Source: an optimization exercise on an open RTL-to-GDS flow (aim: small area, a short achievable clock period and few clock cycles per item). Production flows keep margins and buffers that such runs may drop. At most, simulation tests tie the RTL to the original design; equivalence was not proved. Some runs may be left out. An edit can pass the tests and still lose a function that they never use. The RTL of run 2 was laid out without a check of its function.

**inv_sqrt_lut.hex**
```
8000
7fc0
7f81
7f42
7f03
7ec5
7e87
7e49
7e0c
7dcf
7d92
7d56
7d1a
7cde
7ca3
7c68
7c2e
7bf3
7bb9
7b80
7b46
7b0d
7ad5
7a9c
7a64
7a2c
79f5
79be
7987
7950
791a
78e4
78ae
7878
7843
780e
77da
77a5
7771
773d
770a
76d6
76a3
7670
763e
760b
75d9
75a8
7576
7545
7514
74e3
74b2
7482
7452
7422
73f2
73c3
7393
7364
7336
7307
72d9
72aa
727d
724f
7221
71f4
71c7
719a
716e
7141
7115
70e9
70bd
7091
7066
703b
7010
6fe5
6fba
6f90
6f66
6f3b
6f12
6ee8
6ebe
6e95
6e6c
6e43
6e1a
6df1
6dc9
6da0
6d78
6d50
6d29
6d01
6cda
6cb2
6c8b
6c64
6c3d
6c17
6bf0
6bca
6ba4
6b7e
6b58
6b32
6b0d
6ae8
6ac2
6a9d
6a78
6a54
6a2f
6a0b
69e6
69c2
699e
697a
6956
6933
690f
68ec
68c9
68a6
6883
6860
683e
681b
67f9
67d6
67b4
6792
6771
674f
672d
670c
66ea
66c9
66a8
6687
6666
6646
6625
6605
65e4
65c4
65a4
6584
6564
6544
6525
6505
64e6
64c7
64a7
6488
6469
644a
642c
640d
63ef
63d0
63b2
6394
6376
6358
633a
631c
62fe
62e1
62c3
62a6
6289
626c
624f
6232
6215
61f8
61db
61bf
61a2
6186
616a
614e
6132
6116
60fa
60de
60c2
60a7
608b
6070
6054
6039
601e
6003
5fe8
5fcd
5fb2
5f98
5f7d
5f63
5f48
5f2e
5f13
5ef9
5edf
5ec5
5eab
5e91
5e78
5e5e
5e44
5e2b
5e11
5df8
5ddf
5dc5
5dac
5d93
5d7a
5d61
5d49
5d30
5d17
5cff
5ce6
5cce
5cb5
5c9d
5c85
5c6d
5c55
5c3d
5c25
5c0d
5bf5
5bde
5bc6
5bae
5b97
5b7f
5b68
5b51
5b3a
5b23
5b0b
5af4
5ade
5ac7
5ab0
5a99
5a82
5a55
5a28
59fc
59d0
59a3
5978
594c
5921
58f6
58cb
58a0
5876
584c
5822
57f8
57cf
57a5
577c
5754
572b
5703
56db
56b3
568b
5664
563d
5615
55ef
55c8
55a2
557b
5555
5530
550a
54e4
54bf
549a
5475
5451
542c
5408
53e4
53c0
539c
5378
5355
5332
530f
52ec
52c9
52a7
5284
5262
5240
521e
51fc
51db
51b9
5198
5177
5156
5135
5115
50f4
50d4
50b4
5094
5074
5054
5035
5015
4ff6
4fd7
4fb8
4f99
4f7a
4f5c
4f3d
4f1f
4f01
4ee3
4ec5
4ea7
4e8a
4e6c
4e4f
4e31
4e14
4df7
4dda
4dbe
4da1
4d85
4d68
4d4c
4d30
4d14
4cf8
4cdc
4cc1
4ca5
4c8a
4c6e
4c53
4c38
4c1d
4c02
4be7
4bcd
4bb2
4b98
4b7e
4b63
4b49
4b2f
4b15
4afc
4ae2
4ac8
4aaf
4a95
4a7c
4a63
4a4a
4a31
4a18
49ff
49e7
49ce
49b6
499d
4985
496d
4955
493d
4925
490d
48f5
48dd
48c6
48ae
4897
4880
4868
4851
483a
4823
480c
47f6
47df
47c8
47b2
479b
4785
476f
4758
4742
472c
4716
4700
46eb
46d5
46bf
46aa
4694
467f
4669
4654
463f
462a
4615
4600
45eb
45d6
45c1
45ad
4598
4583
456f
455b
4546
4532
451e
450a
44f6
44e2
44ce
44ba
44a6
4492
447f
446b
4458
4444
4431
441e
440a
43f7
43e4
43d1
43be
43ab
4398
4385
4373
4360
434d
433b
4328
4316
4303
42f1
42df
42cc
42ba
42a8
4296
4284
4272
4260
424e
423d
422b
4219
4208
41f6
41e5
41d3
41c2
41b1
419f
418e
417d
416c
415b
414a
4139
4128
4117
4106
40f5
40e5
40d4
40c3
40b3
40a2
4092
4082
4071
4061
4051
4040
4030
4020
4010
```
**run.sh**
```bash
#!/bin/bash
# synth_recipe.tcl (not shown) runs the flow's synth.tcl, then flattens the netlist and writes it again
# the make line also repeats each setting of config.mk as NAME=value (left out here)
make -C /OpenROAD-flow-scripts/flow DESIGN_CONFIG=/design/flow/config.mk WORK_HOME=/design/flow/orfs CLKGATE_MAP_FILE= SYNTH_SCRIPT=/design/flow/synth_recipe.tcl finish
```
**config.mk**
```make
export PLATFORM = sky130hd
export DESIGN_NAME = layernorm
export DESIGN_NICKNAME = layernorm
export VERILOG_FILES = /design/flow/design.v
export SDC_FILE = /design/flow/constraint.sdc
export NUM_CORES = 4
export LEC_CHECK = 0
export CAP_MARGIN = 20
export CELL_PAD_IN_SITES_DETAIL_PLACEMENT = 1
export CELL_PAD_IN_SITES_GLOBAL_PLACEMENT = 2
export CORE_AREA = 4 4 1096 341
export DIE_AREA = 0 0 1100 345
export PLACE_DENSITY = 0.35
export SETUP_SLACK_MARGIN = 3
export SLEW_MARGIN = 20
export SYNTH_MEMORY_MAX_BITS = 16384
```
**constraint.sdc**
```tcl
create_clock -name core_clock -period 65.0 [get_ports {clk_i}]
set_input_delay 13.0000 -clock core_clock [delete_from_list [all_inputs] [get_ports {clk_i}]]
set_output_delay 13.0000 -clock core_clock [all_outputs]
set_load 0.01 [all_outputs]
```
**design.v**
```verilog
module fp16_add_comb (
  input  wire [15:0] a_i,
  input  wire [15:0] b_i,
  output wire [15:0] sum_o
);
  wire        a_sign = a_i[15];
  wire [4:0]  a_exp  = a_i[14:10];
  wire [9:0]  a_mant = a_i[9:0];
  wire        b_sign = b_i[15];
  wire [4:0]  b_exp  = b_i[14:10];
  wire [9:0]  b_mant = b_i[9:0];
  wire a_is_zero = (a_exp == 5'd0);
  wire b_is_zero = (b_exp == 5'd0);
  wire a_is_inf  = (a_exp == 5'd31) && (a_mant == 10'd0);
  wire b_is_inf  = (b_exp == 5'd31) && (b_mant == 10'd0);
  wire a_is_nan  = (a_exp == 5'd31) && (a_mant != 10'd0);
  wire b_is_nan  = (b_exp == 5'd31) && (b_mant != 10'd0);
  wire [10:0] a_full = a_is_zero ? 11'd0 : {1'b1, a_mant};
  wire [10:0] b_full = b_is_zero ? 11'd0 : {1'b1, b_mant};
  wire a_ge_b = (a_exp > b_exp) || ((a_exp == b_exp) && (a_full >= b_full));
  wire        lg_sign = a_ge_b ? a_sign : b_sign;
  wire [4:0]  lg_exp  = a_ge_b ? a_exp  : b_exp;
  wire [10:0] lg_mant = a_ge_b ? a_full : b_full;
  wire        sm_sign = a_ge_b ? b_sign : a_sign;
  wire [10:0] sm_mant = a_ge_b ? b_full : a_full;
  wire [4:0]  sm_exp  = a_ge_b ? b_exp  : a_exp;
  wire [4:0] exp_diff = lg_exp - sm_exp;
  wire [13:0] lg_ext = {1'b0, lg_mant, 2'b00};
  wire [26:0] sm_wide = {1'b0, sm_mant, 2'b00, 13'b0};
  wire [26:0] sm_shifted = sm_wide >> exp_diff;
  wire [13:0] sm_ext = sm_shifted[26:13];
  wire        sticky  = |sm_shifted[12:0];
  wire eff_sub = lg_sign ^ sm_sign;
  wire [14:0] mant_sum = eff_sub ? ({1'b0, lg_ext} - {1'b0, sm_ext}) :
                                   ({1'b0, lg_ext} + {1'b0, sm_ext});
  reg [3:0] lod;
  reg       sum_is_zero;
  integer i;
  always @(*) begin
    lod = 4'd0;
    sum_is_zero = (mant_sum[14:0] == 15'd0);
    for (i = 0; i < 15; i = i + 1) begin
      if (mant_sum[i]) lod = i[3:0];
    end
  end
  wire overflow = (lod == 4'd13) || (lod == 4'd14);
  wire [3:0] rshift_amt = (lod > 4'd12) ? (lod - 4'd12) : 4'd0;
  wire [3:0] lshift_amt = (lod < 4'd12) ? (4'd12 - lod) : 4'd0;
  wire [14:0] norm_mant = sum_is_zero ? 15'd0 :
                          overflow    ? (mant_sum >> rshift_amt) :
                                        (mant_sum << lshift_amt);
  wire signed [6:0] lg_exp_s = $signed({2'b0, lg_exp});
  wire signed [6:0] rsh_s    = $signed({3'b0, rshift_amt});
  wire signed [6:0] lsh_s    = $signed({3'b0, lshift_amt});
  wire signed [6:0] exp_adj_s = sum_is_zero ? 7'sd0 :
                                overflow    ? (lg_exp_s + rsh_s) :
                                              (lg_exp_s - lsh_s);
  wire [9:0] trunc_mant = norm_mant[11:2];
  wire       guard_bit  = norm_mant[1];
  wire       round_bit  = norm_mant[0];
  wire       extra_sticky = overflow ? |mant_sum[0] : 1'b0;
  wire       sticky_bit   = sticky | extra_sticky;
  wire       use_sticky = sticky_bit & ~eff_sub;
  wire       round_up = guard_bit & (round_bit | use_sticky | trunc_mant[0]);
  wire [10:0] rounded_mant = {1'b0, trunc_mant} + {10'd0, round_up};
  wire        round_ovf = rounded_mant[10];
  wire signed [6:0] final_exp_s = round_ovf ? (exp_adj_s + 7'sd1) : exp_adj_s;
  wire [15:0] normal_result = {lg_sign, final_exp_s[4:0], rounded_mant[9:0]};
  wire exp_overflow = (final_exp_s >= 7'sd31);
  wire [15:0] inf_result = {lg_sign, 5'd31, 10'd0};
  wire exp_underflow = (final_exp_s <= 7'sd0) && !sum_is_zero;
  wire [15:0] zero_result = {lg_sign, 15'd0};
  wire [15:0] nan_result = 16'h7E00;
  reg [15:0] result;
  always @(*) begin
    if (a_is_nan || b_is_nan) begin
      result = nan_result;
    end else if (a_is_inf && b_is_inf && eff_sub) begin
      result = nan_result;
    end else if (a_is_inf || b_is_inf) begin
      result = a_is_inf ? {a_sign, 5'd31, 10'd0} : {b_sign, 5'd31, 10'd0};
    end else if (a_is_zero && b_is_zero) begin
      result = {a_sign & b_sign, 15'd0};
    end else if (a_is_zero) begin
      result = b_i;
    end else if (b_is_zero) begin
      result = a_i;
    end else if (sum_is_zero) begin
      result = 16'd0;
    end else if (exp_underflow) begin
      result = zero_result;
    end else if (exp_overflow) begin
      result = inf_result;
    end else begin
      result = normal_result;
    end
  end
  assign sum_o = result;
endmodule
module fp16_mul_comb (
  input  wire [15:0] a_i,
  input  wire [15:0] b_i,
  output wire [15:0] prod_o
);
  wire        a_sign = a_i[15];
  wire [4:0]  a_exp  = a_i[14:10];
  wire [9:0]  a_mant = a_i[9:0];
  wire        b_sign = b_i[15];
  wire [4:0]  b_exp  = b_i[14:10];
  wire [9:0]  b_mant = b_i[9:0];
  wire res_sign = a_sign ^ b_sign;
  wire a_is_zero = (a_exp == 5'd0);
  wire b_is_zero = (b_exp == 5'd0);
  wire a_is_inf  = (a_exp == 5'd31) && (a_mant == 10'd0);
  wire b_is_inf  = (b_exp == 5'd31) && (b_mant == 10'd0);
  wire a_is_nan  = (a_exp == 5'd31) && (a_mant != 10'd0);
  wire b_is_nan  = (b_exp == 5'd31) && (b_mant != 10'd0);
  wire [10:0] a_full = {1'b1, a_mant};
  wire [10:0] b_full = {1'b1, b_mant};
  wire [21:0] mant_prod = a_full * b_full;
  wire signed [7:0] exp_raw = $signed({1'b0, a_exp}) + $signed({1'b0, b_exp}) - 8'sd15;
  wire norm_shift = mant_prod[21];
  wire [9:0] trunc_mant = norm_shift ? mant_prod[20:11] : mant_prod[19:10];
  wire       guard_bit  = norm_shift ? mant_prod[10]     : mant_prod[9];
  wire       round_bit  = norm_shift ? mant_prod[9]      : mant_prod[8];
  wire       sticky_bit = norm_shift ? |mant_prod[8:0]   : |mant_prod[7:0];
  wire round_up = guard_bit & (round_bit | sticky_bit | trunc_mant[0]);
  wire [10:0] rounded = {1'b0, trunc_mant} + {10'd0, round_up};
  wire round_ovf = rounded[10];
  wire signed [7:0] final_exp = exp_raw + {7'd0, norm_shift} + {7'd0, round_ovf};
  wire [15:0] normal_result = {res_sign, final_exp[4:0], rounded[9:0]};
  wire [15:0] inf_result    = {res_sign, 5'd31, 10'd0};
  wire [15:0] nan_result    = 16'h7E00;
  wire [15:0] zero_result   = {res_sign, 15'd0};
  wire exp_overflow  = (final_exp >= 8'sd31);
  wire exp_underflow = (final_exp <= 8'sd0);
  reg [15:0] result;
  always @(*) begin
    if (a_is_nan || b_is_nan) begin
      result = nan_result;
    end else if ((a_is_inf && b_is_zero) || (b_is_inf && a_is_zero)) begin
      result = nan_result;
    end else if (a_is_inf || b_is_inf) begin
      result = inf_result;
    end else if (a_is_zero || b_is_zero) begin
      result = zero_result;
    end else if (exp_underflow) begin
      result = zero_result;
    end else if (exp_overflow) begin
      result = inf_result;
    end else begin
      result = normal_result;
    end
  end
  assign prod_o = result;
endmodule
module fp16_from_int8 (
  input  wire [7:0]  val_i,
  output wire [15:0] fp16_o
);
  wire       is_neg = val_i[7];
  wire [7:0] abs_val = is_neg ? (~val_i + 8'd1) : val_i;
  wire       is_zero = (val_i == 8'd0);
  reg [3:0] lod;
  integer i;
  always @(*) begin
    lod = 4'd0;
    for (i = 0; i < 8; i = i + 1) begin
      if (abs_val[i]) lod = i[3:0];
    end
  end
  wire [4:0] exp_val = lod[3:0] + 5'd15;
  wire [3:0] mant_shift = 4'd10 - lod;
  wire [9:0] mant_val = (abs_val << mant_shift) & 10'h3FF;  
  assign fp16_o = is_zero ? 16'd0 : {is_neg, exp_val, mant_val};
endmodule
module fp16_rsqrt_comb (
  input  wire [15:0] val_i,
  output reg  [15:0] result_o
);
  wire [4:0] e = val_i[14:10];
  wire [9:0] f = val_i[9:0];
  wire is_zero = (e == 5'd0);
  wire is_inf  = (e == 5'd31);
  wire parity = ~e[0];
  reg [15:0] lut_mem [0:511];
  initial $readmemh("inv_sqrt_lut.hex", lut_mem);
  wire [15:0] lut_out = lut_mem[{parity, f[9:2]}];
  wire k_is_15 = lut_out[15];
  wire signed [6:0] base = $signed({2'b0, 5'd15}) -
                            $signed({2'b0, e}) +
                            $signed({6'd0, parity});
  wire signed [6:0] half_base = base >>> 1;
  wire signed [6:0] out_e_s = half_base + (k_is_15 ? 7'sd15 : 7'sd14);
  wire [9:0] raw_frac   = lut_out[13:4];
  wire       guard       = lut_out[3];
  wire       round_bit   = lut_out[2];
  wire       sticky      = |lut_out[1:0];
  wire       round_up    = guard & (round_bit | sticky | raw_frac[0]);
  wire [10:0] rounded    = {1'b0, raw_frac} + {10'd0, round_up};
  wire        round_ovf  = rounded[10];
  wire [9:0] out_frac = k_is_15   ? 10'd0 :
                         round_ovf ? 10'd0 : rounded[9:0];
  wire signed [6:0] out_e_adj = round_ovf ? (out_e_s + 7'sd1) : out_e_s;
  always @(*) begin
    if (is_zero) begin
      result_o = 16'h7C00;
    end else if (is_inf) begin
      result_o = 16'h0000;
    end else if (out_e_adj <= 7'sd0) begin
      result_o = 16'h0000;
    end else if (out_e_adj >= 7'sd31) begin
      result_o = 16'h7C00;
    end else begin
      result_o = {1'b0, out_e_adj[4:0], out_frac};
    end
  end
endmodule
module layernorm #(
  parameter DIM = 64
) (
  input  wire        clk_i,
  input  wire        rst_i,
  input  wire        start_i,
  input  wire [DIM*16-1:0] x_i,
  output reg  [5:0]  w_sel_o,
  output reg  [6:0]  w_addr_o,
  input  wire [7:0]  w_data_i,
  input  wire [5:0]  gamma_sel_i,
  input  wire [15:0] gamma_scale_i,
  input  wire [15:0] beta_scale_i,
  output reg  [DIM*16-1:0] y_o,
  output reg               done_o,
  output reg               busy_o
);
  localparam [4:0]  INV_N_EXP = 5'd15 - $clog2(DIM);
  localparam [15:0] INV_N = {1'b0, INV_N_EXP, 10'd0};
  reg  [7:0]  k;
  reg  [4:0]  jsel;
  reg         sum_ph;     
  reg         d_ph;       
  reg         norm_ph;    
  reg         gam_ph;     
  reg  [15:0] xr_a, xr_b;
  reg  [15:0] acc;
  reg  [15:0] sq_a, sq_b;
  reg  [15:0] neg_mean;
  reg  [15:0] inv_std;
  reg  [15:0] scale_r;
  reg  [7:0]  wd_r;
  wire [15:0] x_a = x_i[jsel*32      +: 16];
  wire [15:0] x_b = x_i[jsel*32 + 16 +: 16];
  wire [15:0] d_a, d_b;
  fp16_add_comb u_sub_a (.a_i(xr_a), .b_i(neg_mean), .sum_o(d_a));
  fp16_add_comb u_sub_b (.a_i(xr_b), .b_i(neg_mean), .sum_o(d_b));
  wire [15:0] deq_fp16;
  fp16_from_int8 u_deq (.val_i(wd_r), .fp16_o(deq_fp16));
  wire [15:0] gamma_tap = y_o[15:0];
  wire [15:0] m_g, m_a, m_b;
  fp16_mul_comb u_mul_g (.a_i(norm_ph ? acc : deq_fp16), .b_i(norm_ph ? inv_std : scale_r), .prod_o(m_g));
  fp16_mul_comb u_mul_a (.a_i(norm_ph ? m_g : d_a), .b_i(norm_ph ? gamma_tap : d_a), .prod_o(m_a));
  fp16_mul_comb u_mul_b (.a_i(norm_ph ? deq_fp16 : d_b), .b_i(norm_ph ? scale_r : d_b), .prod_o(m_b));
  wire [15:0] p_a = sum_ph ? xr_a : sq_a;
  wire [15:0] p_b = sum_ph ? xr_b : sq_b;
  wire [15:0] c1, c2;
  fp16_add_comb u_add1 (.a_i(acc), .b_i(p_a), .sum_o(c1));
  fp16_add_comb u_add2 (.a_i(norm_ph ? sq_a : c1), .b_i(p_b), .sum_o(c2));
  wire [15:0] mean_w;
  fp16_mul_comb u_mean (.a_i(c2), .b_i(INV_N), .prod_o(mean_w));
  wire [15:0] var_w;
  fp16_mul_comb u_var (.a_i(acc), .b_i(INV_N), .prod_o(var_w));
  wire [15:0] rsq;
  fp16_rsqrt_comb u_rsqrt (.val_i(var_w), .result_o(rsq));
  always @(posedge clk_i) begin
    y_o <= {(gam_ph ? m_g : c2), y_o[DIM*16-1:16]};
  end
  always @(posedge clk_i) begin
    xr_a <= x_a;
    xr_b <= x_b;
    wd_r <= w_data_i;
    if (k == 8'd0 || k == 8'd32 || k == 8'd33) acc <= 16'd0;
    else if (d_ph) acc <= k[0] ? d_b : d_a;
    else acc <= c2;
    if (k == 8'd32) neg_mean <= {~mean_w[15], mean_w[14:0]};
    if (k == 8'd66) inv_std <= rsq;
    sq_a <= m_a;
    sq_b <= m_b;
    if (k == 8'd0) scale_r <= gamma_scale_i;
    else if (k == 8'd66) scale_r <= beta_scale_i;
  end
  always @(posedge clk_i) begin
    if (rst_i) begin
      k       <= 8'd0;
      done_o  <= 1'b0;
      busy_o  <= 1'b0;
    end else begin
      done_o <= 1'b0;
      if (k == 8'd0) begin
        if (start_i) begin
          k      <= 8'd1;
          busy_o <= 1'b1;
        end
      end else if (k == 8'd131) begin
        k      <= 8'd0;
        done_o <= 1'b1;
        busy_o <= 1'b0;
      end else begin
        k <= k + 8'd1;
      end
    end
  end
  always @(posedge clk_i) begin
    if (rst_i) begin
      jsel    <= 5'd0;
      d_ph    <= 1'b0;
      sum_ph  <= 1'b1;
      norm_ph <= 1'b0;
      gam_ph  <= 1'b1;
      w_sel_o <= 6'd0;
      w_addr_o <= 7'd0;
    end else begin
      if (k == 8'd0 || k == 8'd131) begin
        jsel    <= start_i && k == 8'd0 ? 5'd1 : 5'd0;
        d_ph    <= 1'b0;
        sum_ph  <= 1'b1;
        norm_ph <= 1'b0;
        gam_ph  <= 1'b1;
        w_sel_o <= gamma_sel_i;
        w_addr_o <= 7'd0;
      end else begin
        if (k < 8'd63) jsel <= k[4:0] + 5'd1;
        else jsel <= k[5:1];           
        sum_ph  <= (k + 8'd1) <= 8'd32;
        d_ph    <= (k + 8'd1) >= 8'd66;
        norm_ph <= (k + 8'd1) >= 8'd67;
        gam_ph  <= (k + 8'd1) <= 8'd66;
        w_addr_o <= {1'b0, k[5:0]};
        if (k == 8'd64) w_sel_o <= w_sel_o + 6'd1;
      end
    end
  end
endmodule
```
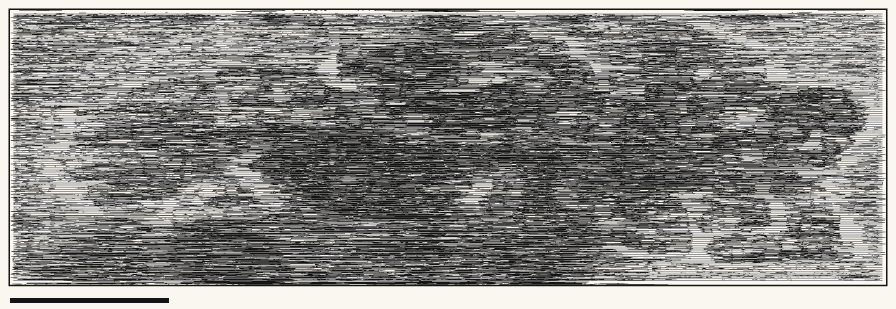
*Metal 1, run 1*
Bar = 200 um. Supply wires on this layer in gray.
- main direction: horizontal
- longest straight run: 314 um
- share of all routed wire: 52%
Post-Route WL: 594000 um
met1 usage: 48.4%

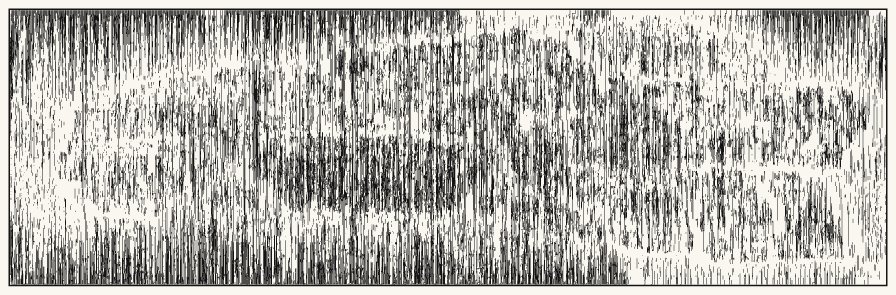
*Met2 routing, run 1*
- main direction: vertical
- longest straight run: 272 um
- share of all routed wire: 35%
DR vias: 84000
M2 GR Usage: 36.7%

==> results.json, run 1 <==
{
  "status": "complete, no violations",
  "cap_violations": 0,
  "grtUsageMet3_pct": 11.4,
  "slew_viol_final": 0,
  "viasPerCell": 5.22,
  "regMostFlops": "y_o",
  "reg2reg_setup_slack_ns": 30.78,
  "post_cts_buffers": 0,
  "holdBufCountCts": 0,
  "rows": 123,
  "clock_sinks": 1190,
  "setup_viol": 0,
  "synth_ff_type": "dfxtp_1",
  "fin_setup_tns_ns": 0,
  "initial_utilization_pct": 22.1,
  "path_clk_slew_ns": 0.08,
  "cts_tree": "yes",
  "finClkSkew_ns": 0.113,
  "buf_share_pct": 20.6,
  "drt.antenna.violating_nets": 0,
  "synthAdderAreaFrac_pct": 14.1,
  "cts_buffer_depth": 4,
  "worstHoldPathType": "reg2reg",
  "grt_max_degree": 95,
  "wl_per_cell_um": 36.9,
  "crit_fanout": 26,
  "first_pass_iters": 7,
  "cts-resized-gates": 0,
  "fp.dieH_um": 345,
  "synth_compound_area_share_pct": 17.6,
  "initialDrtViolationCount": 9756,
  "ys_types": 133,
  "htreeDepth": 3,
  "nNonClkInverters": 698,
  "synth_seq_area_share_pct": 30.2,
  "place_area_um2": 108000,
  "endpoint": "neg_mean[3]$_SDFFCE_PP0P_",
  "seq_cell_count": 1190,
  "wl_met3_um": 64900,
  "cp.depth": 130,
  "cts-root-buf": "clkbuf_16",
  "synth_top_family_by_area": "compound AO/OA/AOI/OAI gates",
  "rsz0062_at_grt": "false",
  "n_fill_cell": 41700,
  "place_ws_ns": 31.84,
  "cts_buffers": 112,
  "grt_pass1_vias": 80900,
  "synth_xor_area_share_pct": 3.25,
  "coreArea_um2": 365000
}
Testbench counts for the RTL of run 1, summed over its fixed seeds: cycles 33,800, items 256.
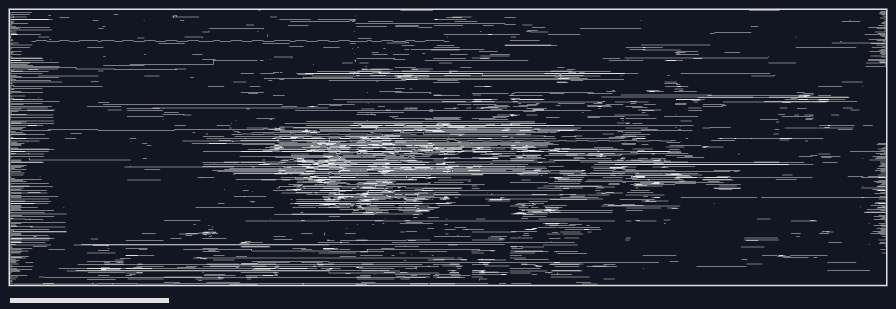
*Signal wires on met3, run 1*
Bar = 200 um.
- share of all routed wire: 11%
- main direction: horizontal
- nets with wire on the layer: 1458
- longest straight run: 532 um

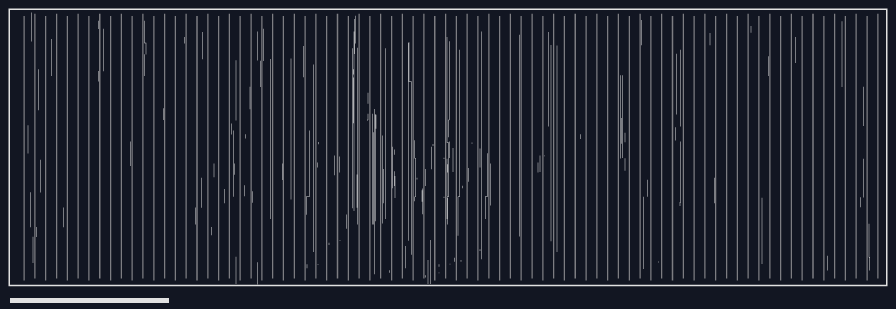
*Signal wires on met4, run 1*
Bar = 200 um. Supply wires on this layer in gray.
- share of all routed wire: 1.3%
- longest straight run: 286 um
- wire length on this layer: 7960 um
- nets with wire on the layer: 89
- main direction: vertical

-- run 1: synth_stat cells (22+ instances only) --
cell type / count
xnor2_1: 185
xor2_1: 112
a21oi_1: 601
nand2_1: 900
nand3_1: 189
a311oi_1: 25
a221oi_1: 24
a211oi_1: 95
o22ai_1: 64
fa_1: 261
a22oi_1: 23
mux4_2: 339
o21bai_1: 72
ha_1: 491
mux2i_1: 208
o21ai_1: 36
buf_2: 23
and3_1: 64
mux2_2: 89
a31oi_1: 84
o21ai_0: 434
o21a_1: 60
nor3_1: 195
nand4_1: 56
o221ai_1: 30
o211ai_1: 81
or4_1: 31
a21o_1: 100
o31ai_1: 46
nand2b_1: 69
or2_2: 47
buf_1: 59
nor4_1: 61
a211o_1: 22
clkbuf_1: 376
nor2_1: 846
inv_1: 669
dfxtp_1: 1143
o2111ai_1: 25
and2_1: 92
edfxtp_1: 47
nor2b_1: 68
or3_1: 60
a21boi_0: 23
-- run 1: per-stage QoR --
step	cells	hold WS [ns]
2_1_floorplan	8978	0.382
3_3_place_gp	15800	0.332
3_5_place_dp	15800	0.335
4_1_cts	16000	0.272
5_1_grt	16000	0.285
6_report	16100	0.288
## Run 2: files that changed since run 1, shown whole
removed: run.sh
==> design.v <==
module fp16_add_comb (
  input  wire [15:0] a_i,
  input  wire [15:0] b_i,
  output wire [15:0] sum_o
);
  wire        a_sign = a_i[15];
  wire [4:0]  a_exp  = a_i[14:10];
  wire [9:0]  a_mant = a_i[9:0];
  wire        b_sign = b_i[15];
  wire [4:0]  b_exp  = b_i[14:10];
  wire [9:0]  b_mant = b_i[9:0];
  wire a_is_zero = (a_exp == 5'd0);
  wire b_is_zero = (b_exp == 5'd0);
  wire a_max     = (a_exp == 5'd31);
  wire b_max     = (b_exp == 5'd31);
  wire a_is_inf  = a_max && (a_mant == 10'd0);
  wire b_is_inf  = b_max && (b_mant == 10'd0);
  wire a_is_nan  = a_max && (a_mant != 10'd0);
  wire b_is_nan  = b_max && (b_mant != 10'd0);
  wire eff_sub   = a_sign ^ b_sign;
  wire [5:0] dab = {1'b0, a_exp} - {1'b0, b_exp};
  wire [5:0] dba = {1'b0, b_exp} - {1'b0, a_exp};
  wire       a_exp_ge = ~dab[5];
  wire [4:0] d = a_exp_ge ? dab[4:0] : dba[4:0];
  wire [4:0]  lg_exp  = a_exp_ge ? a_exp : b_exp;
  wire [10:0] lg_full = a_exp_ge ? {1'b1, a_mant} : {1'b1, b_mant};
  wire [10:0] sm_full = a_exp_ge ? {1'b1, b_mant} : {1'b1, a_mant};
  wire        lg_sign_e = a_exp_ge ? a_sign : b_sign;
  wire [12:0] sm_w = {sm_full, 2'b00};
  wire [12:0] sm_al = (d > 5'd13) ? 13'd0 : (sm_w >> d);
  reg sticky;
  integer s;
  always @(*) begin
    sticky = 1'b0;
    for (s = 0; s < 13; s = s + 1)
      if (s < d) sticky = sticky | sm_w[s];
  end
  wire [13:0] lg_w = {1'b0, lg_full, 2'b00};
  wire [13:0] f_sum = eff_sub ? (lg_w - {1'b0, sm_al}) : (lg_w + {1'b0, sm_al});
  wire f_ovf = f_sum[13];              
  wire f_top = f_sum[12];              
  reg [9:0] f_trunc;
  reg       f_guard, f_round, f_stk;
  reg [5:0] f_exp;                    
  always @(*) begin
    if (f_ovf) begin
      f_trunc = f_sum[12:3];
      f_guard = f_sum[2];
      f_round = f_sum[1];
      f_stk   = (sticky | f_sum[0]) & ~eff_sub;
    end else if (f_top) begin
      f_trunc = f_sum[11:2];
      f_guard = f_sum[1];
      f_round = f_sum[0];
      f_stk   = sticky & ~eff_sub;
    end else begin
      f_trunc = {f_sum[10:1]};
      f_guard = f_sum[0];
      f_round = 1'b0;
      f_stk   = 1'b0;
    end
  end
  wire [5:0] lg_exp_p1 = {1'b0, lg_exp} + 6'd1;
  wire [5:0] lg_exp_m1 = {1'b0, lg_exp} - 6'd1;
  always @(*) begin
    if (f_ovf)      f_exp = lg_exp_p1;
    else if (f_top) f_exp = {1'b0, lg_exp};
    else            f_exp = lg_exp_m1;
  end
  wire        f_rup  = f_guard & (f_round | f_stk | f_trunc[0]);
  wire [10:0] f_rnd  = {1'b0, f_trunc} + {10'd0, f_rup};
  wire [5:0]  f_exp2 = f_exp + {5'd0, f_rnd[10]};
  wire        f_oflow = (f_exp2 >= 6'd31);
  wire        f_uflow = (f_exp2 == 6'd0);
  wire [14:0] f_res = {f_exp2[4:0], f_rnd[9:0]};
  wire [11:0] n_lg  = {lg_full, 1'b0};
  wire [11:0] n_sm  = d[0] ? {1'b0, sm_full} : {sm_full, 1'b0};
  wire [12:0] n_d1  = {1'b0, n_lg} - {1'b0, n_sm};
  wire [12:0] n_d2  = {1'b0, n_sm} - {1'b0, n_lg};
  wire        n_neg = n_d1[12];       
  wire [11:0] n_mag = n_neg ? n_d2[11:0] : n_d1[11:0];
  wire        n_zero = (n_mag == 12'd0);
  reg [3:0] n_lz;
  integer t;
  always @(*) begin
    n_lz = 4'd12;
    for (t = 0; t < 12; t = t + 1)
      if (n_mag[t]) n_lz = 4'd11 - t[3:0];
  end
  wire [11:0] n_norm = n_mag << n_lz;
  wire signed [6:0] n_exp_s = $signed({2'b0, lg_exp}) - $signed({3'b0, n_lz});
  wire        n_uflow = (n_exp_s <= 7'sd0);
  wire [14:0] n_res = {n_exp_s[4:0], n_norm[10:1]};
  wire        near = eff_sub & ((d == 5'd0) | ((d == 5'd1) & (n_lz >= 4'd2)));
  wire        res_sign = near ? (n_neg ? ~lg_sign_e : lg_sign_e) : lg_sign_e;
  reg [15:0] result;
  always @(*) begin
    if (a_is_nan || b_is_nan) begin
      result = 16'h7E00;
    end else if (a_is_inf && b_is_inf && eff_sub) begin
      result = 16'h7E00;
    end else if (a_is_inf || b_is_inf) begin
      result = a_is_inf ? {a_sign, 5'd31, 10'd0} : {b_sign, 5'd31, 10'd0};
    end else if (a_is_zero && b_is_zero) begin
      result = {a_sign & b_sign, 15'd0};
    end else if (a_is_zero) begin
      result = b_i;
    end else if (b_is_zero) begin
      result = a_i;
    end else if (near) begin
      if (n_zero)       result = 16'd0;
      else if (n_uflow) result = {res_sign, 15'd0};
      else              result = {res_sign, n_res};
    end else begin
      if (f_uflow)      result = {res_sign, 15'd0};
      else if (f_oflow) result = {res_sign, 5'd31, 10'd0};
      else              result = {res_sign, f_res};
    end
  end
  assign sum_o = result;
endmodule
module fp16_mul_comb (
  input  wire [15:0] a_i,
  input  wire [15:0] b_i,
  output wire [15:0] prod_o
);
  wire        a_sign = a_i[15];
  wire [4:0]  a_exp  = a_i[14:10];
  wire [9:0]  a_mant = a_i[9:0];
  wire        b_sign = b_i[15];
  wire [4:0]  b_exp  = b_i[14:10];
  wire [9:0]  b_mant = b_i[9:0];
  wire res_sign = a_sign ^ b_sign;
  wire a_is_zero = (a_exp == 5'd0);
  wire b_is_zero = (b_exp == 5'd0);
  wire a_is_inf  = (a_exp == 5'd31) && (a_mant == 10'd0);
  wire b_is_inf  = (b_exp == 5'd31) && (b_mant == 10'd0);
  wire a_is_nan  = (a_exp == 5'd31) && (a_mant != 10'd0);
  wire b_is_nan  = (b_exp == 5'd31) && (b_mant != 10'd0);
  wire [10:0] a_full = {1'b1, a_mant};
  wire [10:0] b_full = {1'b1, b_mant};
  wire [21:0] mant_prod = a_full * b_full;
  wire signed [7:0] exp_raw = $signed({1'b0, a_exp}) + $signed({1'b0, b_exp}) - 8'sd15;
  wire norm_shift = mant_prod[21];
  wire [9:0] trunc_mant = norm_shift ? mant_prod[20:11] : mant_prod[19:10];
  wire       guard_bit  = norm_shift ? mant_prod[10]     : mant_prod[9];
  wire       round_bit  = norm_shift ? mant_prod[9]      : mant_prod[8];
  wire       sticky_bit = norm_shift ? |mant_prod[8:0]   : |mant_prod[7:0];
  wire round_up = guard_bit & (round_bit | sticky_bit | trunc_mant[0]);
  wire [10:0] rounded = {1'b0, trunc_mant} + {10'd0, round_up};
  wire round_ovf = rounded[10];
  wire signed [7:0] final_exp = exp_raw + {7'd0, norm_shift} + {7'd0, round_ovf};
  wire [15:0] normal_result = {res_sign, final_exp[4:0], rounded[9:0]};
  wire [15:0] inf_result    = {res_sign, 5'd31, 10'd0};
  wire [15:0] nan_result    = 16'h7E00;
  wire [15:0] zero_result   = {res_sign, 15'd0};
  wire exp_overflow  = (final_exp >= 8'sd31);
  wire exp_underflow = (final_exp <= 8'sd0);
  reg [15:0] result;
  always @(*) begin
    if (a_is_nan || b_is_nan) begin
      result = nan_result;
    end else if ((a_is_inf && b_is_zero) || (b_is_inf && a_is_zero)) begin
      result = nan_result;
    end else if (a_is_inf || b_is_inf) begin
      result = inf_result;
    end else if (a_is_zero || b_is_zero) begin
      result = zero_result;
    end else if (exp_underflow) begin
      result = zero_result;
    end else if (exp_overflow) begin
      result = inf_result;
    end else begin
      result = normal_result;
    end
  end
  assign prod_o = result;
endmodule
module fp16_from_int8 (
  input  wire [7:0]  val_i,
  output reg  [15:0] fp16_o
);
  always @(*) begin
    case (val_i)
      8'd0: fp16_o = 16'h0000;
      8'd1: fp16_o = 16'h3c00;
      8'd2: fp16_o = 16'h4000;
      8'd3: fp16_o = 16'h4200;
      8'd4: fp16_o = 16'h4400;
      8'd5: fp16_o = 16'h4500;
      8'd6: fp16_o = 16'h4600;
      8'd7: fp16_o = 16'h4700;
      8'd8: fp16_o = 16'h4800;
      8'd9: fp16_o = 16'h4880;
      8'd10: fp16_o = 16'h4900;
      8'd11: fp16_o = 16'h4980;
      8'd12: fp16_o = 16'h4a00;
      8'd13: fp16_o = 16'h4a80;
      8'd14: fp16_o = 16'h4b00;
      8'd15: fp16_o = 16'h4b80;
      8'd16: fp16_o = 16'h4c00;
      8'd17: fp16_o = 16'h4c40;
      8'd18: fp16_o = 16'h4c80;
      8'd19: fp16_o = 16'h4cc0;
      8'd20: fp16_o = 16'h4d00;
      8'd21: fp16_o = 16'h4d40;
      8'd22: fp16_o = 16'h4d80;
      8'd23: fp16_o = 16'h4dc0;
      8'd24: fp16_o = 16'h4e00;
      8'd25: fp16_o = 16'h4e40;
      8'd26: fp16_o = 16'h4e80;
      8'd27: fp16_o = 16'h4ec0;
      8'd28: fp16_o = 16'h4f00;
      8'd29: fp16_o = 16'h4f40;
      8'd30: fp16_o = 16'h4f80;
      8'd31: fp16_o = 16'h4fc0;
      8'd32: fp16_o = 16'h5000;
      8'd33: fp16_o = 16'h5020;
      8'd34: fp16_o = 16'h5040;
      8'd35: fp16_o = 16'h5060;
      8'd36: fp16_o = 16'h5080;
      8'd37: fp16_o = 16'h50a0;
      8'd38: fp16_o = 16'h50c0;
      8'd39: fp16_o = 16'h50e0;
      8'd40: fp16_o = 16'h5100;
      8'd41: fp16_o = 16'h5120;
      8'd42: fp16_o = 16'h5140;
      8'd43: fp16_o = 16'h5160;
      8'd44: fp16_o = 16'h5180;
      8'd45: fp16_o = 16'h51a0;
      8'd46: fp16_o = 16'h51c0;
      8'd47: fp16_o = 16'h51e0;
      8'd48: fp16_o = 16'h5200;
      8'd49: fp16_o = 16'h5220;
      8'd50: fp16_o = 16'h5240;
      8'd51: fp16_o = 16'h5260;
      8'd52: fp16_o = 16'h5280;
      8'd53: fp16_o = 16'h52a0;
      8'd54: fp16_o = 16'h52c0;
      8'd55: fp16_o = 16'h52e0;
      8'd56: fp16_o = 16'h5300;
      8'd57: fp16_o = 16'h5320;
      8'd58: fp16_o = 16'h5340;
      8'd59: fp16_o = 16'h5360;
      8'd60: fp16_o = 16'h5380;
      8'd61: fp16_o = 16'h53a0;
      8'd62: fp16_o = 16'h53c0;
      8'd63: fp16_o = 16'h53e0;
      8'd64: fp16_o = 16'h5400;
      8'd65: fp16_o = 16'h5410;
      8'd66: fp16_o = 16'h5420;
      8'd67: fp16_o = 16'h5430;
      8'd68: fp16_o = 16'h5440;
      8'd69: fp16_o = 16'h5450;
      8'd70: fp16_o = 16'h5460;
      8'd71: fp16_o = 16'h5470;
      8'd72: fp16_o = 16'h5480;
      8'd73: fp16_o = 16'h5490;
      8'd74: fp16_o = 16'h54a0;
      8'd75: fp16_o = 16'h54b0;
      8'd76: fp16_o = 16'h54c0;
      8'd77: fp16_o = 16'h54d0;
      8'd78: fp16_o = 16'h54e0;
      8'd79: fp16_o = 16'h54f0;
      8'd80: fp16_o = 16'h5500;
      8'd81: fp16_o = 16'h5510;
      8'd82: fp16_o = 16'h5520;
      8'd83: fp16_o = 16'h5530;
      8'd84: fp16_o = 16'h5540;
      8'd85: fp16_o = 16'h5550;
      8'd86: fp16_o = 16'h5560;
      8'd87: fp16_o = 16'h5570;
      8'd88: fp16_o = 16'h5580;
      8'd89: fp16_o = 16'h5590;
      8'd90: fp16_o = 16'h55a0;
      8'd91: fp16_o = 16'h55b0;
      8'd92: fp16_o = 16'h55c0;
      8'd93: fp16_o = 16'h55d0;
      8'd94: fp16_o = 16'h55e0;
      8'd95: fp16_o = 16'h55f0;
      8'd96: fp16_o = 16'h5600;
      8'd97: fp16_o = 16'h5610;
      8'd98: fp16_o = 16'h5620;
      8'd99: fp16_o = 16'h5630;
      8'd100: fp16_o = 16'h5640;
      8'd101: fp16_o = 16'h5650;
      8'd102: fp16_o = 16'h5660;
      8'd103: fp16_o = 16'h5670;
      8'd104: fp16_o = 16'h5680;
      8'd105: fp16_o = 16'h5690;
      8'd106: fp16_o = 16'h56a0;
      8'd107: fp16_o = 16'h56b0;
      8'd108: fp16_o = 16'h56c0;
      8'd109: fp16_o = 16'h56d0;
      8'd110: fp16_o = 16'h56e0;
      8'd111: fp16_o = 16'h56f0;
      8'd112: fp16_o = 16'h5700;
      8'd113: fp16_o = 16'h5710;
      8'd114: fp16_o = 16'h5720;
      8'd115: fp16_o = 16'h5730;
      8'd116: fp16_o = 16'h5740;
      8'd117: fp16_o = 16'h5750;
      8'd118: fp16_o = 16'h5760;
      8'd119: fp16_o = 16'h5770;
      8'd120: fp16_o = 16'h5780;
      8'd121: fp16_o = 16'h5790;
      8'd122: fp16_o = 16'h57a0;
      8'd123: fp16_o = 16'h57b0;
      8'd124: fp16_o = 16'h57c0;
      8'd125: fp16_o = 16'h57d0;
      8'd126: fp16_o = 16'h57e0;
      8'd127: fp16_o = 16'h57f0;
      8'd128: fp16_o = 16'hd800;
      8'd129: fp16_o = 16'hd7f0;
      8'd130: fp16_o = 16'hd7e0;
      8'd131: fp16_o = 16'hd7d0;
      8'd132: fp16_o = 16'hd7c0;
      8'd133: fp16_o = 16'hd7b0;
      8'd134: fp16_o = 16'hd7a0;
      8'd135: fp16_o = 16'hd790;
      8'd136: fp16_o = 16'hd780;
      8'd137: fp16_o = 16'hd770;
      8'd138: fp16_o = 16'hd760;
      8'd139: fp16_o = 16'hd750;
      8'd140: fp16_o = 16'hd740;
      8'd141: fp16_o = 16'hd730;
      8'd142: fp16_o = 16'hd720;
      8'd143: fp16_o = 16'hd710;
      8'd144: fp16_o = 16'hd700;
      8'd145: fp16_o = 16'hd6f0;
      8'd146: fp16_o = 16'hd6e0;
      8'd147: fp16_o = 16'hd6d0;
      8'd148: fp16_o = 16'hd6c0;
      8'd149: fp16_o = 16'hd6b0;
      8'd150: fp16_o = 16'hd6a0;
      8'd151: fp16_o = 16'hd690;
      8'd152: fp16_o = 16'hd680;
      8'd153: fp16_o = 16'hd670;
      8'd154: fp16_o = 16'hd660;
      8'd155: fp16_o = 16'hd650;
      8'd156: fp16_o = 16'hd640;
      8'd157: fp16_o = 16'hd630;
      8'd158: fp16_o = 16'hd620;
      8'd159: fp16_o = 16'hd610;
      8'd160: fp16_o = 16'hd600;
      8'd161: fp16_o = 16'hd5f0;
      8'd162: fp16_o = 16'hd5e0;
      8'd163: fp16_o = 16'hd5d0;
      8'd164: fp16_o = 16'hd5c0;
      8'd165: fp16_o = 16'hd5b0;
      8'd166: fp16_o = 16'hd5a0;
      8'd167: fp16_o = 16'hd590;
      8'd168: fp16_o = 16'hd580;
      8'd169: fp16_o = 16'hd570;
      8'd170: fp16_o = 16'hd560;
      8'd171: fp16_o = 16'hd550;
      8'd172: fp16_o = 16'hd540;
      8'd173: fp16_o = 16'hd530;
      8'd174: fp16_o = 16'hd520;
      8'd175: fp16_o = 16'hd510;
      8'd176: fp16_o = 16'hd500;
      8'd177: fp16_o = 16'hd4f0;
      8'd178: fp16_o = 16'hd4e0;
      8'd179: fp16_o = 16'hd4d0;
      8'd180: fp16_o = 16'hd4c0;
      8'd181: fp16_o = 16'hd4b0;
      8'd182: fp16_o = 16'hd4a0;
      8'd183: fp16_o = 16'hd490;
      8'd184: fp16_o = 16'hd480;
      8'd185: fp16_o = 16'hd470;
      8'd186: fp16_o = 16'hd460;
      8'd187: fp16_o = 16'hd450;
      8'd188: fp16_o = 16'hd440;
      8'd189: fp16_o = 16'hd430;
      8'd190: fp16_o = 16'hd420;
      8'd191: fp16_o = 16'hd410;
      8'd192: fp16_o = 16'hd400;
      8'd193: fp16_o = 16'hd3e0;
      8'd194: fp16_o = 16'hd3c0;
      8'd195: fp16_o = 16'hd3a0;
      8'd196: fp16_o = 16'hd380;
      8'd197: fp16_o = 16'hd360;
      8'd198: fp16_o = 16'hd340;
      8'd199: fp16_o = 16'hd320;
      8'd200: fp16_o = 16'hd300;
      8'd201: fp16_o = 16'hd2e0;
      8'd202: fp16_o = 16'hd2c0;
      8'd203: fp16_o = 16'hd2a0;
      8'd204: fp16_o = 16'hd280;
      8'd205: fp16_o = 16'hd260;
      8'd206: fp16_o = 16'hd240;
      8'd207: fp16_o = 16'hd220;
      8'd208: fp16_o = 16'hd200;
      8'd209: fp16_o = 16'hd1e0;
      8'd210: fp16_o = 16'hd1c0;
      8'd211: fp16_o = 16'hd1a0;
      8'd212: fp16_o = 16'hd180;
      8'd213: fp16_o = 16'hd160;
      8'd214: fp16_o = 16'hd140;
      8'd215: fp16_o = 16'hd120;
      8'd216: fp16_o = 16'hd100;
      8'd217: fp16_o = 16'hd0e0;
      8'd218: fp16_o = 16'hd0c0;
      8'd219: fp16_o = 16'hd0a0;
      8'd220: fp16_o = 16'hd080;
      8'd221: fp16_o = 16'hd060;
      8'd222: fp16_o = 16'hd040;
      8'd223: fp16_o = 16'hd020;
      8'd224: fp16_o = 16'hd000;
      8'd225: fp16_o = 16'hcfc0;
      8'd226: fp16_o = 16'hcf80;
      8'd227: fp16_o = 16'hcf40;
      8'd228: fp16_o = 16'hcf00;
      8'd229: fp16_o = 16'hcec0;
      8'd230: fp16_o = 16'hce80;
      8'd231: fp16_o = 16'hce40;
      8'd232: fp16_o = 16'hce00;
      8'd233: fp16_o = 16'hcdc0;
      8'd234: fp16_o = 16'hcd80;
      8'd235: fp16_o = 16'hcd40;
      8'd236: fp16_o = 16'hcd00;
      8'd237: fp16_o = 16'hccc0;
      8'd238: fp16_o = 16'hcc80;
      8'd239: fp16_o = 16'hcc40;
      8'd240: fp16_o = 16'hcc00;
      8'd241: fp16_o = 16'hcb80;
      8'd242: fp16_o = 16'hcb00;
      8'd243: fp16_o = 16'hca80;
      8'd244: fp16_o = 16'hca00;
      8'd245: fp16_o = 16'hc980;
      8'd246: fp16_o = 16'hc900;
      8'd247: fp16_o = 16'hc880;
      8'd248: fp16_o = 16'hc800;
      8'd249: fp16_o = 16'hc700;
      8'd250: fp16_o = 16'hc600;
      8'd251: fp16_o = 16'hc500;
      8'd252: fp16_o = 16'hc400;
      8'd253: fp16_o = 16'hc200;
      8'd254: fp16_o = 16'hc000;
      8'd255: fp16_o = 16'hbc00;
      default: fp16_o = 16'h0000;
    endcase
  end
endmodule
module fp16_rsqrt_comb (
  input  wire [15:0] val_i,
  output reg  [15:0] result_o
);
  wire [4:0] e = val_i[14:10];
  wire [9:0] f = val_i[9:0];
  wire is_zero = (e == 5'd0);
  wire is_inf  = (e == 5'd31);
  wire parity = ~e[0];
  reg [15:0] lut_mem [0:511];
  initial $readmemh("inv_sqrt_lut.hex", lut_mem);
  wire [15:0] lut_out = lut_mem[{parity, f[9:2]}];
  wire k_is_15 = lut_out[15];
  wire signed [6:0] base = $signed({2'b0, 5'd15}) -
                            $signed({2'b0, e}) +
                            $signed({6'd0, parity});
  wire signed [6:0] half_base = base >>> 1;
  wire signed [6:0] out_e_s = half_base + (k_is_15 ? 7'sd15 : 7'sd14);
  wire [9:0] raw_frac   = lut_out[13:4];
  wire       guard       = lut_out[3];
  wire       round_bit   = lut_out[2];
  wire       sticky      = |lut_out[1:0];
  wire       round_up    = guard & (round_bit | sticky | raw_frac[0]);
  wire [10:0] rounded    = {1'b0, raw_frac} + {10'd0, round_up};
  wire        round_ovf  = rounded[10];
  wire [9:0] out_frac = k_is_15   ? 10'd0 :
                         round_ovf ? 10'd0 : rounded[9:0];
  wire signed [6:0] out_e_adj = round_ovf ? (out_e_s + 7'sd1) : out_e_s;
  always @(*) begin
    if (is_zero) begin
      result_o = 16'h7C00;
    end else if (is_inf) begin
      result_o = 16'h0000;
    end else if (out_e_adj <= 7'sd0) begin
      result_o = 16'h0000;
    end else if (out_e_adj >= 7'sd31) begin
      result_o = 16'h7C00;
    end else begin
      result_o = {1'b0, out_e_adj[4:0], out_frac};
    end
  end
endmodule
module layernorm #(
  parameter DIM = 64
) (
  input  wire        clk_i,
  input  wire        rst_i,
  input  wire        start_i,
  input  wire [DIM*16-1:0] x_i,
  output reg  [5:0]  w_sel_o,
  output reg  [6:0]  w_addr_o,
  input  wire [7:0]  w_data_i,
  input  wire [5:0]  gamma_sel_i,
  input  wire [15:0] gamma_scale_i,
  input  wire [15:0] beta_scale_i,
  output reg  [DIM*16-1:0] y_o,
  output reg               done_o,
  output reg               busy_o
);
  localparam [4:0]  INV_N_EXP = 5'd15 - $clog2(DIM);
  localparam [15:0] INV_N = {1'b0, INV_N_EXP, 10'd0};
  reg  [7:0]  k;
  reg  [4:0]  jsel;
  reg         sum_ph;     
  reg         d_ph;       
  reg         norm_ph;    
  reg         gam_ph;     
  reg  [15:0] xr_a, xr_b;
  reg  [15:0] acc;
  reg  [15:0] sq_a, sq_b;
  reg  [15:0] neg_mean;
  reg  [15:0] inv_std;
  reg  [15:0] scale_r;
  reg  [7:0]  wd_r;
  wire [15:0] x_a = x_i[jsel*32      +: 16];
  wire [15:0] x_b = x_i[jsel*32 + 16 +: 16];
  wire [15:0] d_a, d_b;
  fp16_add_comb u_sub_a (.a_i(xr_a), .b_i(neg_mean), .sum_o(d_a));
  fp16_add_comb u_sub_b (.a_i(xr_b), .b_i(neg_mean), .sum_o(d_b));
  wire [15:0] deq_fp16;
  fp16_from_int8 u_deq (.val_i(wd_r), .fp16_o(deq_fp16));
  wire [15:0] gamma_tap = y_o[15:0];
  wire [15:0] m_g, m_a, m_b;
  fp16_mul_comb u_mul_g (.a_i(norm_ph ? acc : deq_fp16), .b_i(norm_ph ? inv_std : scale_r), .prod_o(m_g));
  fp16_mul_comb u_mul_a (.a_i(norm_ph ? m_g : d_a), .b_i(norm_ph ? gamma_tap : d_a), .prod_o(m_a));
  fp16_mul_comb u_mul_b (.a_i(norm_ph ? deq_fp16 : d_b), .b_i(norm_ph ? scale_r : d_b), .prod_o(m_b));
  wire [15:0] p_a = sum_ph ? xr_a : sq_a;
  wire [15:0] p_b = sum_ph ? xr_b : sq_b;
  wire [15:0] c1, c2;
  fp16_add_comb u_add1 (.a_i(acc), .b_i(p_a), .sum_o(c1));
  fp16_add_comb u_add2 (.a_i(norm_ph ? sq_a : c1), .b_i(p_b), .sum_o(c2));
  wire [15:0] mean_w;
  fp16_mul_comb u_mean (.a_i(c2), .b_i(INV_N), .prod_o(mean_w));
  wire [15:0] var_w;
  fp16_mul_comb u_var (.a_i(acc), .b_i(INV_N), .prod_o(var_w));
  wire [15:0] rsq;
  fp16_rsqrt_comb u_rsqrt (.val_i(var_w), .result_o(rsq));
  always @(posedge clk_i) begin
    y_o <= {(gam_ph ? m_g : c2), y_o[DIM*16-1:16]};
  end
  always @(posedge clk_i) begin
    xr_a <= x_a;
    xr_b <= x_b;
    wd_r <= w_data_i;
    if (k == 8'd0 || k == 8'd32 || k == 8'd33) acc <= 16'd0;
    else if (d_ph) acc <= k[0] ? d_b : d_a;
    else acc <= c2;
    if (k == 8'd32) neg_mean <= {~mean_w[15], mean_w[14:0]};
    if (k == 8'd66) inv_std <= rsq;
    sq_a <= m_a;
    sq_b <= m_b;
    if (k == 8'd0) scale_r <= gamma_scale_i;
    else if (k == 8'd66) scale_r <= beta_scale_i;
  end
  always @(posedge clk_i) begin
    if (rst_i) begin
      k       <= 8'd0;
      done_o  <= 1'b0;
      busy_o  <= 1'b0;
    end else begin
      done_o <= 1'b0;
      if (k == 8'd0) begin
        if (start_i) begin
          k      <= 8'd1;
          busy_o <= 1'b1;
        end
      end else if (k == 8'd131) begin
        k      <= 8'd0;
        done_o <= 1'b1;
        busy_o <= 1'b0;
      end else begin
        k <= k + 8'd1;
      end
    end
  end
  always @(posedge clk_i) begin
    if (rst_i) begin
      jsel    <= 5'd0;
      d_ph    <= 1'b0;
      sum_ph  <= 1'b1;
      norm_ph <= 1'b0;
      gam_ph  <= 1'b1;
      w_sel_o <= 6'd0;
      w_addr_o <= 7'd0;
    end else begin
      if (k == 8'd0 || k == 8'd131) begin
        jsel    <= start_i && k == 8'd0 ? 5'd1 : 5'd0;
        d_ph    <= 1'b0;
        sum_ph  <= 1'b1;
        norm_ph <= 1'b0;
        gam_ph  <= 1'b1;
        w_sel_o <= gamma_sel_i;
        w_addr_o <= 7'd0;
      end else begin
        if (k < 8'd63) jsel <= k[4:0] + 5'd1;
        else jsel <= k[5:1];           
        sum_ph  <= (k + 8'd1) <= 8'd32;
        d_ph    <= (k + 8'd1) >= 8'd66;
        norm_ph <= (k + 8'd1) >= 8'd67;
        gam_ph  <= (k + 8'd1) <= 8'd66;
        w_addr_o <= {1'b0, k[5:0]};
        if (k == 8'd64) w_sel_o <= w_sel_o + 6'd1;
      end
    end
  end
endmodule
==> flow/run.sh <==
#!/bin/bash
set -euo pipefail
MARGIN=$(cat flow/margin.txt)
bash standard.sh SETUP_SLACK_MARGIN=$MARGIN finish > standard.log 2>&1
==> flow/margin.txt <==
45
==> standard.sh <==
#!/bin/bash
# synth_recipe.tcl (not shown) runs the flow's synth.tcl, then flattens the netlist and writes it again
# the make line also repeats each setting of config.mk as NAME=value (left out here)
make -C /OpenROAD-flow-scripts/flow DESIGN_CONFIG=/design/flow/config.mk WORK_HOME=/design/flow/orfs CLKGATE_MAP_FILE= SYNTH_SCRIPT=/design/flow/synth_recipe.tcl "${@:-finish}"
==> results.json, run 2 <==
{
  "maxClockFrequency_mhz": 51.6,
  "reg2reg_setup_slack_ns": 45.61,
  "hold_slack_ns": 0.287,
  "place_ws_ns": 39.78,
  "synth_ff_type": "dfxtp_1",
  "die_x_um": 1100,
  "status": "complete, no violations",
  "ys_types": 136,
  "synth_seq_area_share_pct": 29.2,
  "post_cts_buffers": 99,
  "cts_buffer_depth": 4,
  "cts-root-buf": "clkbuf_16",
  "rows": 123,
  "final_cells": 16700,
  "coreArea_um2": 365000,
  "synth_common_cells": "1147 x dfxtp_1, 802 x nand2_1, 768 x nor2_1, 763 x inv_1, 650 x a21oi_1",
  "crit_fanout": 20,
  "initialDrtViolationCount": 10100,
  "slew_viol_final": 0,
  "cts_buffers": 107,
  "viasPerCell": 5.34,
  "regMostFlops": "y_o",
  "initial_utilization_pct": 22.9,
  "grt_pass1_vias": 86300,
  "dp.cells": 16200,
  "grt.busiest_layer": "met1",
  "globalRouteMet2Util_pct": 39.2,
  "cts_tree": "yes",
  "clock_sinks": 1194,
  "worstHoldPathType": "reg2reg",
  "drt.antenna.violating_nets": 0,
  "holdBufCountCts": 0,
  "place_area_um2": 111000,
  "wl_per_cell_um": 37.0,
  "setup_viol": 0,
  "wl_met2_um": 224000,
  "htreeDepth": 3,
  "crit_path_end_kind": "register",
  "wl_met3_um": 67400,
  "cts-resized-gates": 366,
  "finClkSkew_ns": 0.0683,
  "grt_max_degree": 69,
  "cap_violations": 0,
  "yosysMostFrequentCell": "dfxtp_1",
  "path_clk_slew_ns": 0.12,
  "fin_setup_tns_ns": 0
}
run 2: final timing paths:
| path | cells after the start | endpoint | start |
|---|---|---|---|
| worst max-delay path | 85 | sq_b[0]$_SDFF_PP0_ | neg_mean[13]$_SDFFCE_PP1P_ |
| worst max register to register | 85 | sq_b[0]$_SDFF_PP0_ | neg_mean[13]$_SDFFCE_PP1P_ |
| worst min register to register | 0 | y_o[426]$_DFF_P_ | y_o[442]$_DFF_P_ |
| worst min-delay path | 0 | y_o[426]$_DFF_P_ | y_o[442]$_DFF_P_ |
run 2: area by class of cell:
type | count | area (um2)
clock buffer | 136 | 2960
sequential | 1194 | 24400
clock inverter | 58 | 671
timing repair buffer | 2656 | 25700
tap | 4937 | 6180
multi-input combinational | 6876 | 56900
antenna | 36 | 90.1
fill | 41500 | 245000
inverter | 777 | 2980
run 2: cells by family after synthesis:
group,count (synthesis),share of synthesized area (%)
XOR/XNOR,261,2.75
buffers and inverters,1287,5.89
multiplexers,640,12.8
flip-flops,1194,29.2
adder cells (fa/ha/maj),789,14.3
other,1,0.00449
AO/OA/AOI/OAI,2521,20.1
AND/OR/NAND/NOR,2661,15.0
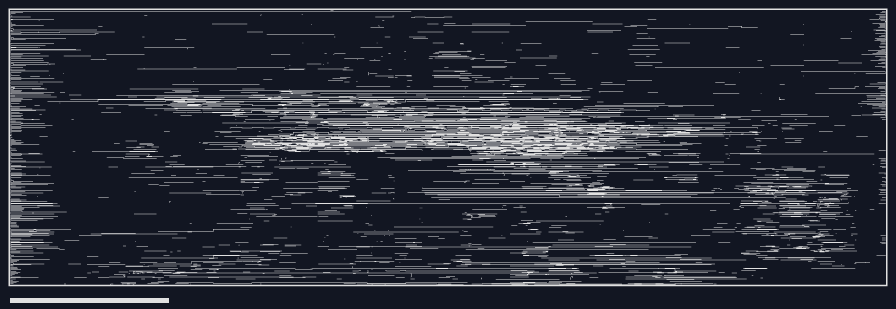
*Signal wires on met3, run 2*
Bar = 200 um.
- main direction: horizontal
- nets with wire on the layer: 1492
- wire length on this layer: 67.4 mm
- share of all routed wire: 11%
- longest straight run: 550 um

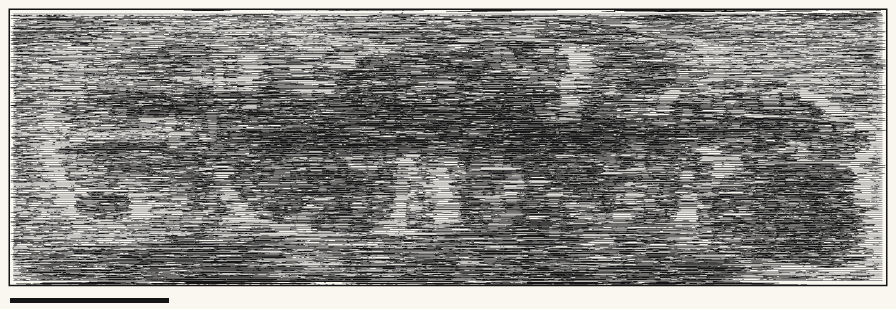
*Metal 1, run 2*
Bar = 200 um. Supply wires on this layer in gray.
- share of all routed wire: 51%
- longest straight run: 462 um
- wire length on this layer: 313 mm
- main direction: horizontal
- nets with wire on the layer: 12642
Post-Route WL: 616000 um
DR vias: 89000
met1 usage: 48.7%

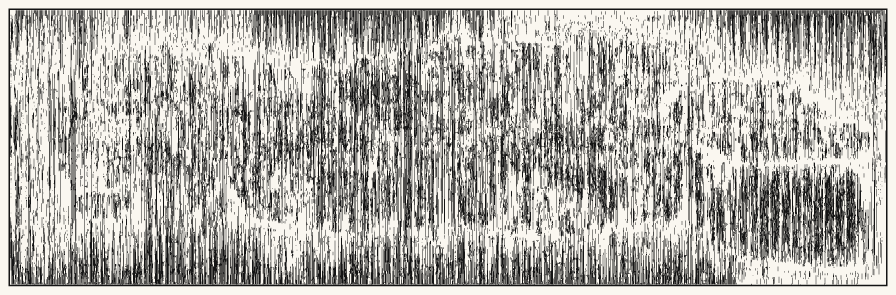
*Met2 routing, run 2*
- wire length on this layer: 224 mm
- share of all routed wire: 36%
- nets with wire on the layer: 11950
- main direction: vertical
- longest straight run: 229 um

==> run 2 -> run 3 <==
--- a/design.v
+++ b/design.v
@@ -141,3 +141,186 @@
   wire [10:0] b_full = {1'b1, b_mant};
-  wire [21:0] mant_prod = a_full * b_full;
+  wire s1, c2, s3, c4, s5, c6, s7, c8, s9, c10, s11, c12, s13, c14, s15, c16, s17, c18, s19, c20, s21, c22, s23, c24, s25, c26, s27, c28, s29, c30, s31, c32, s33, c34, s35, c36, s37, c38, s39, c40, s41, c42, s43, c44, s45, c46, s47, c48, s49, c50, s51, c52, s53, c54, s55, c56, s57, c58, s59, c60, s61, c62, s63, c64, s65, c66, s67, c68, s69, c70, s71, c72, s73, c74, s75, c76, s77, c78, s79, c80, s81, c82, s83, c84, s85, c86, s87, c88, s89, c90, s91, c92, s93, c94, s95, c96, s97, c98, s99, c100, s101, c102, s103, c104, s105, c106, s107, c108, s109, c110, s111, c112, s113, c114, s115, c116, s117, c118, s119, c120, s121, c122, s123, c124, s125, c126, s127, c128, s129, c130, s131, c132, s133, c134, s135, c136, s137, c138, s139, c140, s141, c142, s143, c144, s145, c146, s147, c148, s149, c150, s151, c152, s153, c154, s155, c156, s157, c158, s159, c160, s161, c162, s163, c164, s165, c166, s167, c168, s169, c170, s171, c172, s173, c174, s175, c176, s177, c178, s179, c180;
+  assign s1 = (a_full[0] & b_full[9]) ^ (a_full[1] & b_full[8]);
+  assign c2 = (a_full[0] & b_full[9]) & (a_full[1] & b_full[8]);
+  assign s3 = (a_full[0] & b_full[10]) ^ (a_full[1] & b_full[9]) ^ (a_full[2] & b_full[8]);
+  assign c4 = ((a_full[0] & b_full[10]) & (a_full[1] & b_full[9])) | ((a_full[0] & b_full[10]) & (a_full[2] & b_full[8])) | ((a_full[1] & b_full[9]) & (a_full[2] & b_full[8]));
+  assign s5 = (a_full[3] & b_full[7]) ^ (a_full[4] & b_full[6]);
+  assign c6 = (a_full[3] & b_full[7]) & (a_full[4] & b_full[6]);
+  assign s7 = (a_full[1] & b_full[10]) ^ (a_full[2] & b_full[9]) ^ (a_full[3] & b_full[8]);
+  assign c8 = ((a_full[1] & b_full[10]) & (a_full[2] & b_full[9])) | ((a_full[1] & b_full[10]) & (a_full[3] & b_full[8])) | ((a_full[2] & b_full[9]) & (a_full[3] & b_full[8]));
+  assign s9 = (a_full[4] & b_full[7]) ^ (a_full[5] & b_full[6]);
+  assign c10 = (a_full[4] & b_full[7]) & (a_full[5] & b_full[6]);
+  assign s11 = (a_full[2] & b_full[10]) ^ (a_full[3] & b_full[9]) ^ (a_full[4] & b_full[8]);
+  assign c12 = ((a_full[2] & b_full[10]) & (a_full[3] & b_full[9])) | ((a_full[2] & b_full[10]) & (a_full[4] & b_full[8])) | ((a_full[3] & b_full[9]) & (a_full[4] & b_full[8]));
+  assign s13 = (a_full[0] & b_full[6]) ^ (a_full[1] & b_full[5]);
+  assign c14 = (a_full[0] & b_full[6]) & (a_full[1] & b_full[5]);
+  assign s15 = (a_full[0] & b_full[7]) ^ (a_full[1] & b_full[6]) ^ (a_full[2] & b_full[5]);
+  assign c16 = ((a_full[0] & b_full[7]) & (a_full[1] & b_full[6])) | ((a_full[0] & b_full[7]) & (a_full[2] & b_full[5])) | ((a_full[1] & b_full[6]) & (a_full[2] & b_full[5]));
+  assign s17 = (a_full[3] & b_full[4]) ^ (a_full[4] & b_full[3]);
+  assign c18 = (a_full[3] & b_full[4]) & (a_full[4] & b_full[3]);
+  assign s19 = (a_full[0] & b_full[8]) ^ (a_full[1] & b_full[7]) ^ (a_full[2] & b_full[6]);
+  assign c20 = ((a_full[0] & b_full[8]) & (a_full[1] & b_full[7])) | ((a_full[0] & b_full[8]) & (a_full[2] & b_full[6])) | ((a_full[1] & b_full[7]) & (a_full[2] & b_full[6]));
+  assign s21 = (a_full[3] & b_full[5]) ^ (a_full[4] & b_full[4]) ^ (a_full[5] & b_full[3]);
+  assign c22 = ((a_full[3] & b_full[5]) & (a_full[4] & b_full[4])) | ((a_full[3] & b_full[5]) & (a_full[5] & b_full[3])) | ((a_full[4] & b_full[4]) & (a_full[5] & b_full[3]));
+  assign s23 = (a_full[6] & b_full[2]) ^ (a_full[7] & b_full[1]);
+  assign c24 = (a_full[6] & b_full[2]) & (a_full[7] & b_full[1]);
+  assign s25 = s1 ^ (a_full[2] & b_full[7]) ^ (a_full[3] & b_full[6]);
+  assign c26 = (s1 & (a_full[2] & b_full[7])) | (s1 & (a_full[3] & b_full[6])) | ((a_full[2] & b_full[7]) & (a_full[3] & b_full[6]));
+  assign s27 = (a_full[4] & b_full[5]) ^ (a_full[5] & b_full[4]) ^ (a_full[6] & b_full[3]);
+  assign c28 = ((a_full[4] & b_full[5]) & (a_full[5] & b_full[4])) | ((a_full[4] & b_full[5]) & (a_full[6] & b_full[3])) | ((a_full[5] & b_full[4]) & (a_full[6] & b_full[3]));
+  assign s29 = (a_full[7] & b_full[2]) ^ (a_full[8] & b_full[1]) ^ (a_full[9] & b_full[0]);
+  assign c30 = ((a_full[7] & b_full[2]) & (a_full[8] & b_full[1])) | ((a_full[7] & b_full[2]) & (a_full[9] & b_full[0])) | ((a_full[8] & b_full[1]) & (a_full[9] & b_full[0]));
+  assign s31 = s3 ^ s5 ^ (a_full[5] & b_full[5]);
+  assign c32 = (s3 & s5) | (s3 & (a_full[5] & b_full[5])) | (s5 & (a_full[5] & b_full[5]));
+  assign s33 = (a_full[6] & b_full[4]) ^ (a_full[7] & b_full[3]) ^ (a_full[8] & b_full[2]);
+  assign c34 = ((a_full[6] & b_full[4]) & (a_full[7] & b_full[3])) | ((a_full[6] & b_full[4]) & (a_full[8] & b_full[2])) | ((a_full[7] & b_full[3]) & (a_full[8] & b_full[2]));
+  assign s35 = (a_full[9] & b_full[1]) ^ (a_full[10] & b_full[0]) ^ c2;
+  assign c36 = ((a_full[9] & b_full[1]) & (a_full[10] & b_full[0])) | ((a_full[9] & b_full[1]) & c2) | ((a_full[10] & b_full[0]) & c2);
+  assign s37 = s7 ^ s9 ^ (a_full[6] & b_full[5]);
+  assign c38 = (s7 & s9) | (s7 & (a_full[6] & b_full[5])) | (s9 & (a_full[6] & b_full[5]));
+  assign s39 = (a_full[7] & b_full[4]) ^ (a_full[8] & b_full[3]) ^ (a_full[9] & b_full[2]);
+  assign c40 = ((a_full[7] & b_full[4]) & (a_full[8] & b_full[3])) | ((a_full[7] & b_full[4]) & (a_full[9] & b_full[2])) | ((a_full[8] & b_full[3]) & (a_full[9] & b_full[2]));
+  assign s41 = (a_full[10] & b_full[1]) ^ c4 ^ c6;
+  assign c42 = ((a_full[10] & b_full[1]) & c4) | ((a_full[10] & b_full[1]) & c6) | (c4 & c6);
+  assign s43 = s11 ^ (a_full[5] & b_full[7]) ^ (a_full[6] & b_full[6]);
+  assign c44 = (s11 & (a_full[5] & b_full[7])) | (s11 & (a_full[6] & b_full[6])) | ((a_full[5] & b_full[7]) & (a_full[6] & b_full[6]));
+  assign s45 = (a_full[7] & b_full[5]) ^ (a_full[8] & b_full[4]) ^ (a_full[9] & b_full[3]);
+  assign c46 = ((a_full[7] & b_full[5]) & (a_full[8] & b_full[4])) | ((a_full[7] & b_full[5]) & (a_full[9] & b_full[3])) | ((a_full[8] & b_full[4]) & (a_full[9] & b_full[3]));
+  assign s47 = (a_full[10] & b_full[2]) ^ c8 ^ c10;
+  assign c48 = ((a_full[10] & b_full[2]) & c8) | ((a_full[10] & b_full[2]) & c10) | (c8 & c10);
+  assign s49 = (a_full[3] & b_full[10]) ^ (a_full[4] & b_full[9]) ^ (a_full[5] & b_full[8]);
+  assign c50 = ((a_full[3] & b_full[10]) & (a_full[4] & b_full[9])) | ((a_full[3] & b_full[10]) & (a_full[5] & b_full[8])) | ((a_full[4] & b_full[9]) & (a_full[5] & b_full[8]));
+  assign s51 = (a_full[6] & b_full[7]) ^ (a_full[7] & b_full[6]) ^ (a_full[8] & b_full[5]);
+  assign c52 = ((a_full[6] & b_full[7]) & (a_full[7] & b_full[6])) | ((a_full[6] & b_full[7]) & (a_full[8] & b_full[5])) | ((a_full[7] & b_full[6]) & (a_full[8] & b_full[5]));
+  assign s53 = (a_full[9] & b_full[4]) ^ (a_full[10] & b_full[3]) ^ c12;
+  assign c54 = ((a_full[9] & b_full[4]) & (a_full[10] & b_full[3])) | ((a_full[9] & b_full[4]) & c12) | ((a_full[10] & b_full[3]) & c12);
+  assign s55 = (a_full[4] & b_full[10]) ^ (a_full[5] & b_full[9]) ^ (a_full[6] & b_full[8]);
+  assign c56 = ((a_full[4] & b_full[10]) & (a_full[5] & b_full[9])) | ((a_full[4] & b_full[10]) & (a_full[6] & b_full[8])) | ((a_full[5] & b_full[9]) & (a_full[6] & b_full[8]));
+  assign s57 = (a_full[7] & b_full[7]) ^ (a_full[8] & b_full[6]) ^ (a_full[9] & b_full[5]);
+  assign c58 = ((a_full[7] & b_full[7]) & (a_full[8] & b_full[6])) | ((a_full[7] & b_full[7]) & (a_full[9] & b_full[5])) | ((a_full[8] & b_full[6]) & (a_full[9] & b_full[5]));
+  assign s59 = (a_full[5] & b_full[10]) ^ (a_full[6] & b_full[9]) ^ (a_full[7] & b_full[8]);
+  assign c60 = ((a_full[5] & b_full[10]) & (a_full[6] & b_full[9])) | ((a_full[5] & b_full[10]) & (a_full[7] & b_full[8])) | ((a_full[6] & b_full[9]) & (a_full[7] & b_full[8]));
+  assign s61 = (a_full[0] & b_full[4]) ^ (a_full[1] & b_full[3]);
+  assign c62 = (a_full[0] & b_full[4]) & (a_full[1] & b_full[3]);
+  assign s63 = (a_full[0] & b_full[5]) ^ (a_full[1] & b_full[4]) ^ (a_full[2] & b_full[3]);
+  assign c64 = ((a_full[0] & b_full[5]) & (a_full[1] & b_full[4])) | ((a_full[0] & b_full[5]) & (a_full[2] & b_full[3])) | ((a_full[1] & b_full[4]) & (a_full[2] & b_full[3]));
+  assign s65 = (a_full[3] & b_full[2]) ^ (a_full[4] & b_full[1]);
+  assign c66 = (a_full[3] & b_full[2]) & (a_full[4] & b_full[1]);
+  assign s67 = s13 ^ (a_full[2] & b_full[4]) ^ (a_full[3] & b_full[3]);
+  assign c68 = (s13 & (a_full[2] & b_full[4])) | (s13 & (a_full[3] & b_full[3])) | ((a_full[2] & b_full[4]) & (a_full[3] & b_full[3]));
+  assign s69 = (a_full[4] & b_full[2]) ^ (a_full[5] & b_full[1]) ^ (a_full[6] & b_full[0]);
+  assign c70 = ((a_full[4] & b_full[2]) & (a_full[5] & b_full[1])) | ((a_full[4] & b_full[2]) & (a_full[6] & b_full[0])) | ((a_full[5] & b_full[1]) & (a_full[6] & b_full[0]));
+  assign s71 = s15 ^ s17 ^ (a_full[5] & b_full[2]);
+  assign c72 = (s15 & s17) | (s15 & (a_full[5] & b_full[2])) | (s17 & (a_full[5] & b_full[2]));
+  assign s73 = (a_full[6] & b_full[1]) ^ (a_full[7] & b_full[0]) ^ c14;
+  assign c74 = ((a_full[6] & b_full[1]) & (a_full[7] & b_full[0])) | ((a_full[6] & b_full[1]) & c14) | ((a_full[7] & b_full[0]) & c14);
+  assign s75 = s19 ^ s21 ^ s23;
+  assign c76 = (s19 & s21) | (s19 & s23) | (s21 & s23);
+  assign s77 = (a_full[8] & b_full[0]) ^ c16 ^ c18;
+  assign c78 = ((a_full[8] & b_full[0]) & c16) | ((a_full[8] & b_full[0]) & c18) | (c16 & c18);
+  assign s79 = s25 ^ s27 ^ s29;
+  assign c80 = (s25 & s27) | (s25 & s29) | (s27 & s29);
+  assign s81 = c20 ^ c22 ^ c24;
+  assign c82 = (c20 & c22) | (c20 & c24) | (c22 & c24);
+  assign s83 = s31 ^ s33 ^ s35;
+  assign c84 = (s31 & s33) | (s31 & s35) | (s33 & s35);
+  assign s85 = c26 ^ c28 ^ c30;
+  assign c86 = (c26 & c28) | (c26 & c30) | (c28 & c30);
+  assign s87 = s37 ^ s39 ^ s41;
+  assign c88 = (s37 & s39) | (s37 & s41) | (s39 & s41);
+  assign s89 = c32 ^ c34 ^ c36;
+  assign c90 = (c32 & c34) | (c32 & c36) | (c34 & c36);
+  assign s91 = s43 ^ s45 ^ s47;
+  assign c92 = (s43 & s45) | (s43 & s47) | (s45 & s47);
+  assign s93 = c38 ^ c40 ^ c42;
+  assign c94 = (c38 & c40) | (c38 & c42) | (c40 & c42);
+  assign s95 = s49 ^ s51 ^ s53;
+  assign c96 = (s49 & s51) | (s49 & s53) | (s51 & s53);
+  assign s97 = c44 ^ c46 ^ c48;
+  assign c98 = (c44 & c46) | (c44 & c48) | (c46 & c48);
+  assign s99 = s55 ^ s57 ^ (a_full[10] & b_full[4]);
+  assign c100 = (s55 & s57) | (s55 & (a_full[10] & b_full[4])) | (s57 & (a_full[10] & b_full[4]));
+  assign s101 = c50 ^ c52 ^ c54;
+  assign c102 = (c50 & c52) | (c50 & c54) | (c52 & c54);
+  assign s103 = s59 ^ (a_full[8] & b_full[7]) ^ (a_full[9] & b_full[6]);
+  assign c104 = (s59 & (a_full[8] & b_full[7])) | (s59 & (a_full[9] & b_full[6])) | ((a_full[8] & b_full[7]) & (a_full[9] & b_full[6]));
+  assign s105 = (a_full[10] & b_full[5]) ^ c56 ^ c58;
+  assign c106 = ((a_full[10] & b_full[5]) & c56) | ((a_full[10] & b_full[5]) & c58) | (c56 & c58);
+  assign s107 = (a_full[6] & b_full[10]) ^ (a_full[7] & b_full[9]) ^ (a_full[8] & b_full[8]);
+  assign c108 = ((a_full[6] & b_full[10]) & (a_full[7] & b_full[9])) | ((a_full[6] & b_full[10]) & (a_full[8] & b_full[8])) | ((a_full[7] & b_full[9]) & (a_full[8] & b_full[8]));
+  assign s109 = (a_full[9] & b_full[7]) ^ (a_full[10] & b_full[6]) ^ c60;
+  assign c110 = ((a_full[9] & b_full[7]) & (a_full[10] & b_full[6])) | ((a_full[9] & b_full[7]) & c60) | ((a_full[10] & b_full[6]) & c60);
+  assign s111 = (a_full[7] & b_full[10]) ^ (a_full[8] & b_full[9]) ^ (a_full[9] & b_full[8]);
+  assign c112 = ((a_full[7] & b_full[10]) & (a_full[8] & b_full[9])) | ((a_full[7] & b_full[10]) & (a_full[9] & b_full[8])) | ((a_full[8] & b_full[9]) & (a_full[9] & b_full[8]));
+  assign s113 = (a_full[0] & b_full[3]) ^ (a_full[1] & b_full[2]);
+  assign c114 = (a_full[0] & b_full[3]) & (a_full[1] & b_full[2]);
+  assign s115 = s61 ^ (a_full[2] & b_full[2]) ^ (a_full[3] & b_full[1]);
+  assign c116 = (s61 & (a_full[2] & b_full[2])) | (s61 & (a_full[3] & b_full[1])) | ((a_full[2] & b_full[2]) & (a_full[3] & b_full[1]));
+  assign s117 = s63 ^ s65 ^ (a_full[5] & b_full[0]);
+  assign c118 = (s63 & s65) | (s63 & (a_full[5] & b_full[0])) | (s65 & (a_full[5] & b_full[0]));
+  assign s119 = s67 ^ s69 ^ c64;
+  assign c120 = (s67 & s69) | (s67 & c64) | (s69 & c64);
+  assign s121 = s71 ^ s73 ^ c68;
+  assign c122 = (s71 & s73) | (s71 & c68) | (s73 & c68);
+  assign s123 = s75 ^ s77 ^ c72;
+  assign c124 = (s75 & s77) | (s75 & c72) | (s77 & c72);
+  assign s125 = s79 ^ s81 ^ c76;
+  assign c126 = (s79 & s81) | (s79 & c76) | (s81 & c76);
+  assign s127 = s83 ^ s85 ^ c80;
+  assign c128 = (s83 & s85) | (s83 & c80) | (s85 & c80);
+  assign s129 = s87 ^ s89 ^ c84;
+  assign c130 = (s87 & s89) | (s87 & c84) | (s89 & c84);
+  assign s131 = s91 ^ s93 ^ c88;
+  assign c132 = (s91 & s93) | (s91 & c88) | (s93 & c88);
+  assign s133 = s95 ^ s97 ^ c92;
+  assign c134 = (s95 & s97) | (s95 & c92) | (s97 & c92);
+  assign s135 = s99 ^ s101 ^ c96;
+  assign c136 = (s99 & s101) | (s99 & c96) | (s101 & c96);
+  assign s137 = s103 ^ s105 ^ c100;
+  assign c138 = (s103 & s105) | (s103 & c100) | (s105 & c100);
+  assign s139 = s107 ^ s109 ^ c104;
+  assign c140 = (s107 & s109) | (s107 & c104) | (s109 & c104);
+  assign s141 = s111 ^ (a_full[10] & b_full[7]) ^ c108;
+  assign c142 = (s111 & (a_full[10] & b_full[7])) | (s111 & c108) | ((a_full[10] & b_full[7]) & c108);
+  assign s143 = (a_full[8] & b_full[10]) ^ (a_full[9] & b_full[9]) ^ (a_full[10] & b_full[8]);
+  assign c144 = ((a_full[8] & b_full[10]) & (a_full[9] & b_full[9])) | ((a_full[8] & b_full[10]) & (a_full[10] & b_full[8])) | ((a_full[9] & b_full[9]) & (a_full[10] & b_full[8]));
+  assign s145 = (a_full[0] & b_full[2]) ^ (a_full[1] & b_full[1]);
+  assign c146 = (a_full[0] & b_full[2]) & (a_full[1] & b_full[1]);
+  assign s147 = s113 ^ (a_full[2] & b_full[1]) ^ (a_full[3] & b_full[0]);
+  assign c148 = (s113 & (a_full[2] & b_full[1])) | (s113 & (a_full[3] & b_full[0])) | ((a_full[2] & b_full[1]) & (a_full[3] & b_full[0]));
+  assign s149 = s115 ^ (a_full[4] & b_full[0]) ^ c114;
+  assign c150 = (s115 & (a_full[4] & b_full[0])) | (s115 & c114) | ((a_full[4] & b_full[0]) & c114);
+  assign s151 = s117 ^ c62 ^ c116;
+  assign c152 = (s117 & c62) | (s117 & c116) | (c62 & c116);
+  assign s153 = s119 ^ c66 ^ c118;
+  assign c154 = (s119 & c66) | (s119 & c118) | (c66 & c118);
+  assign s155 = s121 ^ c70 ^ c120;
+  assign c156 = (s121 & c70) | (s121 & c120) | (c70 & c120);
+  assign s157 = s123 ^ c74 ^ c122;
+  assign c158 = (s123 & c74) | (s123 & c122) | (c74 & c122);
+  assign s159 = s125 ^ c78 ^ c124;
+  assign c160 = (s125 & c78) | (s125 & c124) | (c78 & c124);
+  assign s161 = s127 ^ c82 ^ c126;
+  assign c162 = (s127 & c82) | (s127 & c126) | (c82 & c126);
+  assign s163 = s129 ^ c86 ^ c128;
+  assign c164 = (s129 & c86) | (s129 & c128) | (c86 & c128);
+  assign s165 = s131 ^ c90 ^ c130;
+  assign c166 = (s131 & c90) | (s131 & c130) | (c90 & c130);
+  assign s167 = s133 ^ c94 ^ c132;
+  assign c168 = (s133 & c94) | (s133 & c132) | (c94 & c132);
+  assign s169 = s135 ^ c98 ^ c134;
+  assign c170 = (s135 & c98) | (s135 & c134) | (c98 & c134);
+  assign s171 = s137 ^ c102 ^ c136;
+  assign c172 = (s137 & c102) | (s137 & c136) | (c102 & c136);
+  assign s173 = s139 ^ c106 ^ c138;
+  assign c174 = (s139 & c106) | (s139 & c138) | (c106 & c138);
+  assign s175 = s141 ^ c110 ^ c140;
+  assign c176 = (s141 & c110) | (s141 & c140) | (c110 & c140);
+  assign s177 = s143 ^ c112 ^ c142;
+  assign c178 = (s143 & c112) | (s143 & c142) | (c112 & c142);
+  assign s179 = (a_full[9] & b_full[10]) ^ (a_full[10] & b_full[9]) ^ c144;
+  assign c180 = ((a_full[9] & b_full[10]) & (a_full[10] & b_full[9])) | ((a_full[9] & b_full[10]) & c144) | ((a_full[10] & b_full[9]) & c144);
+  wire [21:0] row0 = {1'b0, (a_full[10] & b_full[10]), s179, s177, s175, s173, s171, s169, s167, s165, s163, s161, s159, s157, s155, s153, s151, s149, s147, s145, (a_full[0] & b_full[1]), (a_full[0] & b_full[0])};
+  wire [21:0] row1 = {1'b0, c180, c178, c176, c174, c172, c170, c168, c166, c164, c162, c160, c158, c156, c154, c152, c150, c148, c146, (a_full[2] & b_full[0]), (a_full[1] & b_full[0]), 1'b0};
+  wire [21:0] mant_prod = row0 + row1;
   wire signed [7:0] exp_raw = $signed({1'b0, a_exp}) + $signed({1'b0, b_exp}) - 8'sd15;
==> flow/margin.txt (replaced) <==
48
--- a/config.mk
+++ b/config.mk
@@ -7,2 +7,3 @@
 export LEC_CHECK = 0
+export ABC_AREA = 1
 export CAP_MARGIN = 20
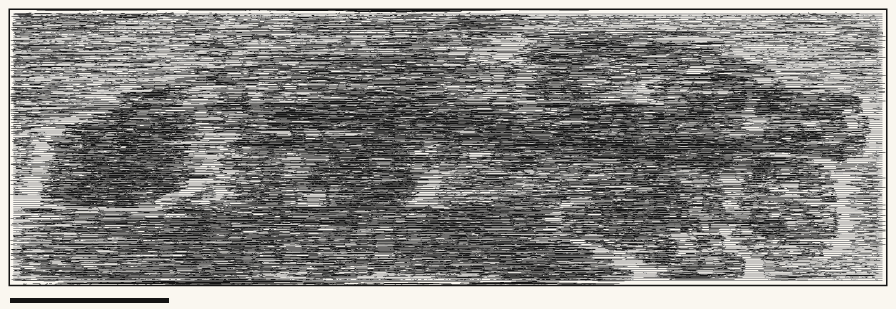
*Metal 1, run 3*
Bar = 200 um. Supply wires on this layer in gray.
- nets with wire on the layer: 14022
- main direction: horizontal

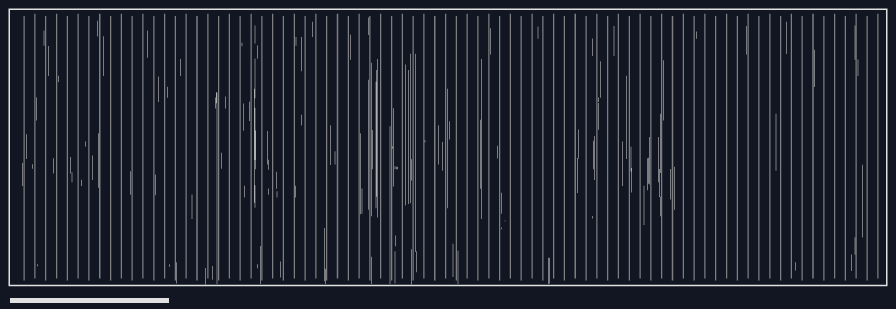
*Signal wires on met4, run 3*
Bar = 200 um. Supply wires on this layer in gray.
- share of all routed wire: 1.1%
- longest straight run: 249 um
- nets with wire on the layer: 94
Post-Route WL: 600000 um
DR vias: 90100

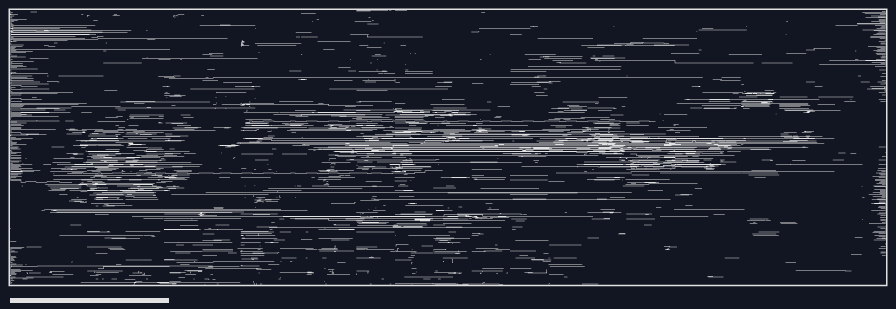
*Signal wires on met3, run 3*
Bar = 200 um.
- longest straight run: 614 um
- wire length on this layer: 50.9 mm

==> results.json, run 3 <==
{
  "status": "complete, no violations",
  "synth_common_cells": "1787 x nand2_1, 1364 x nor2_1, 1280 x o21ai_0, 1278 x inv_1, 1147 x dfxtp_1",
  "multi_input_area_um2": 50000,
  "grt_pass1_vias": 87400,
  "seq-cell-share_pct": 20.9,
  "coreArea_um2": 365000,
  "globalRouteMet2Util_pct": 40.8,
  "reg2reg_depth": 113,
  "n_fill_cell": 43500,
  "setup_viol": 0,
  "r2r_end": "sq_a[4]$_SDFF_PP0_",
  "fp.dieH_um": 345,
  "initial_utilization_pct": 21.0,
  "first_pass_iters": 5,
  "crit_fanout": 9,
  "die_x_um": 1100,
  "endpoint": "sq_a[4]$_SDFF_PP0_",
  "rsz0062_at_grt": "true",
  "buf_share_pct": 23.2,
  "finClkSkew_ns": 0.0822,
  "dp.cells": 17500,
  "clockNetworkAreaShare_pct": 3.23,
  "cts_buffers": 110,
  "post_cts_buffers": 285,
  "largest_cell_class": "multi-input gates",
  "wl_per_cell_um": 33.0,
  "seq_cell_count": 1194,
  "hold_slack_ns": 0.333,
  "wl_met3_um": 50900,
  "num-multi-input-gates": 7678,
  "final_cells": 18200,
  "grt.busiest_layer": "met1"
}
Testbench counts for the RTL of run 3, summed over its fixed seeds: cycles 33,800, items 256.
==> run 3: how the worst min path moves through the flow <==
| stage | from | endpoint | slack (ns) | cells past startpoint |
|---|---|---|---|---|
| CTS | y_o[63]$_DFF_P_ | y_o[47]$_DFF_P_ | 0.33 | 0 |
| finish | y_o[319]$_DFF_P_ | y_o[303]$_DFF_P_ | 0.33 | 0 |
| global placement | y_o[751]$_DFF_P_ | y_o[735]$_DFF_P_ | 0.33 | 0 |
| floorplan | y_o[16]$_DFF_P_ | y_o[0]$_DFF_P_ | 0.38 | 0 |
| global route | y_o[190]$_DFF_P_ | y_o[174]$_DFF_P_ | 0.34 | 0 |
| detailed placement | y_o[400]$_DFF_P_ | y_o[384]$_DFF_P_ | 0.34 | 0 |
==> run 3: kinds of logic (layout without fill, tap and decap cells) <==
logic type | after synthesis | in the layout | synth area share (%)
fa+ha+maj | 699 | 699 | 14.1
simple gates | 4100 | 4114 | 22.5
other cells | 1 | 33 | 0.00488
buf+inv | 1802 | 4344 | 8.94
flops | 1194 | 1194 | 31.7
compound gates | 2623 | 2623 | 20.0
mux | 12 | 12 | 0.158
xor+xnor | 229 | 229 | 2.64
### Met2 routing, run 3

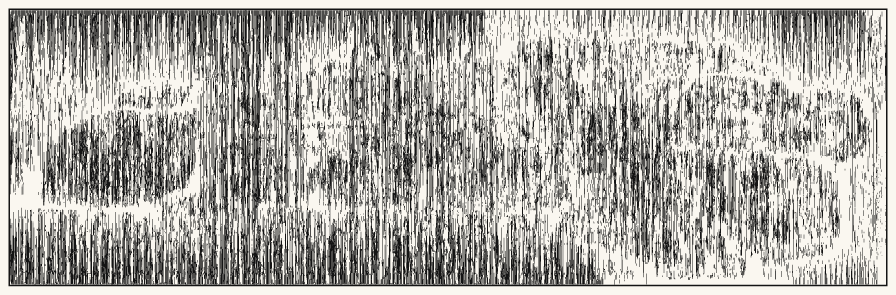

==> run 3 -> run 4 <==
==> flow/run.sh (replaced) <==
#!/bin/bash
# The standard layout (standard.sh, unchanged synthesis and SDC), with
#  - every input and output port still buffered, with a plain buf_1 instead
#    of the delay buffer buffer_ports picks by default.
# The clock period and constraints are the design's.
set -euo pipefail
MARGIN=$(cat flow/margin.txt)
bash standard.sh SETUP_SLACK_MARGIN=$MARGIN \
  "BUFFER_PORTS_ARGS=-buffer_cell sky130_fd_sc_hd__buf_1" finish > standard.log 2>&1
==> flow/margin.txt (replaced) <==
49
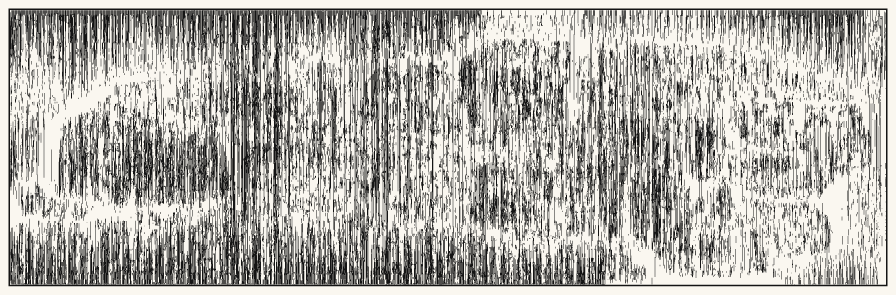
*Met2 routing, run 4*
- main direction: vertical
- longest straight run: 230 um
- share of all routed wire: 37%

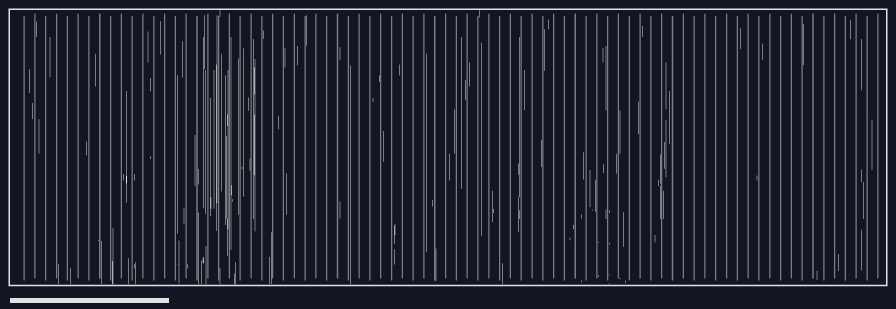
*Signal wires on met4, run 4*
Bar = 200 um. Supply wires on this layer in gray.
- longest straight run: 274 um
- share of all routed wire: 1.3%
- nets with wire on the layer: 105
- wire length on this layer: 7890 um
- main direction: vertical
DR vias: 90900
Post-Route WL: 601000 um

==> results.json, run 4 <==
{
  "final-seq-area_um2": 24400,
  "first_pass_iters": 5,
  "die_x_um": 1100,
  "maxClockFrequency_mhz": 60.0,
  "buf_share_pct": 14.3,
  "clock_sinks": 1194,
  "cts_buffer_depth": 4,
  "cap_violations": 0,
  "slew_viol_final": 0,
  "status": "complete, no violations",
  "initial_utilization_pct": 21.0,
  "synth_seq_area_share_pct": 31.7,
  "crit_path_end_kind": "register",
  "dp.cells": 17500,
  "fp.dieH_um": 345,
  "reg2reg_depth": 118,
  "post_cts_buffers": 390,
  "rows": 123,
  "largest_cell_class": "multi-input gates",
  "holdBufCountCts": 0,
  "clockNetworkAreaShare_pct": 3.52,
  "clock_buffers": 148,
  "n_fill_cell": 44800,
  "multi_input_area_share_pct": 48.1,
  "crit_fanout": 8,
  "yosysMostFrequentCell": "nand2_1",
  "regMostFlops": "y_o",
  "nNonClkBuffers": 2947,
  "setup_viol": 0,
  "place_area_um2": 91300
}
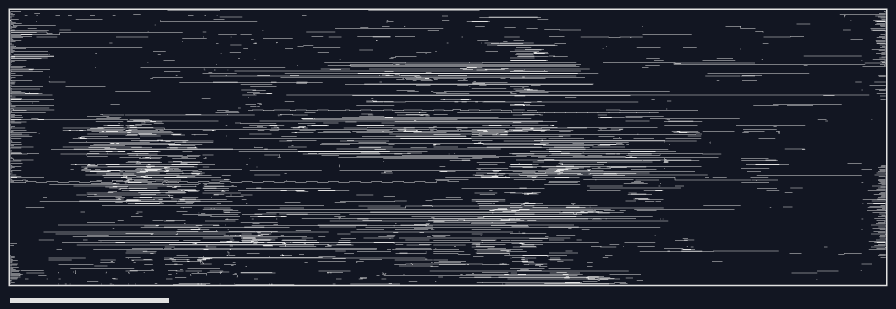
*Signal wires on met3, run 4*
Bar = 200 um.
- share of all routed wire: 10%
- longest straight run: 732 um

[run 4: worst max-delay path: cells and delay by family (launching register included)]
kind | cells | cell delay [ns]
buffers and inverters | 51 | 5.78
adder cells (fa/ha/maj) | 10 | 3.64
AND/OR/NAND/NOR | 37 | 3.42
AO/OA/AOI/OAI | 17 | 2.57
flip-flops | 1 | 0.48
multiplexers | 1 | 0.32
XOR/XNOR | 2 | 0.29
[run 4: worst min-delay path by stage]
stage	slack, ns	cells after the start	end	from
final	0.32	0	y_o[584]$_DFF_P_	y_o[600]$_DFF_P_
after global routing	0.33	0	y_o[584]$_DFF_P_	y_o[600]$_DFF_P_
after CTS	0.32	0	y_o[584]$_DFF_P_	y_o[600]$_DFF_P_
after detailed placement	0.33	0	y_o[135]$_DFF_P_	y_o[151]$_DFF_P_
after global placement	0.33	0	y_o[322]$_DFF_P_	y_o[338]$_DFF_P_
after floorplan	0.38	0	y_o[0]$_DFF_P_	y_o[16]$_DFF_P_
[run 4: per-layer routing]
metal  GRT usage [%]  wire, um
met1            47.7    309000
met2            39.2    222000
met3            10.2     60900
met4            3.27      7890
met5               0       239
### Metal 1, run 4

Bar = 200 um. Supply wires on this layer in gray.
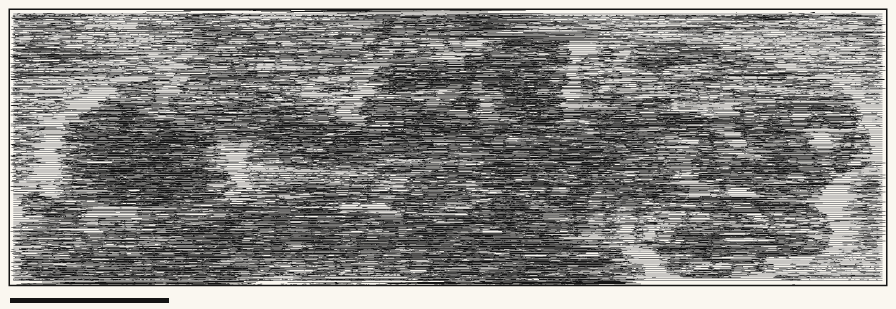

==> run 4 -> run 5 <==
==> flow/margin.txt (replaced) <==
48
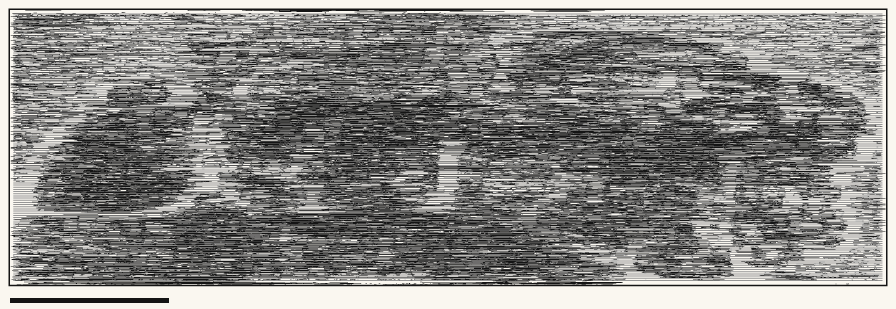
*Metal 1, run 5*
Bar = 200 um. Supply wires on this layer in gray.
- share of all routed wire: 51%
- main direction: horizontal

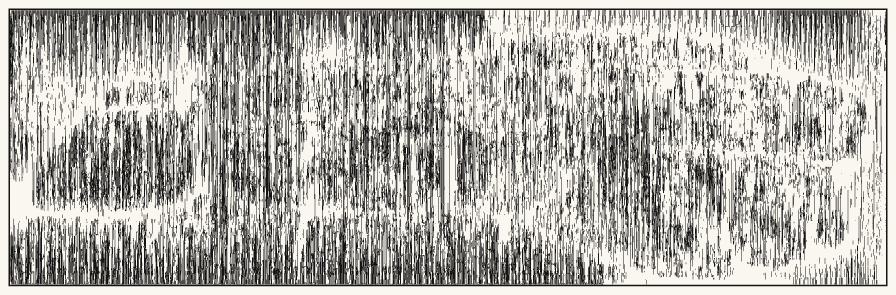
*Met2 routing, run 5*
- nets with wire on the layer: 13034
- longest straight run: 211 um
DR vias: 90000
M2 GR Usage: 38.8%
Post-Route WL: 590000 um

==> results.json, run 5 <==
{
  "status": "complete, no violations",
  "final-seq-area_um2": 24400,
  "hold_slack_ns": 0.304,
  "synth_xor_area_share_pct": 2.64,
  "yosysMostFrequentCell": "nand2_1",
  "finClkSkew_ns": 0.0497,
  "hold_start": "y_o[555]$_DFF_P_",
  "synthMuxAreaShare_pct": 0.158,
  "regMostFlops": "y_o",
  "rows": 123,
  "clockNetworkAreaShare_pct": 3.63,
  "wl_met1_um": 304000,
  "whs_path_depth": 0,
  "cts_buffers": 108,
  "buf_share_pct": 13.5,
  "wl_met2_um": 223000,
  "final_cells": 18300,
  "multi_input_area_share_pct": 48.3,
  "synth_compound_area_share_pct": 20.0,
  "fp.dieH_um": 345,
  "initialDrtViolationCount": 9038,
  "grt_max_degree": 103,
  "wl_met3_um": 53200,
  "cap_violations": 0,
  "startpoint": "acc[4]$_SDFF_PP0_",
  "rsz0062_at_grt": "true",
  "min_to": "y_o[539]$_DFF_P_",
  "taps": 4937,
  "endpoint": "sq_a[8]$_SDFF_PP0_",
  "path_clk_slew_ns": 0.12,
  "htreeDepth": 3,
  "setup_viol": 0,
  "n_fill_cell": 44800,
  "coreArea_um2": 365000,
  "die_x_um": 1100,
  "clock_buffers": 138,
  "synth_simple_gate_area_share_pct": 22.5,
  "nNonClkInverters": 1349,
  "place_area_um2": 91100,
  "viasPerCell": 4.93,
  "synth_seq_area_share_pct": 31.7,
  "cts-root-buf": "clkbuf_16",
  "worstHoldPathType": "reg2reg",
  "seq-cell-share_pct": 23.4,
  "routed.top_layer": "met5",
  "holdBufCountCts": 0,
  "dp.cells": 17500,
  "fin_setup_tns_ns": 0,
  "rr_startpoint": "acc[4]$_SDFF_PP0_",
  "initial_utilization_pct": 21.0,
  "crit_path_end_kind": "register",
  "antenna_cells": 64,
  "multi_input_area_um2": 50400,
  "maxClockFrequency_mhz": 59.8,
  "nNonClkBuffers": 2835
}
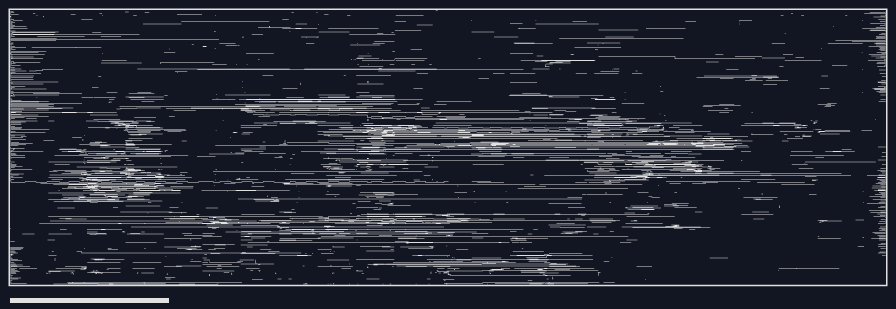
*Signal wires on met3, run 5*
Bar = 200 um.
- longest straight run: 497 um
- nets with wire on the layer: 1419
- wire length on this layer: 53.2 mm
- main direction: horizontal
- share of all routed wire: 9.0%

[run 5: cell counts after synthesis]
Identical to the previous run, type by type.
[run 5: critical path: cells and delay by family, from the launching register on]
family / cells / cell delay (ns)
XOR/XNOR: 3 / 0.76
buffers and inverters: 38 / 4.20
adder cells (fa/ha/maj): 16 / 6.26
flip-flops: 1 / 0.35
AND/OR/NAND/NOR: 36 / 3.78
AO/OA/AOI/OAI: 8 / 1.25
[run 5: metrics by stage]
step                      worst slack (ns)
final                                48.28
after global routing                 47.40
after CTS                            48.00
after detailed placement             42.99
after global placement               42.95
after floorplan                      48.06
[run 5: repair_timing]
item	4_1_cts	5_1_grt
setup endpoints to repair	78	78
pin swaps	161	314
hold endpoints to repair	0	0
gates cloned	22	6
gates resized for setup	658	653
buffers inserted	250	239
[run 5: per-layer routing]
layer | global-route usage [%] | vias to the layer above
li1 | - | 40700
met1 | 46.2 | 45600
met2 | 38.8 | 3286
met3 | 9.08 | 430
met4 | 4.78 | 30
met5 | 0 | -
==> run 5 -> run 6 <==
--- a/config.mk
+++ b/config.mk
@@ -13,3 +13,3 @@
 export DIE_AREA = 0 0 1100 345
-export PLACE_DENSITY = 0.35
+export PLACE_DENSITY = 0.5
 export SETUP_SLACK_MARGIN = 3
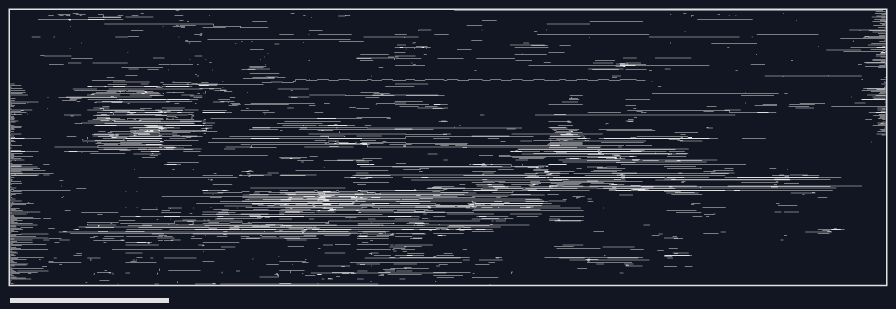
*Signal wires on met3, run 6*
Bar = 200 um.
Post-Route WL: 562000 um
DR vias: 89300
met3 global-route usage: 7.80%

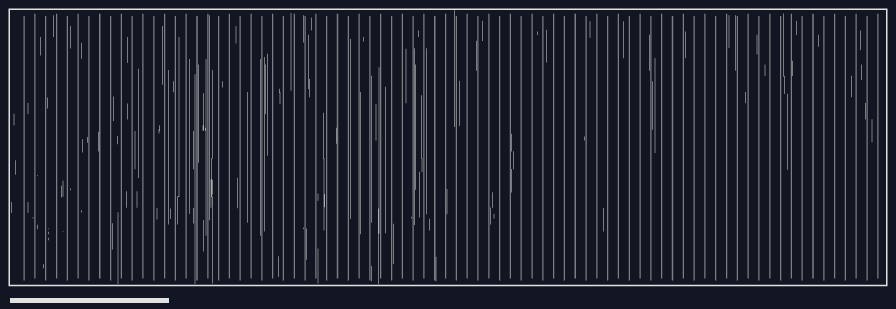
*Signal wires on met4, run 6*
Bar = 200 um. Supply wires on this layer in gray.
- longest straight run: 263 um
- share of all routed wire: 1.4%
- wire length on this layer: 7660 um

==> results.json, run 6 <==
{
  "status": "complete, no violations",
  "fin_setup_tns_ns": 0,
  "post_cts_buffers": 261,
  "cts_buffers": 100,
  "crit_fanout": 8,
  "rr_startpoint": "neg_mean[12]$_SDFFCE_PP1P_",
  "whs_path_depth": 0,
  "routed.top_layer": "met5",
  "die_x_um": 1100,
  "r2r_end": "sq_a[0]$_SDFF_PP0_",
  "path_clk_slew_ns": 0.08,
  "fp.dieH_um": 345,
  "maxClockFrequency_mhz": 58.7,
  "grt_max_degree": 146,
  "rows": 123,
  "cts-resized-gates": 646,
  "grt_use_met1_pct": 44.4,
  "endpoint": "sq_a[0]$_SDFF_PP0_",
  "grt_pass1_vias": 86300,
  "wl_met3_um": 49800,
  "drt.antenna.violating_nets": 0,
  "regMostFlops": "y_o",
  "synth_seq_area_share_pct": 31.7,
  "clock_sinks": 1194,
  "cts-root-buf": "clkbuf_16",
  "final_cells": 18200,
  "cap_violations": 0,
  "startpoint": "neg_mean[12]$_SDFFCE_PP1P_",
  "fin_ws_ns": 47.98,
  "cts_buffer_depth": 4,
  "reg2reg_depth": 112,
  "synth_common_cells": "1787 x nand2_1, 1364 x nor2_1, 1280 x o21ai_0, 1278 x inv_1, 1147 x dfxtp_1",
  "wl_met2_um": 216000,
  "hold_start": "y_o[134]$_DFF_P_",
  "holdBufCountCts": 0,
  "wl_per_cell_um": 30.9,
  "synth_ff_type": "dfxtp_1",
  "wl_met1_um": 289000,
  "cts_tree": "yes",
  "slew_viol_final": 0,
  "worstHoldPathType": "reg2reg",
  "min_to": "y_o[118]$_DFF_P_",
  "rsz0062_at_grt": "true",
  "coreArea_um2": 365000
}
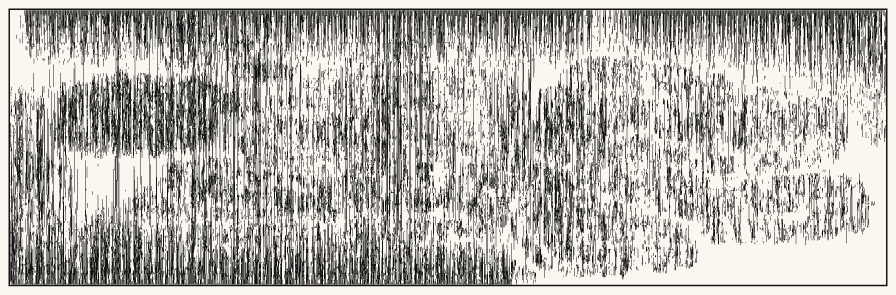
*Met2 routing, run 6*
- share of all routed wire: 38%
- wire length on this layer: 216 mm
- nets with wire on the layer: 12874
- longest straight run: 206 um
- main direction: vertical
M2 GR Usage: 37.7%

run 6: area by class of cell:
cell class,instances,area [um2]
Clock inverter,42,531
Timing Repair inverter,3,25.0
Multi-Input combinational cell,7680,50100
Fill cell,44800,262000
Sequential cell,1194,24400
Clock buffer,132,2810
Tap cell,4937,6180
Timing Repair Buffer,2839,14100
Antenna cell,49,123
Inverter,1345,5280
run 6: kinds of logic after synthesis:
group | after synthesis | share of synthesized area [%]
AND/OR/NAND/NOR | 4100 | 22.5
adder cells (fa/ha/maj) | 699 | 14.1
buffers and inverters | 1802 | 8.94
flip-flops | 1194 | 31.7
AO/OA/AOI/OAI | 2623 | 20.0
other | 1 | 0.00488
XOR/XNOR | 229 | 2.64
multiplexers | 12 | 0.158
run 6: worst max-delay path, delay by kind of cell (launching register included):
kind	cells	cell delay, ns
xor+xnor	3	0.41
mux	1	0.34
fa+ha+maj	14	4.51
simple gates	52	5.93
flops	1	0.46
compound gates	23	3.46
buf+inv	19	1.66
run 6: stage by stage:
stage / hold WS [ns] / instance area (um2)
after floorplan: 0.382 / 76900
after global placement: 0.332 / 91000
after detailed placement: 0.334 / 91100
after CTS: 0.297 / 99100
after global routing: 0.304 / 104000
final: 0.290 / 104000
==> run 6 -> run 7 <==
--- a/config.mk
+++ b/config.mk
@@ -11,5 +11,5 @@
 export CELL_PAD_IN_SITES_GLOBAL_PLACEMENT = 2
-export CORE_AREA = 4 4 1096 341
-export DIE_AREA = 0 0 1100 345
-export PLACE_DENSITY = 0.5
+export CORE_AREA = 4 4 718 718
+export DIE_AREA = 0 0 722 722
+export PLACE_DENSITY = 0.35
 export SETUP_SLACK_MARGIN = 3
==> results.json, run 7 <==
{
  "status": "complete, no violations",
  "ys_types": 81,
  "synth_compound_area_share_pct": 20.0,
  "coreArea_um2": 507000,
  "place_ws_ns": 41.64,
  "wl_met3_um": 31200,
  "endpoint": "sq_a[4]$_SDFF_PP0_",
  "cts_buffer_depth": 4,
  "cp.depth": 111,
  "cts-resized-gates": 765,
  "whs_path_depth": 0,
  "grt_use_met1_pct": 33.0,
  "holdBufCountCts": 0,
  "htreeDepth": 4,
  "fin_setup_tns_ns": 0,
  "synthAdderAreaFrac_pct": 14.1,
  "viasPerCell": 4.46,
  "reg2reg_setup_slack_ns": 48.11,
  "r2r_end": "sq_a[4]$_SDFF_PP0_",
  "setup_viol": 0,
  "grtUsageMet3_pct": 3.43,
  "hold_start": "y_o[181]$_DFF_P_",
  "dp.cells": 19200,
  "final_cells": 20000,
  "finClkSkew_ns": 0.0749,
  "min_to": "y_o[165]$_DFF_P_",
  "crit_family": "simple AND/OR/NAND/NOR gates",
  "wl_met1_um": 304000,
  "wl_per_cell_um": 32.8,
  "fp.dieH_um": 722,
  "fin_ws_ns": 48.11,
  "cts-root-buf": "clkbuf_16"
}
[run 7: changes by cell type in the layout (fill, tap and decap cells not counted), sizes merged]
cell      previous run  this run
clkbuf             135       223
clkinv              44        57
nand2             1860      1859
bufbuf               7         5
nand3              537       534
clkinvlp            21        27
bufinv               7         5
o21ai             1365      1366
diode               49        55
buf               2829      2738
a21oi              502       503
inv               1318      1308
[run 7: area by class of cell]
cell class / count / area (um2)
Antenna cell: 55 / 138
Clock buffer: 219 / 4440
Clock inverter: 48 / 558
Fill cell: 61300 / 400000
Inverter: 1345 / 5300
Multi-Input combinational cell: 7678 / 49500
Sequential cell: 1194 / 24400
Tap cell: 6706 / 8390
Timing Repair Buffer: 2747 / 13400
Timing Repair inverter: 4 / 30.0
[run 7: stage by stage]
stage                     hold slack (ns)  cell area, um2
after floorplan                     0.382           76900
after global placement              0.332           93200
after detailed placement            0.334           93200
after CTS                           0.302          104000
after global routing                0.297          106000
final                               0.304          106000
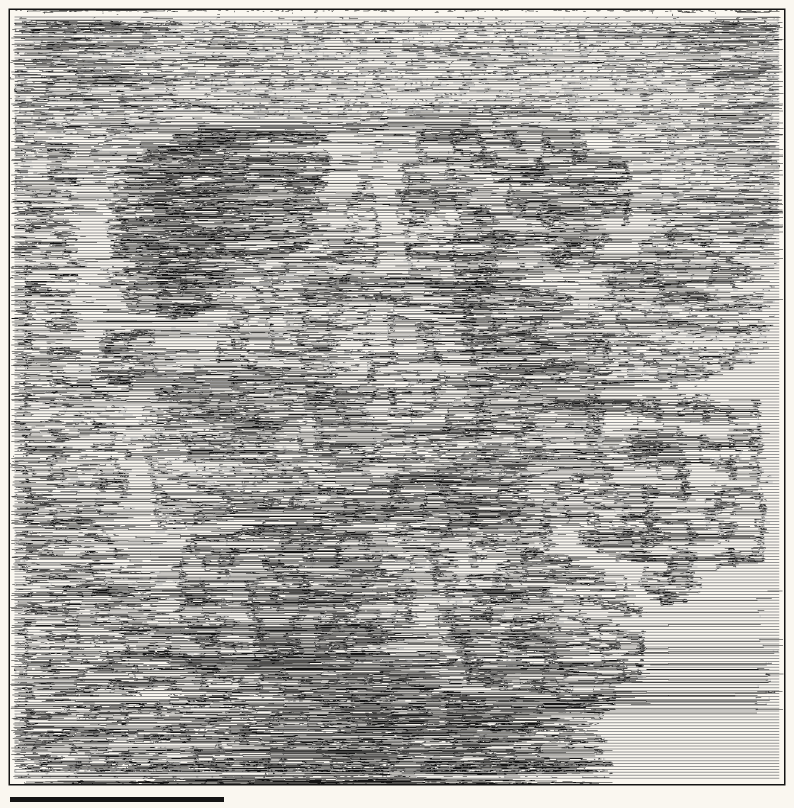
*Metal 1, run 7*
Bar = 200 um. Supply wires on this layer in gray.
- nets with wire on the layer: 13945
- share of all routed wire: 46%
- wire length on this layer: 304 mm
- longest straight run: 344 um
- main direction: horizontal

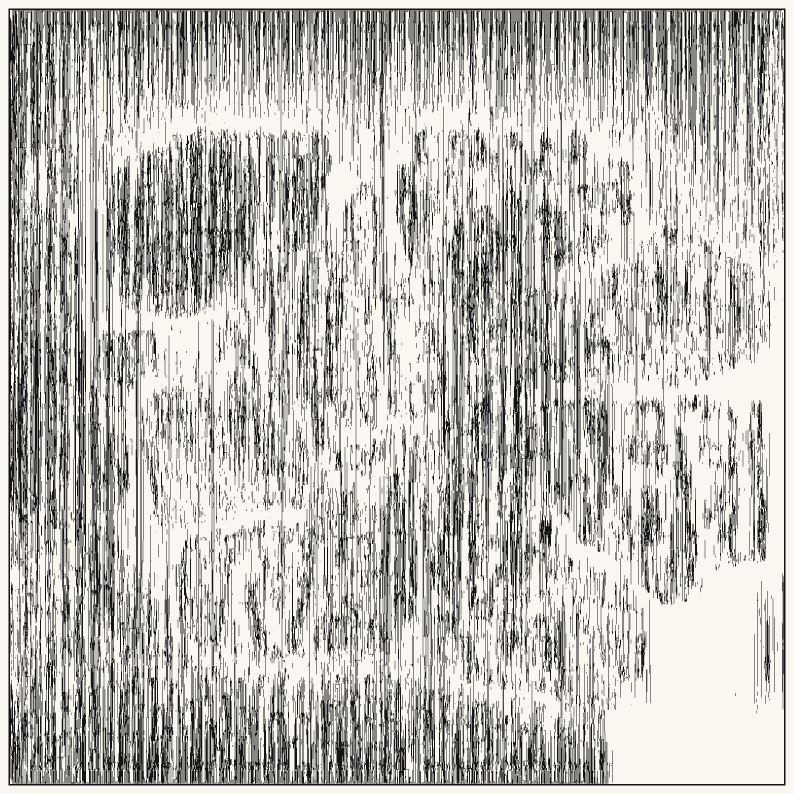
*Met2 routing, run 7*
M2 GR Usage: 40.4%
DR vias: 89300
Post-Route WL: 656000 um

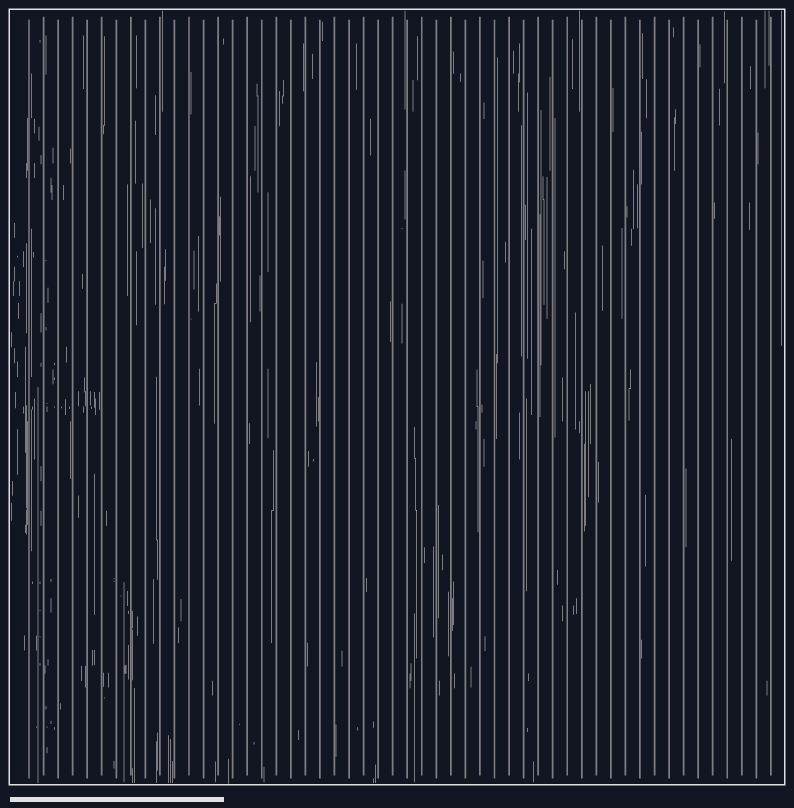
*Signal wires on met4, run 7*
Bar = 200 um. Supply wires on this layer in gray.
- main direction: vertical
- nets with wire on the layer: 201
- share of all routed wire: 1.8%
- longest straight run: 369 um

==> run 7 -> run 8 <==
--- a/design.v
+++ b/design.v
@@ -326,12 +326,17 @@
   wire signed [7:0] exp_raw = $signed({1'b0, a_exp}) + $signed({1'b0, b_exp}) - 8'sd15;
-  wire norm_shift = mant_prod[21];
-  wire [9:0] trunc_mant = norm_shift ? mant_prod[20:11] : mant_prod[19:10];
-  wire       guard_bit  = norm_shift ? mant_prod[10]     : mant_prod[9];
-  wire       round_bit  = norm_shift ? mant_prod[9]      : mant_prod[8];
-  wire       sticky_bit = norm_shift ? |mant_prod[8:0]   : |mant_prod[7:0];
-  wire round_up = guard_bit & (round_bit | sticky_bit | trunc_mant[0]);
-  wire [10:0] rounded = {1'b0, trunc_mant} + {10'd0, round_up};
-  wire round_ovf = rounded[10];
-  wire signed [7:0] final_exp = exp_raw + {7'd0, norm_shift} + {7'd0, round_ovf};
-  wire [15:0] normal_result = {res_sign, final_exp[4:0], rounded[9:0]};
+  wire       ns = mant_prod[21];
+  wire       rup1 = mant_prod[10] & (mant_prod[9] | (|mant_prod[8:0]) | mant_prod[11]);
+  wire       rup0 = mant_prod[9]  & (mant_prod[8] | (|mant_prod[7:0]) | mant_prod[10]);
+  wire [10:0] rnd1 = {1'b0, mant_prod[20:11]} + {10'd0, rup1};
+  wire [10:0] rnd0 = {1'b0, mant_prod[19:10]} + {10'd0, rup0};
+  wire signed [7:0] fe0 = exp_raw;
+  wire signed [7:0] fe1 = exp_raw + 8'sd1;
+  wire signed [7:0] fe2 = exp_raw + 8'sd2;
+  wire rs2 = ns & rnd1[10];
+  wire rs1 = ns ? ~rnd1[10] : rnd0[10];
+  wire [4:0] fexp = rs2 ? fe2[4:0] : rs1 ? fe1[4:0] : fe0[4:0];
+  wire uflow = rs2 ? (fe2 <= 8'sd0) : rs1 ? (fe1 <= 8'sd0) : (fe0 <= 8'sd0);
+  wire oflow = rs2 ? (fe2 >= 8'sd31) : rs1 ? (fe1 >= 8'sd31) : (fe0 >= 8'sd31);
+  wire [9:0] fman = ns ? rnd1[9:0] : rnd0[9:0];
+  wire [15:0] normal_result = {res_sign, fexp, fman};
   wire [15:0] inf_result    = {res_sign, 5'd31, 10'd0};
@@ -339,4 +344,2 @@
   wire [15:0] zero_result   = {res_sign, 15'd0};
-  wire exp_overflow  = (final_exp >= 8'sd31);
-  wire exp_underflow = (final_exp <= 8'sd0);
   reg [15:0] result;
@@ -351,5 +354,5 @@
       result = zero_result;
-    end else if (exp_underflow) begin
+    end else if (uflow) begin
       result = zero_result;
-    end else if (exp_overflow) begin
+    end else if (oflow) begin
       result = inf_result;
@@ -696,2 +699,3 @@
   reg  [15:0] acc;
+  reg  [15:0] d_r;
   reg  [15:0] sq_a, sq_b;
@@ -710,3 +714,3 @@
   wire [15:0] m_g, m_a, m_b;
-  fp16_mul_comb u_mul_g (.a_i(norm_ph ? acc : deq_fp16), .b_i(norm_ph ? inv_std : scale_r), .prod_o(m_g));
+  fp16_mul_comb u_mul_g (.a_i(norm_ph ? d_r : deq_fp16), .b_i(norm_ph ? inv_std : scale_r), .prod_o(m_g));
   fp16_mul_comb u_mul_a (.a_i(norm_ph ? m_g : d_a), .b_i(norm_ph ? gamma_tap : d_a), .prod_o(m_a));
@@ -717,3 +721,3 @@
   fp16_add_comb u_add1 (.a_i(acc), .b_i(p_a), .sum_o(c1));
-  fp16_add_comb u_add2 (.a_i(norm_ph ? sq_a : c1), .b_i(p_b), .sum_o(c2));
+  fp16_add_comb u_add2 (.a_i(c1), .b_i(p_b), .sum_o(c2));
   wire [15:0] mean_w;
@@ -732,4 +736,5 @@
     if (k == 8'd0 || k == 8'd32 || k == 8'd33) acc <= 16'd0;
-    else if (d_ph) acc <= k[0] ? d_b : d_a;
+    else if (d_ph) acc <= 16'h8000;
     else acc <= c2;
+    d_r <= k[0] ? d_b : d_a;
     if (k == 8'd32) neg_mean <= {~mean_w[15], mean_w[14:0]};
==> flow/margin.txt (replaced) <==
50
--- a/config.mk
+++ b/config.mk
@@ -11,4 +11,4 @@
 export CELL_PAD_IN_SITES_GLOBAL_PLACEMENT = 2
-export CORE_AREA = 4 4 718 718
-export DIE_AREA = 0 0 722 722
+export CORE_AREA = 4 4 1096 341
+export DIE_AREA = 0 0 1100 345
 export PLACE_DENSITY = 0.35
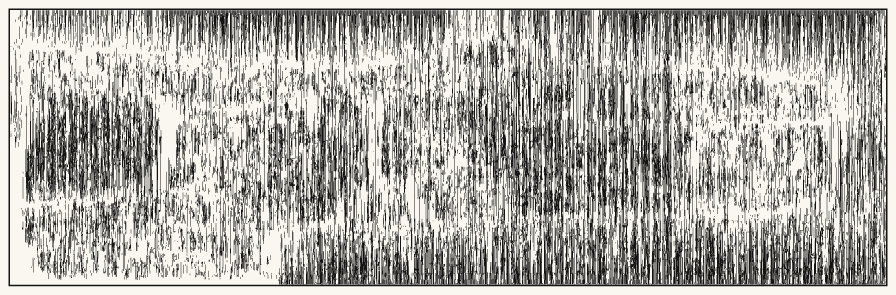
*Met2 routing, run 8*
- wire length on this layer: 233 mm
- longest straight run: 231 um
- nets with wire on the layer: 13461
- share of all routed wire: 40%
M2 GR Usage: 41.0%
DR vias: 92100

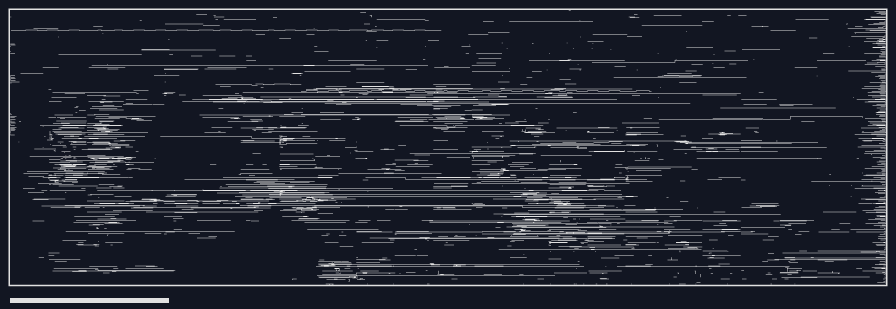
*Signal wires on met3, run 8*
Bar = 200 um.
- nets with wire on the layer: 1255
- main direction: horizontal
- longest straight run: 532 um

==> results.json, run 8 <==
{
  "status": "complete, no violations",
  "die_x_um": 1100,
  "holdBufCountCts": 0,
  "startpoint": "x_i[877]",
  "grt_pass1_vias": 89700,
  "place_ws_ns": 44.19,
  "crit_path_end_kind": "register",
  "clock_sinks": 1210,
  "synthAdderAreaFrac_pct": 14.0,
  "coreArea_um2": 365000,
  "slew_viol_final": 0,
  "cts_tree": "yes",
  "wl_per_cell_um": 31.4,
  "initial_utilization_pct": 21.5,
  "reg2reg_depth": 92,
  "drt.antenna.violating_nets": 0,
  "synth_ff_type": "dfxtp_1",
  "worstHoldPathType": "reg2reg",
  "first_pass_iters": 5,
  "htreeDepth": 3,
  "setup_viol": 0,
  "final_cells": 18700,
  "fin_area_um2": 109000,
  "fin_ws_ns": 49.82,
  "synth_top_family_by_area": "simple AND/OR/NAND/NOR gates",
  "rows": 123,
  "grt_max_degree": 117,
  "hold_slack_ns": 0.310,
  "ys_types": 86,
  "yosysMostFrequentCell": "nand2_1",
  "wl_um": 586000,
  "cts-root-buf": "clkbuf_16",
  "synthMuxAreaShare_pct": 0.192,
  "synth_common_cells": "1797 x nand2_1, 1456 x nor2_1, 1356 x inv_1, 1290 x o21ai_0, 1163 x dfxtp_1",
  "regMostFlops": "y_o",
  "cap_violations": 0,
  "cp.depth": 5,
  "synth_seq_area_share_pct": 31.5,
  "synth_compound_area_share_pct": 20.0,
  "hold_start": "y_o[83]$_DFF_P_",
  "cts_buffers": 105,
  "maxClockFrequency_mhz": 65.9,
  "initialDrtViolationCount": 9185,
  "synth_simple_gate_area_share_pct": 22.7,
  "r2r_end": "sq_b[3]$_SDFF_PP0_",
  "crit_fanout": 1,
  "endpoint": "xr_a[13]$_DFF_P_"
}
Testbench counts for the RTL of run 8, summed over its fixed seeds: cycles 33,800, items 256.
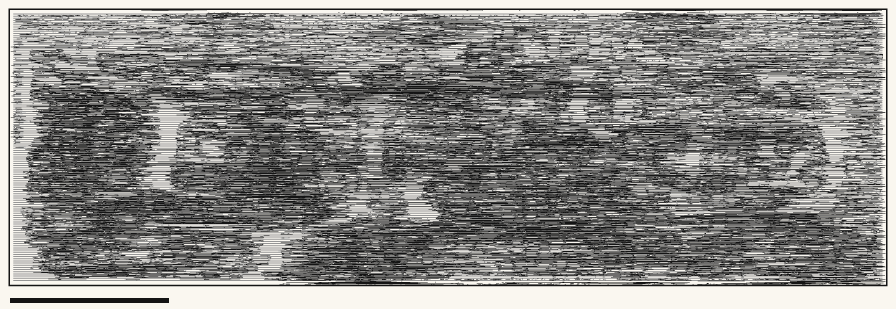
*Metal 1, run 8*
Bar = 200 um. Supply wires on this layer in gray.
- main direction: horizontal
- wire length on this layer: 299 mm
- nets with wire on the layer: 14384
- share of all routed wire: 51%

## run 8: worst min-delay path by stage
stage                  endpoint  cells after the start
2_1_floorplan    y_o[0]$_DFF_P_                      0
3_3_place_gp   y_o[520]$_DFF_P_                      0
3_5_place_dp   y_o[546]$_DFF_P_                      0
4_1_cts         y_o[67]$_DFF_P_                      0
5_1_grt         y_o[67]$_DFF_P_                      0
6_report        y_o[67]$_DFF_P_                      0
## run 8: layout make-up
type	instances	area [um2]
well taps	4937	6180
clock inverters	50	639
repair inverters	4	27.5
multi-input cells	7888	53100
inverters	1394	5520
clock buffers	138	2920
diodes	59	148
repair buffers	2981	15500
fillers	44700	256000
flip-flops and latches	1210	24700
## run 8: routing by layer
layer / GRT usage, % / vias to the layer above / part of all wire [%]
met5: 0 / - / 0.020
met4: 3.61 / 18 / 1.4
met3: 6.60 / 330 / 7.7
met1: 45.7 / 47000 / 51
met2: 41.0 / 2952 / 40
li1: - / 41900 / -
## run 8: timing repair
item                       in CTS  in global routing
setup buffers                 386                263
gates resized for setup      1000                782
hold endpoints to repair        0                  0
setup endpoints to repair      78                 78
gates cloned                   27                  5
pin swaps                     287                356
==> run 8 -> run 9 <==
==> flow/margin.txt (replaced) <==
49
==> results.json, run 9 <==
{
  "synth_ff_type": "dfxtp_1",
  "synth_common_cells": "1797 x nand2_1, 1456 x nor2_1, 1356 x inv_1, 1290 x o21ai_0, 1163 x dfxtp_1",
  "regMostFlops": "y_o",
  "buf_share_pct": 12.6,
  "wl_met3_um": 45600,
  "fin_setup_tns_ns": 0,
  "synth_compound_area_share_pct": 20.0,
  "first_pass_iters": 5,
  "rsz0062_at_grt": "false",
  "post_cts_buffers": 160,
  "largest_cell_class": "multi-input gates",
  "holdBufCountCts": 0,
  "wl_met2_um": 230000,
  "die_x_um": 1100,
  "multi_input_area_um2": 50700,
  "finClkSkew_ns": 0.0786,
  "synth_seq_area_share_pct": 31.5,
  "synth_top_family_by_area": "simple AND/OR/NAND/NOR gates",
  "drt.antenna.violating_nets": 0,
  "final-seq-area_um2": 24700,
  "slew_viol_final": 0,
  "cts_buffer_depth": 4,
  "path_clk_slew_ns": 0.11,
  "grt_pass1_vias": 87800,
  "cts-resized-gates": 438,
  "cts-root-buf": "clkbuf_16",
  "yosysMostFrequentCell": "nand2_1",
  "wl_per_cell_um": 31.4,
  "worstHoldPathType": "reg2reg",
  "status": "complete, no violations",
  "clock_buffers": 138,
  "setup_viol": 0,
  "crit_path_end_kind": "register",
  "place_ws_ns": 44.19,
  "multi_input_area_share_pct": 48.8,
  "cap_violations": 0,
  "nNonClkBuffers": 2728,
  "seq_cell_count": 1210,
  "rows": 123,
  "synth_simple_gate_area_share_pct": 22.7
}
## run 9: cell counts after synthesis
Identical to the previous run, type by type.
## run 9: worst paths after layout
check / from / to / slack [ns] / cells after the start
max reg2reg: sum_ph$_SDFF_PP1_ / neg_mean[4]$_SDFFCE_PP0P_ / 49.57 / 112
min reg2reg: y_o[83]$_DFF_P_ / y_o[67]$_DFF_P_ / 0.31 / 0
min: y_o[83]$_DFF_P_ / y_o[67]$_DFF_P_ / 0.31 / 0
max: sum_ph$_SDFF_PP1_ / neg_mean[4]$_SDFFCE_PP0P_ / 49.57 / 112
## run 9: through the flow
step | util [%] | cells | hold WS, ns
after floorplan | - | 10900 | 0.382
after detailed placement | 25.3 | 17700 | 0.334
after CTS | 27.1 | 18100 | 0.297
after global routing | 28.4 | 18400 | 0.294
after global placement | 25.3 | 17700 | 0.331
final | 28.5 | 18400 | 0.311
## run 9: layer usage
layer,track usage (%),up-vias
met2,40.7,2931
li1,-,41400
met4,2.88,18
met1,45.2,46000
met5,0,-
met3,6.78,328
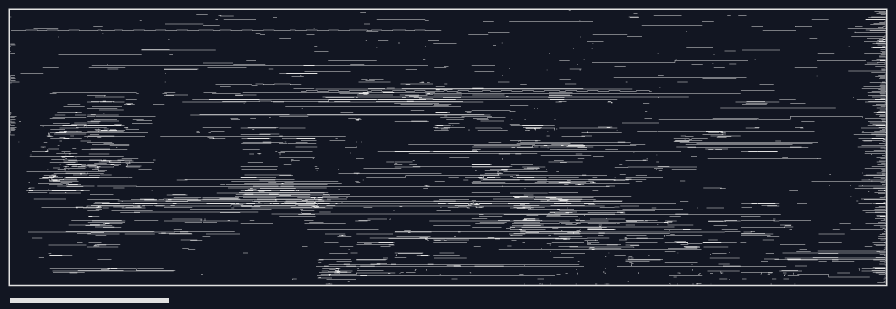
*Signal wires on met3, run 9*
Bar = 200 um.
met3 global-route usage: 6.78%
Post-Route WL: 579000 um
DR vias: 90600

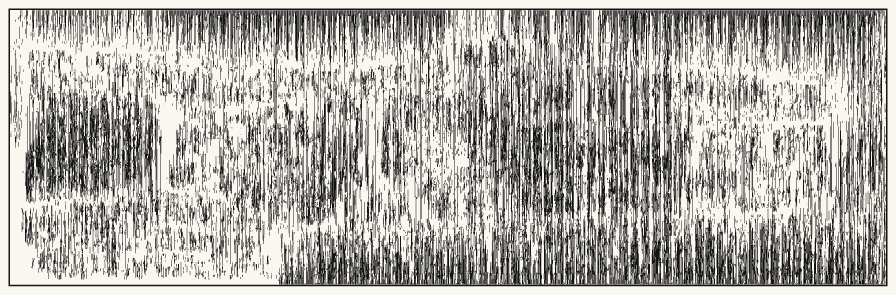
*Met2 routing, run 9*
- longest straight run: 247 um
- wire length on this layer: 230 mm
- main direction: vertical
- nets with wire on the layer: 13188
M2 GR Usage: 40.7%

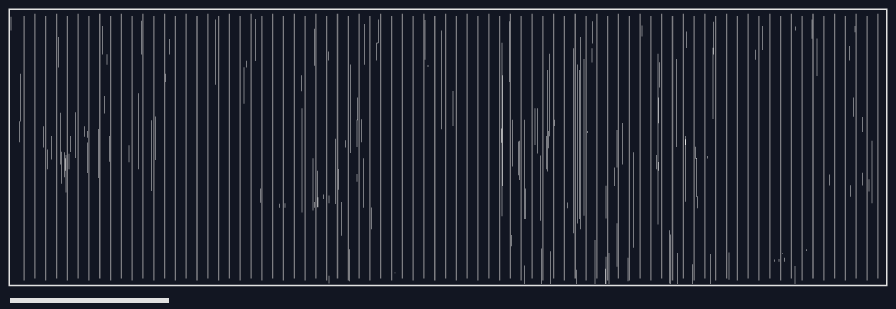
*Signal wires on met4, run 9*
Bar = 200 um. Supply wires on this layer in gray.

==> afterwards: timing with drivers on the ports <==
How much do the figures lean on ideal ports? The routed layouts below were timed once more, with nothing changed but the port constraints.
Step 1 sets driving cells, clkbuf_16 on the clock port and buf_2 on the other inputs (assumed; they add their load-dependent delay and slew).
Step 2 moves the port delays by t, midway between the first and last clock arrival at a register: inputs arrive t later, outputs are due t later. That takes back most of the time a late clock gives input paths.
Slacks: ideal ports / drivers / drivers and shift; pairs: ideal ports / drivers.
| run | shift t [ns] | setup slack, ns | hold WS [ns] | clock arrival spread, ns | worst register clock-pin slew, ns |
|---|---|---|---|---|---|
| run 1 | 1.034 | 30.782 / 30.782 / 30.782 | 0.288 / 0.288 / 0.288 | 0.118 / 0.118 | 0.11 / 0.11 |
| run 2 | 1.002 | 45.611 / 45.611 / 45.611 | 0.287 / 0.287 / 0.287 | 0.098 / 0.098 | 0.12 / 0.12 |
| run 3 | 1.009 | 48.123 / 48.123 / 48.123 | 0.333 / 0.333 / 0.333 | 0.086 / 0.086 | 0.12 / 0.12 |
| run 4 | 0.998 | 48.347 / 48.347 / 48.347 | 0.316 / 0.316 / 0.316 | 0.093 / 0.093 | 0.10 / 0.10 |
| run 5 | 1.014 | 48.279 / 48.279 / 48.279 | 0.304 / 0.304 / 0.304 | 0.058 / 0.058 | 0.12 / 0.12 |
| run 6 | 0.948 | 47.978 / 47.978 / 47.978 | 0.290 / 0.290 / 0.290 | 0.121 / 0.121 | 0.12 / 0.12 |
| run 7 | 0.956 | 48.112 / 48.112 / 48.112 | 0.304 / 0.304 / 0.304 | 0.079 / 0.079 | 0.07 / 0.07 |
| run 8 | 0.997 | 49.825 / 49.838 / 48.903 | 0.310 / 0.310 / 0.310 | 0.083 / 0.083 | 0.11 / 0.11 |
| run 9 | 0.996 | 49.570 / 49.570 / 48.933 | 0.311 / 0.311 / 0.311 | 0.081 / 0.081 | 0.11 / 0.11 |
After both steps setup and hold are still met in every run listed. For run 8, which loses most, drivers alone change the setup slack by +0.013 ns; drivers and shift together by -0.922 ns.
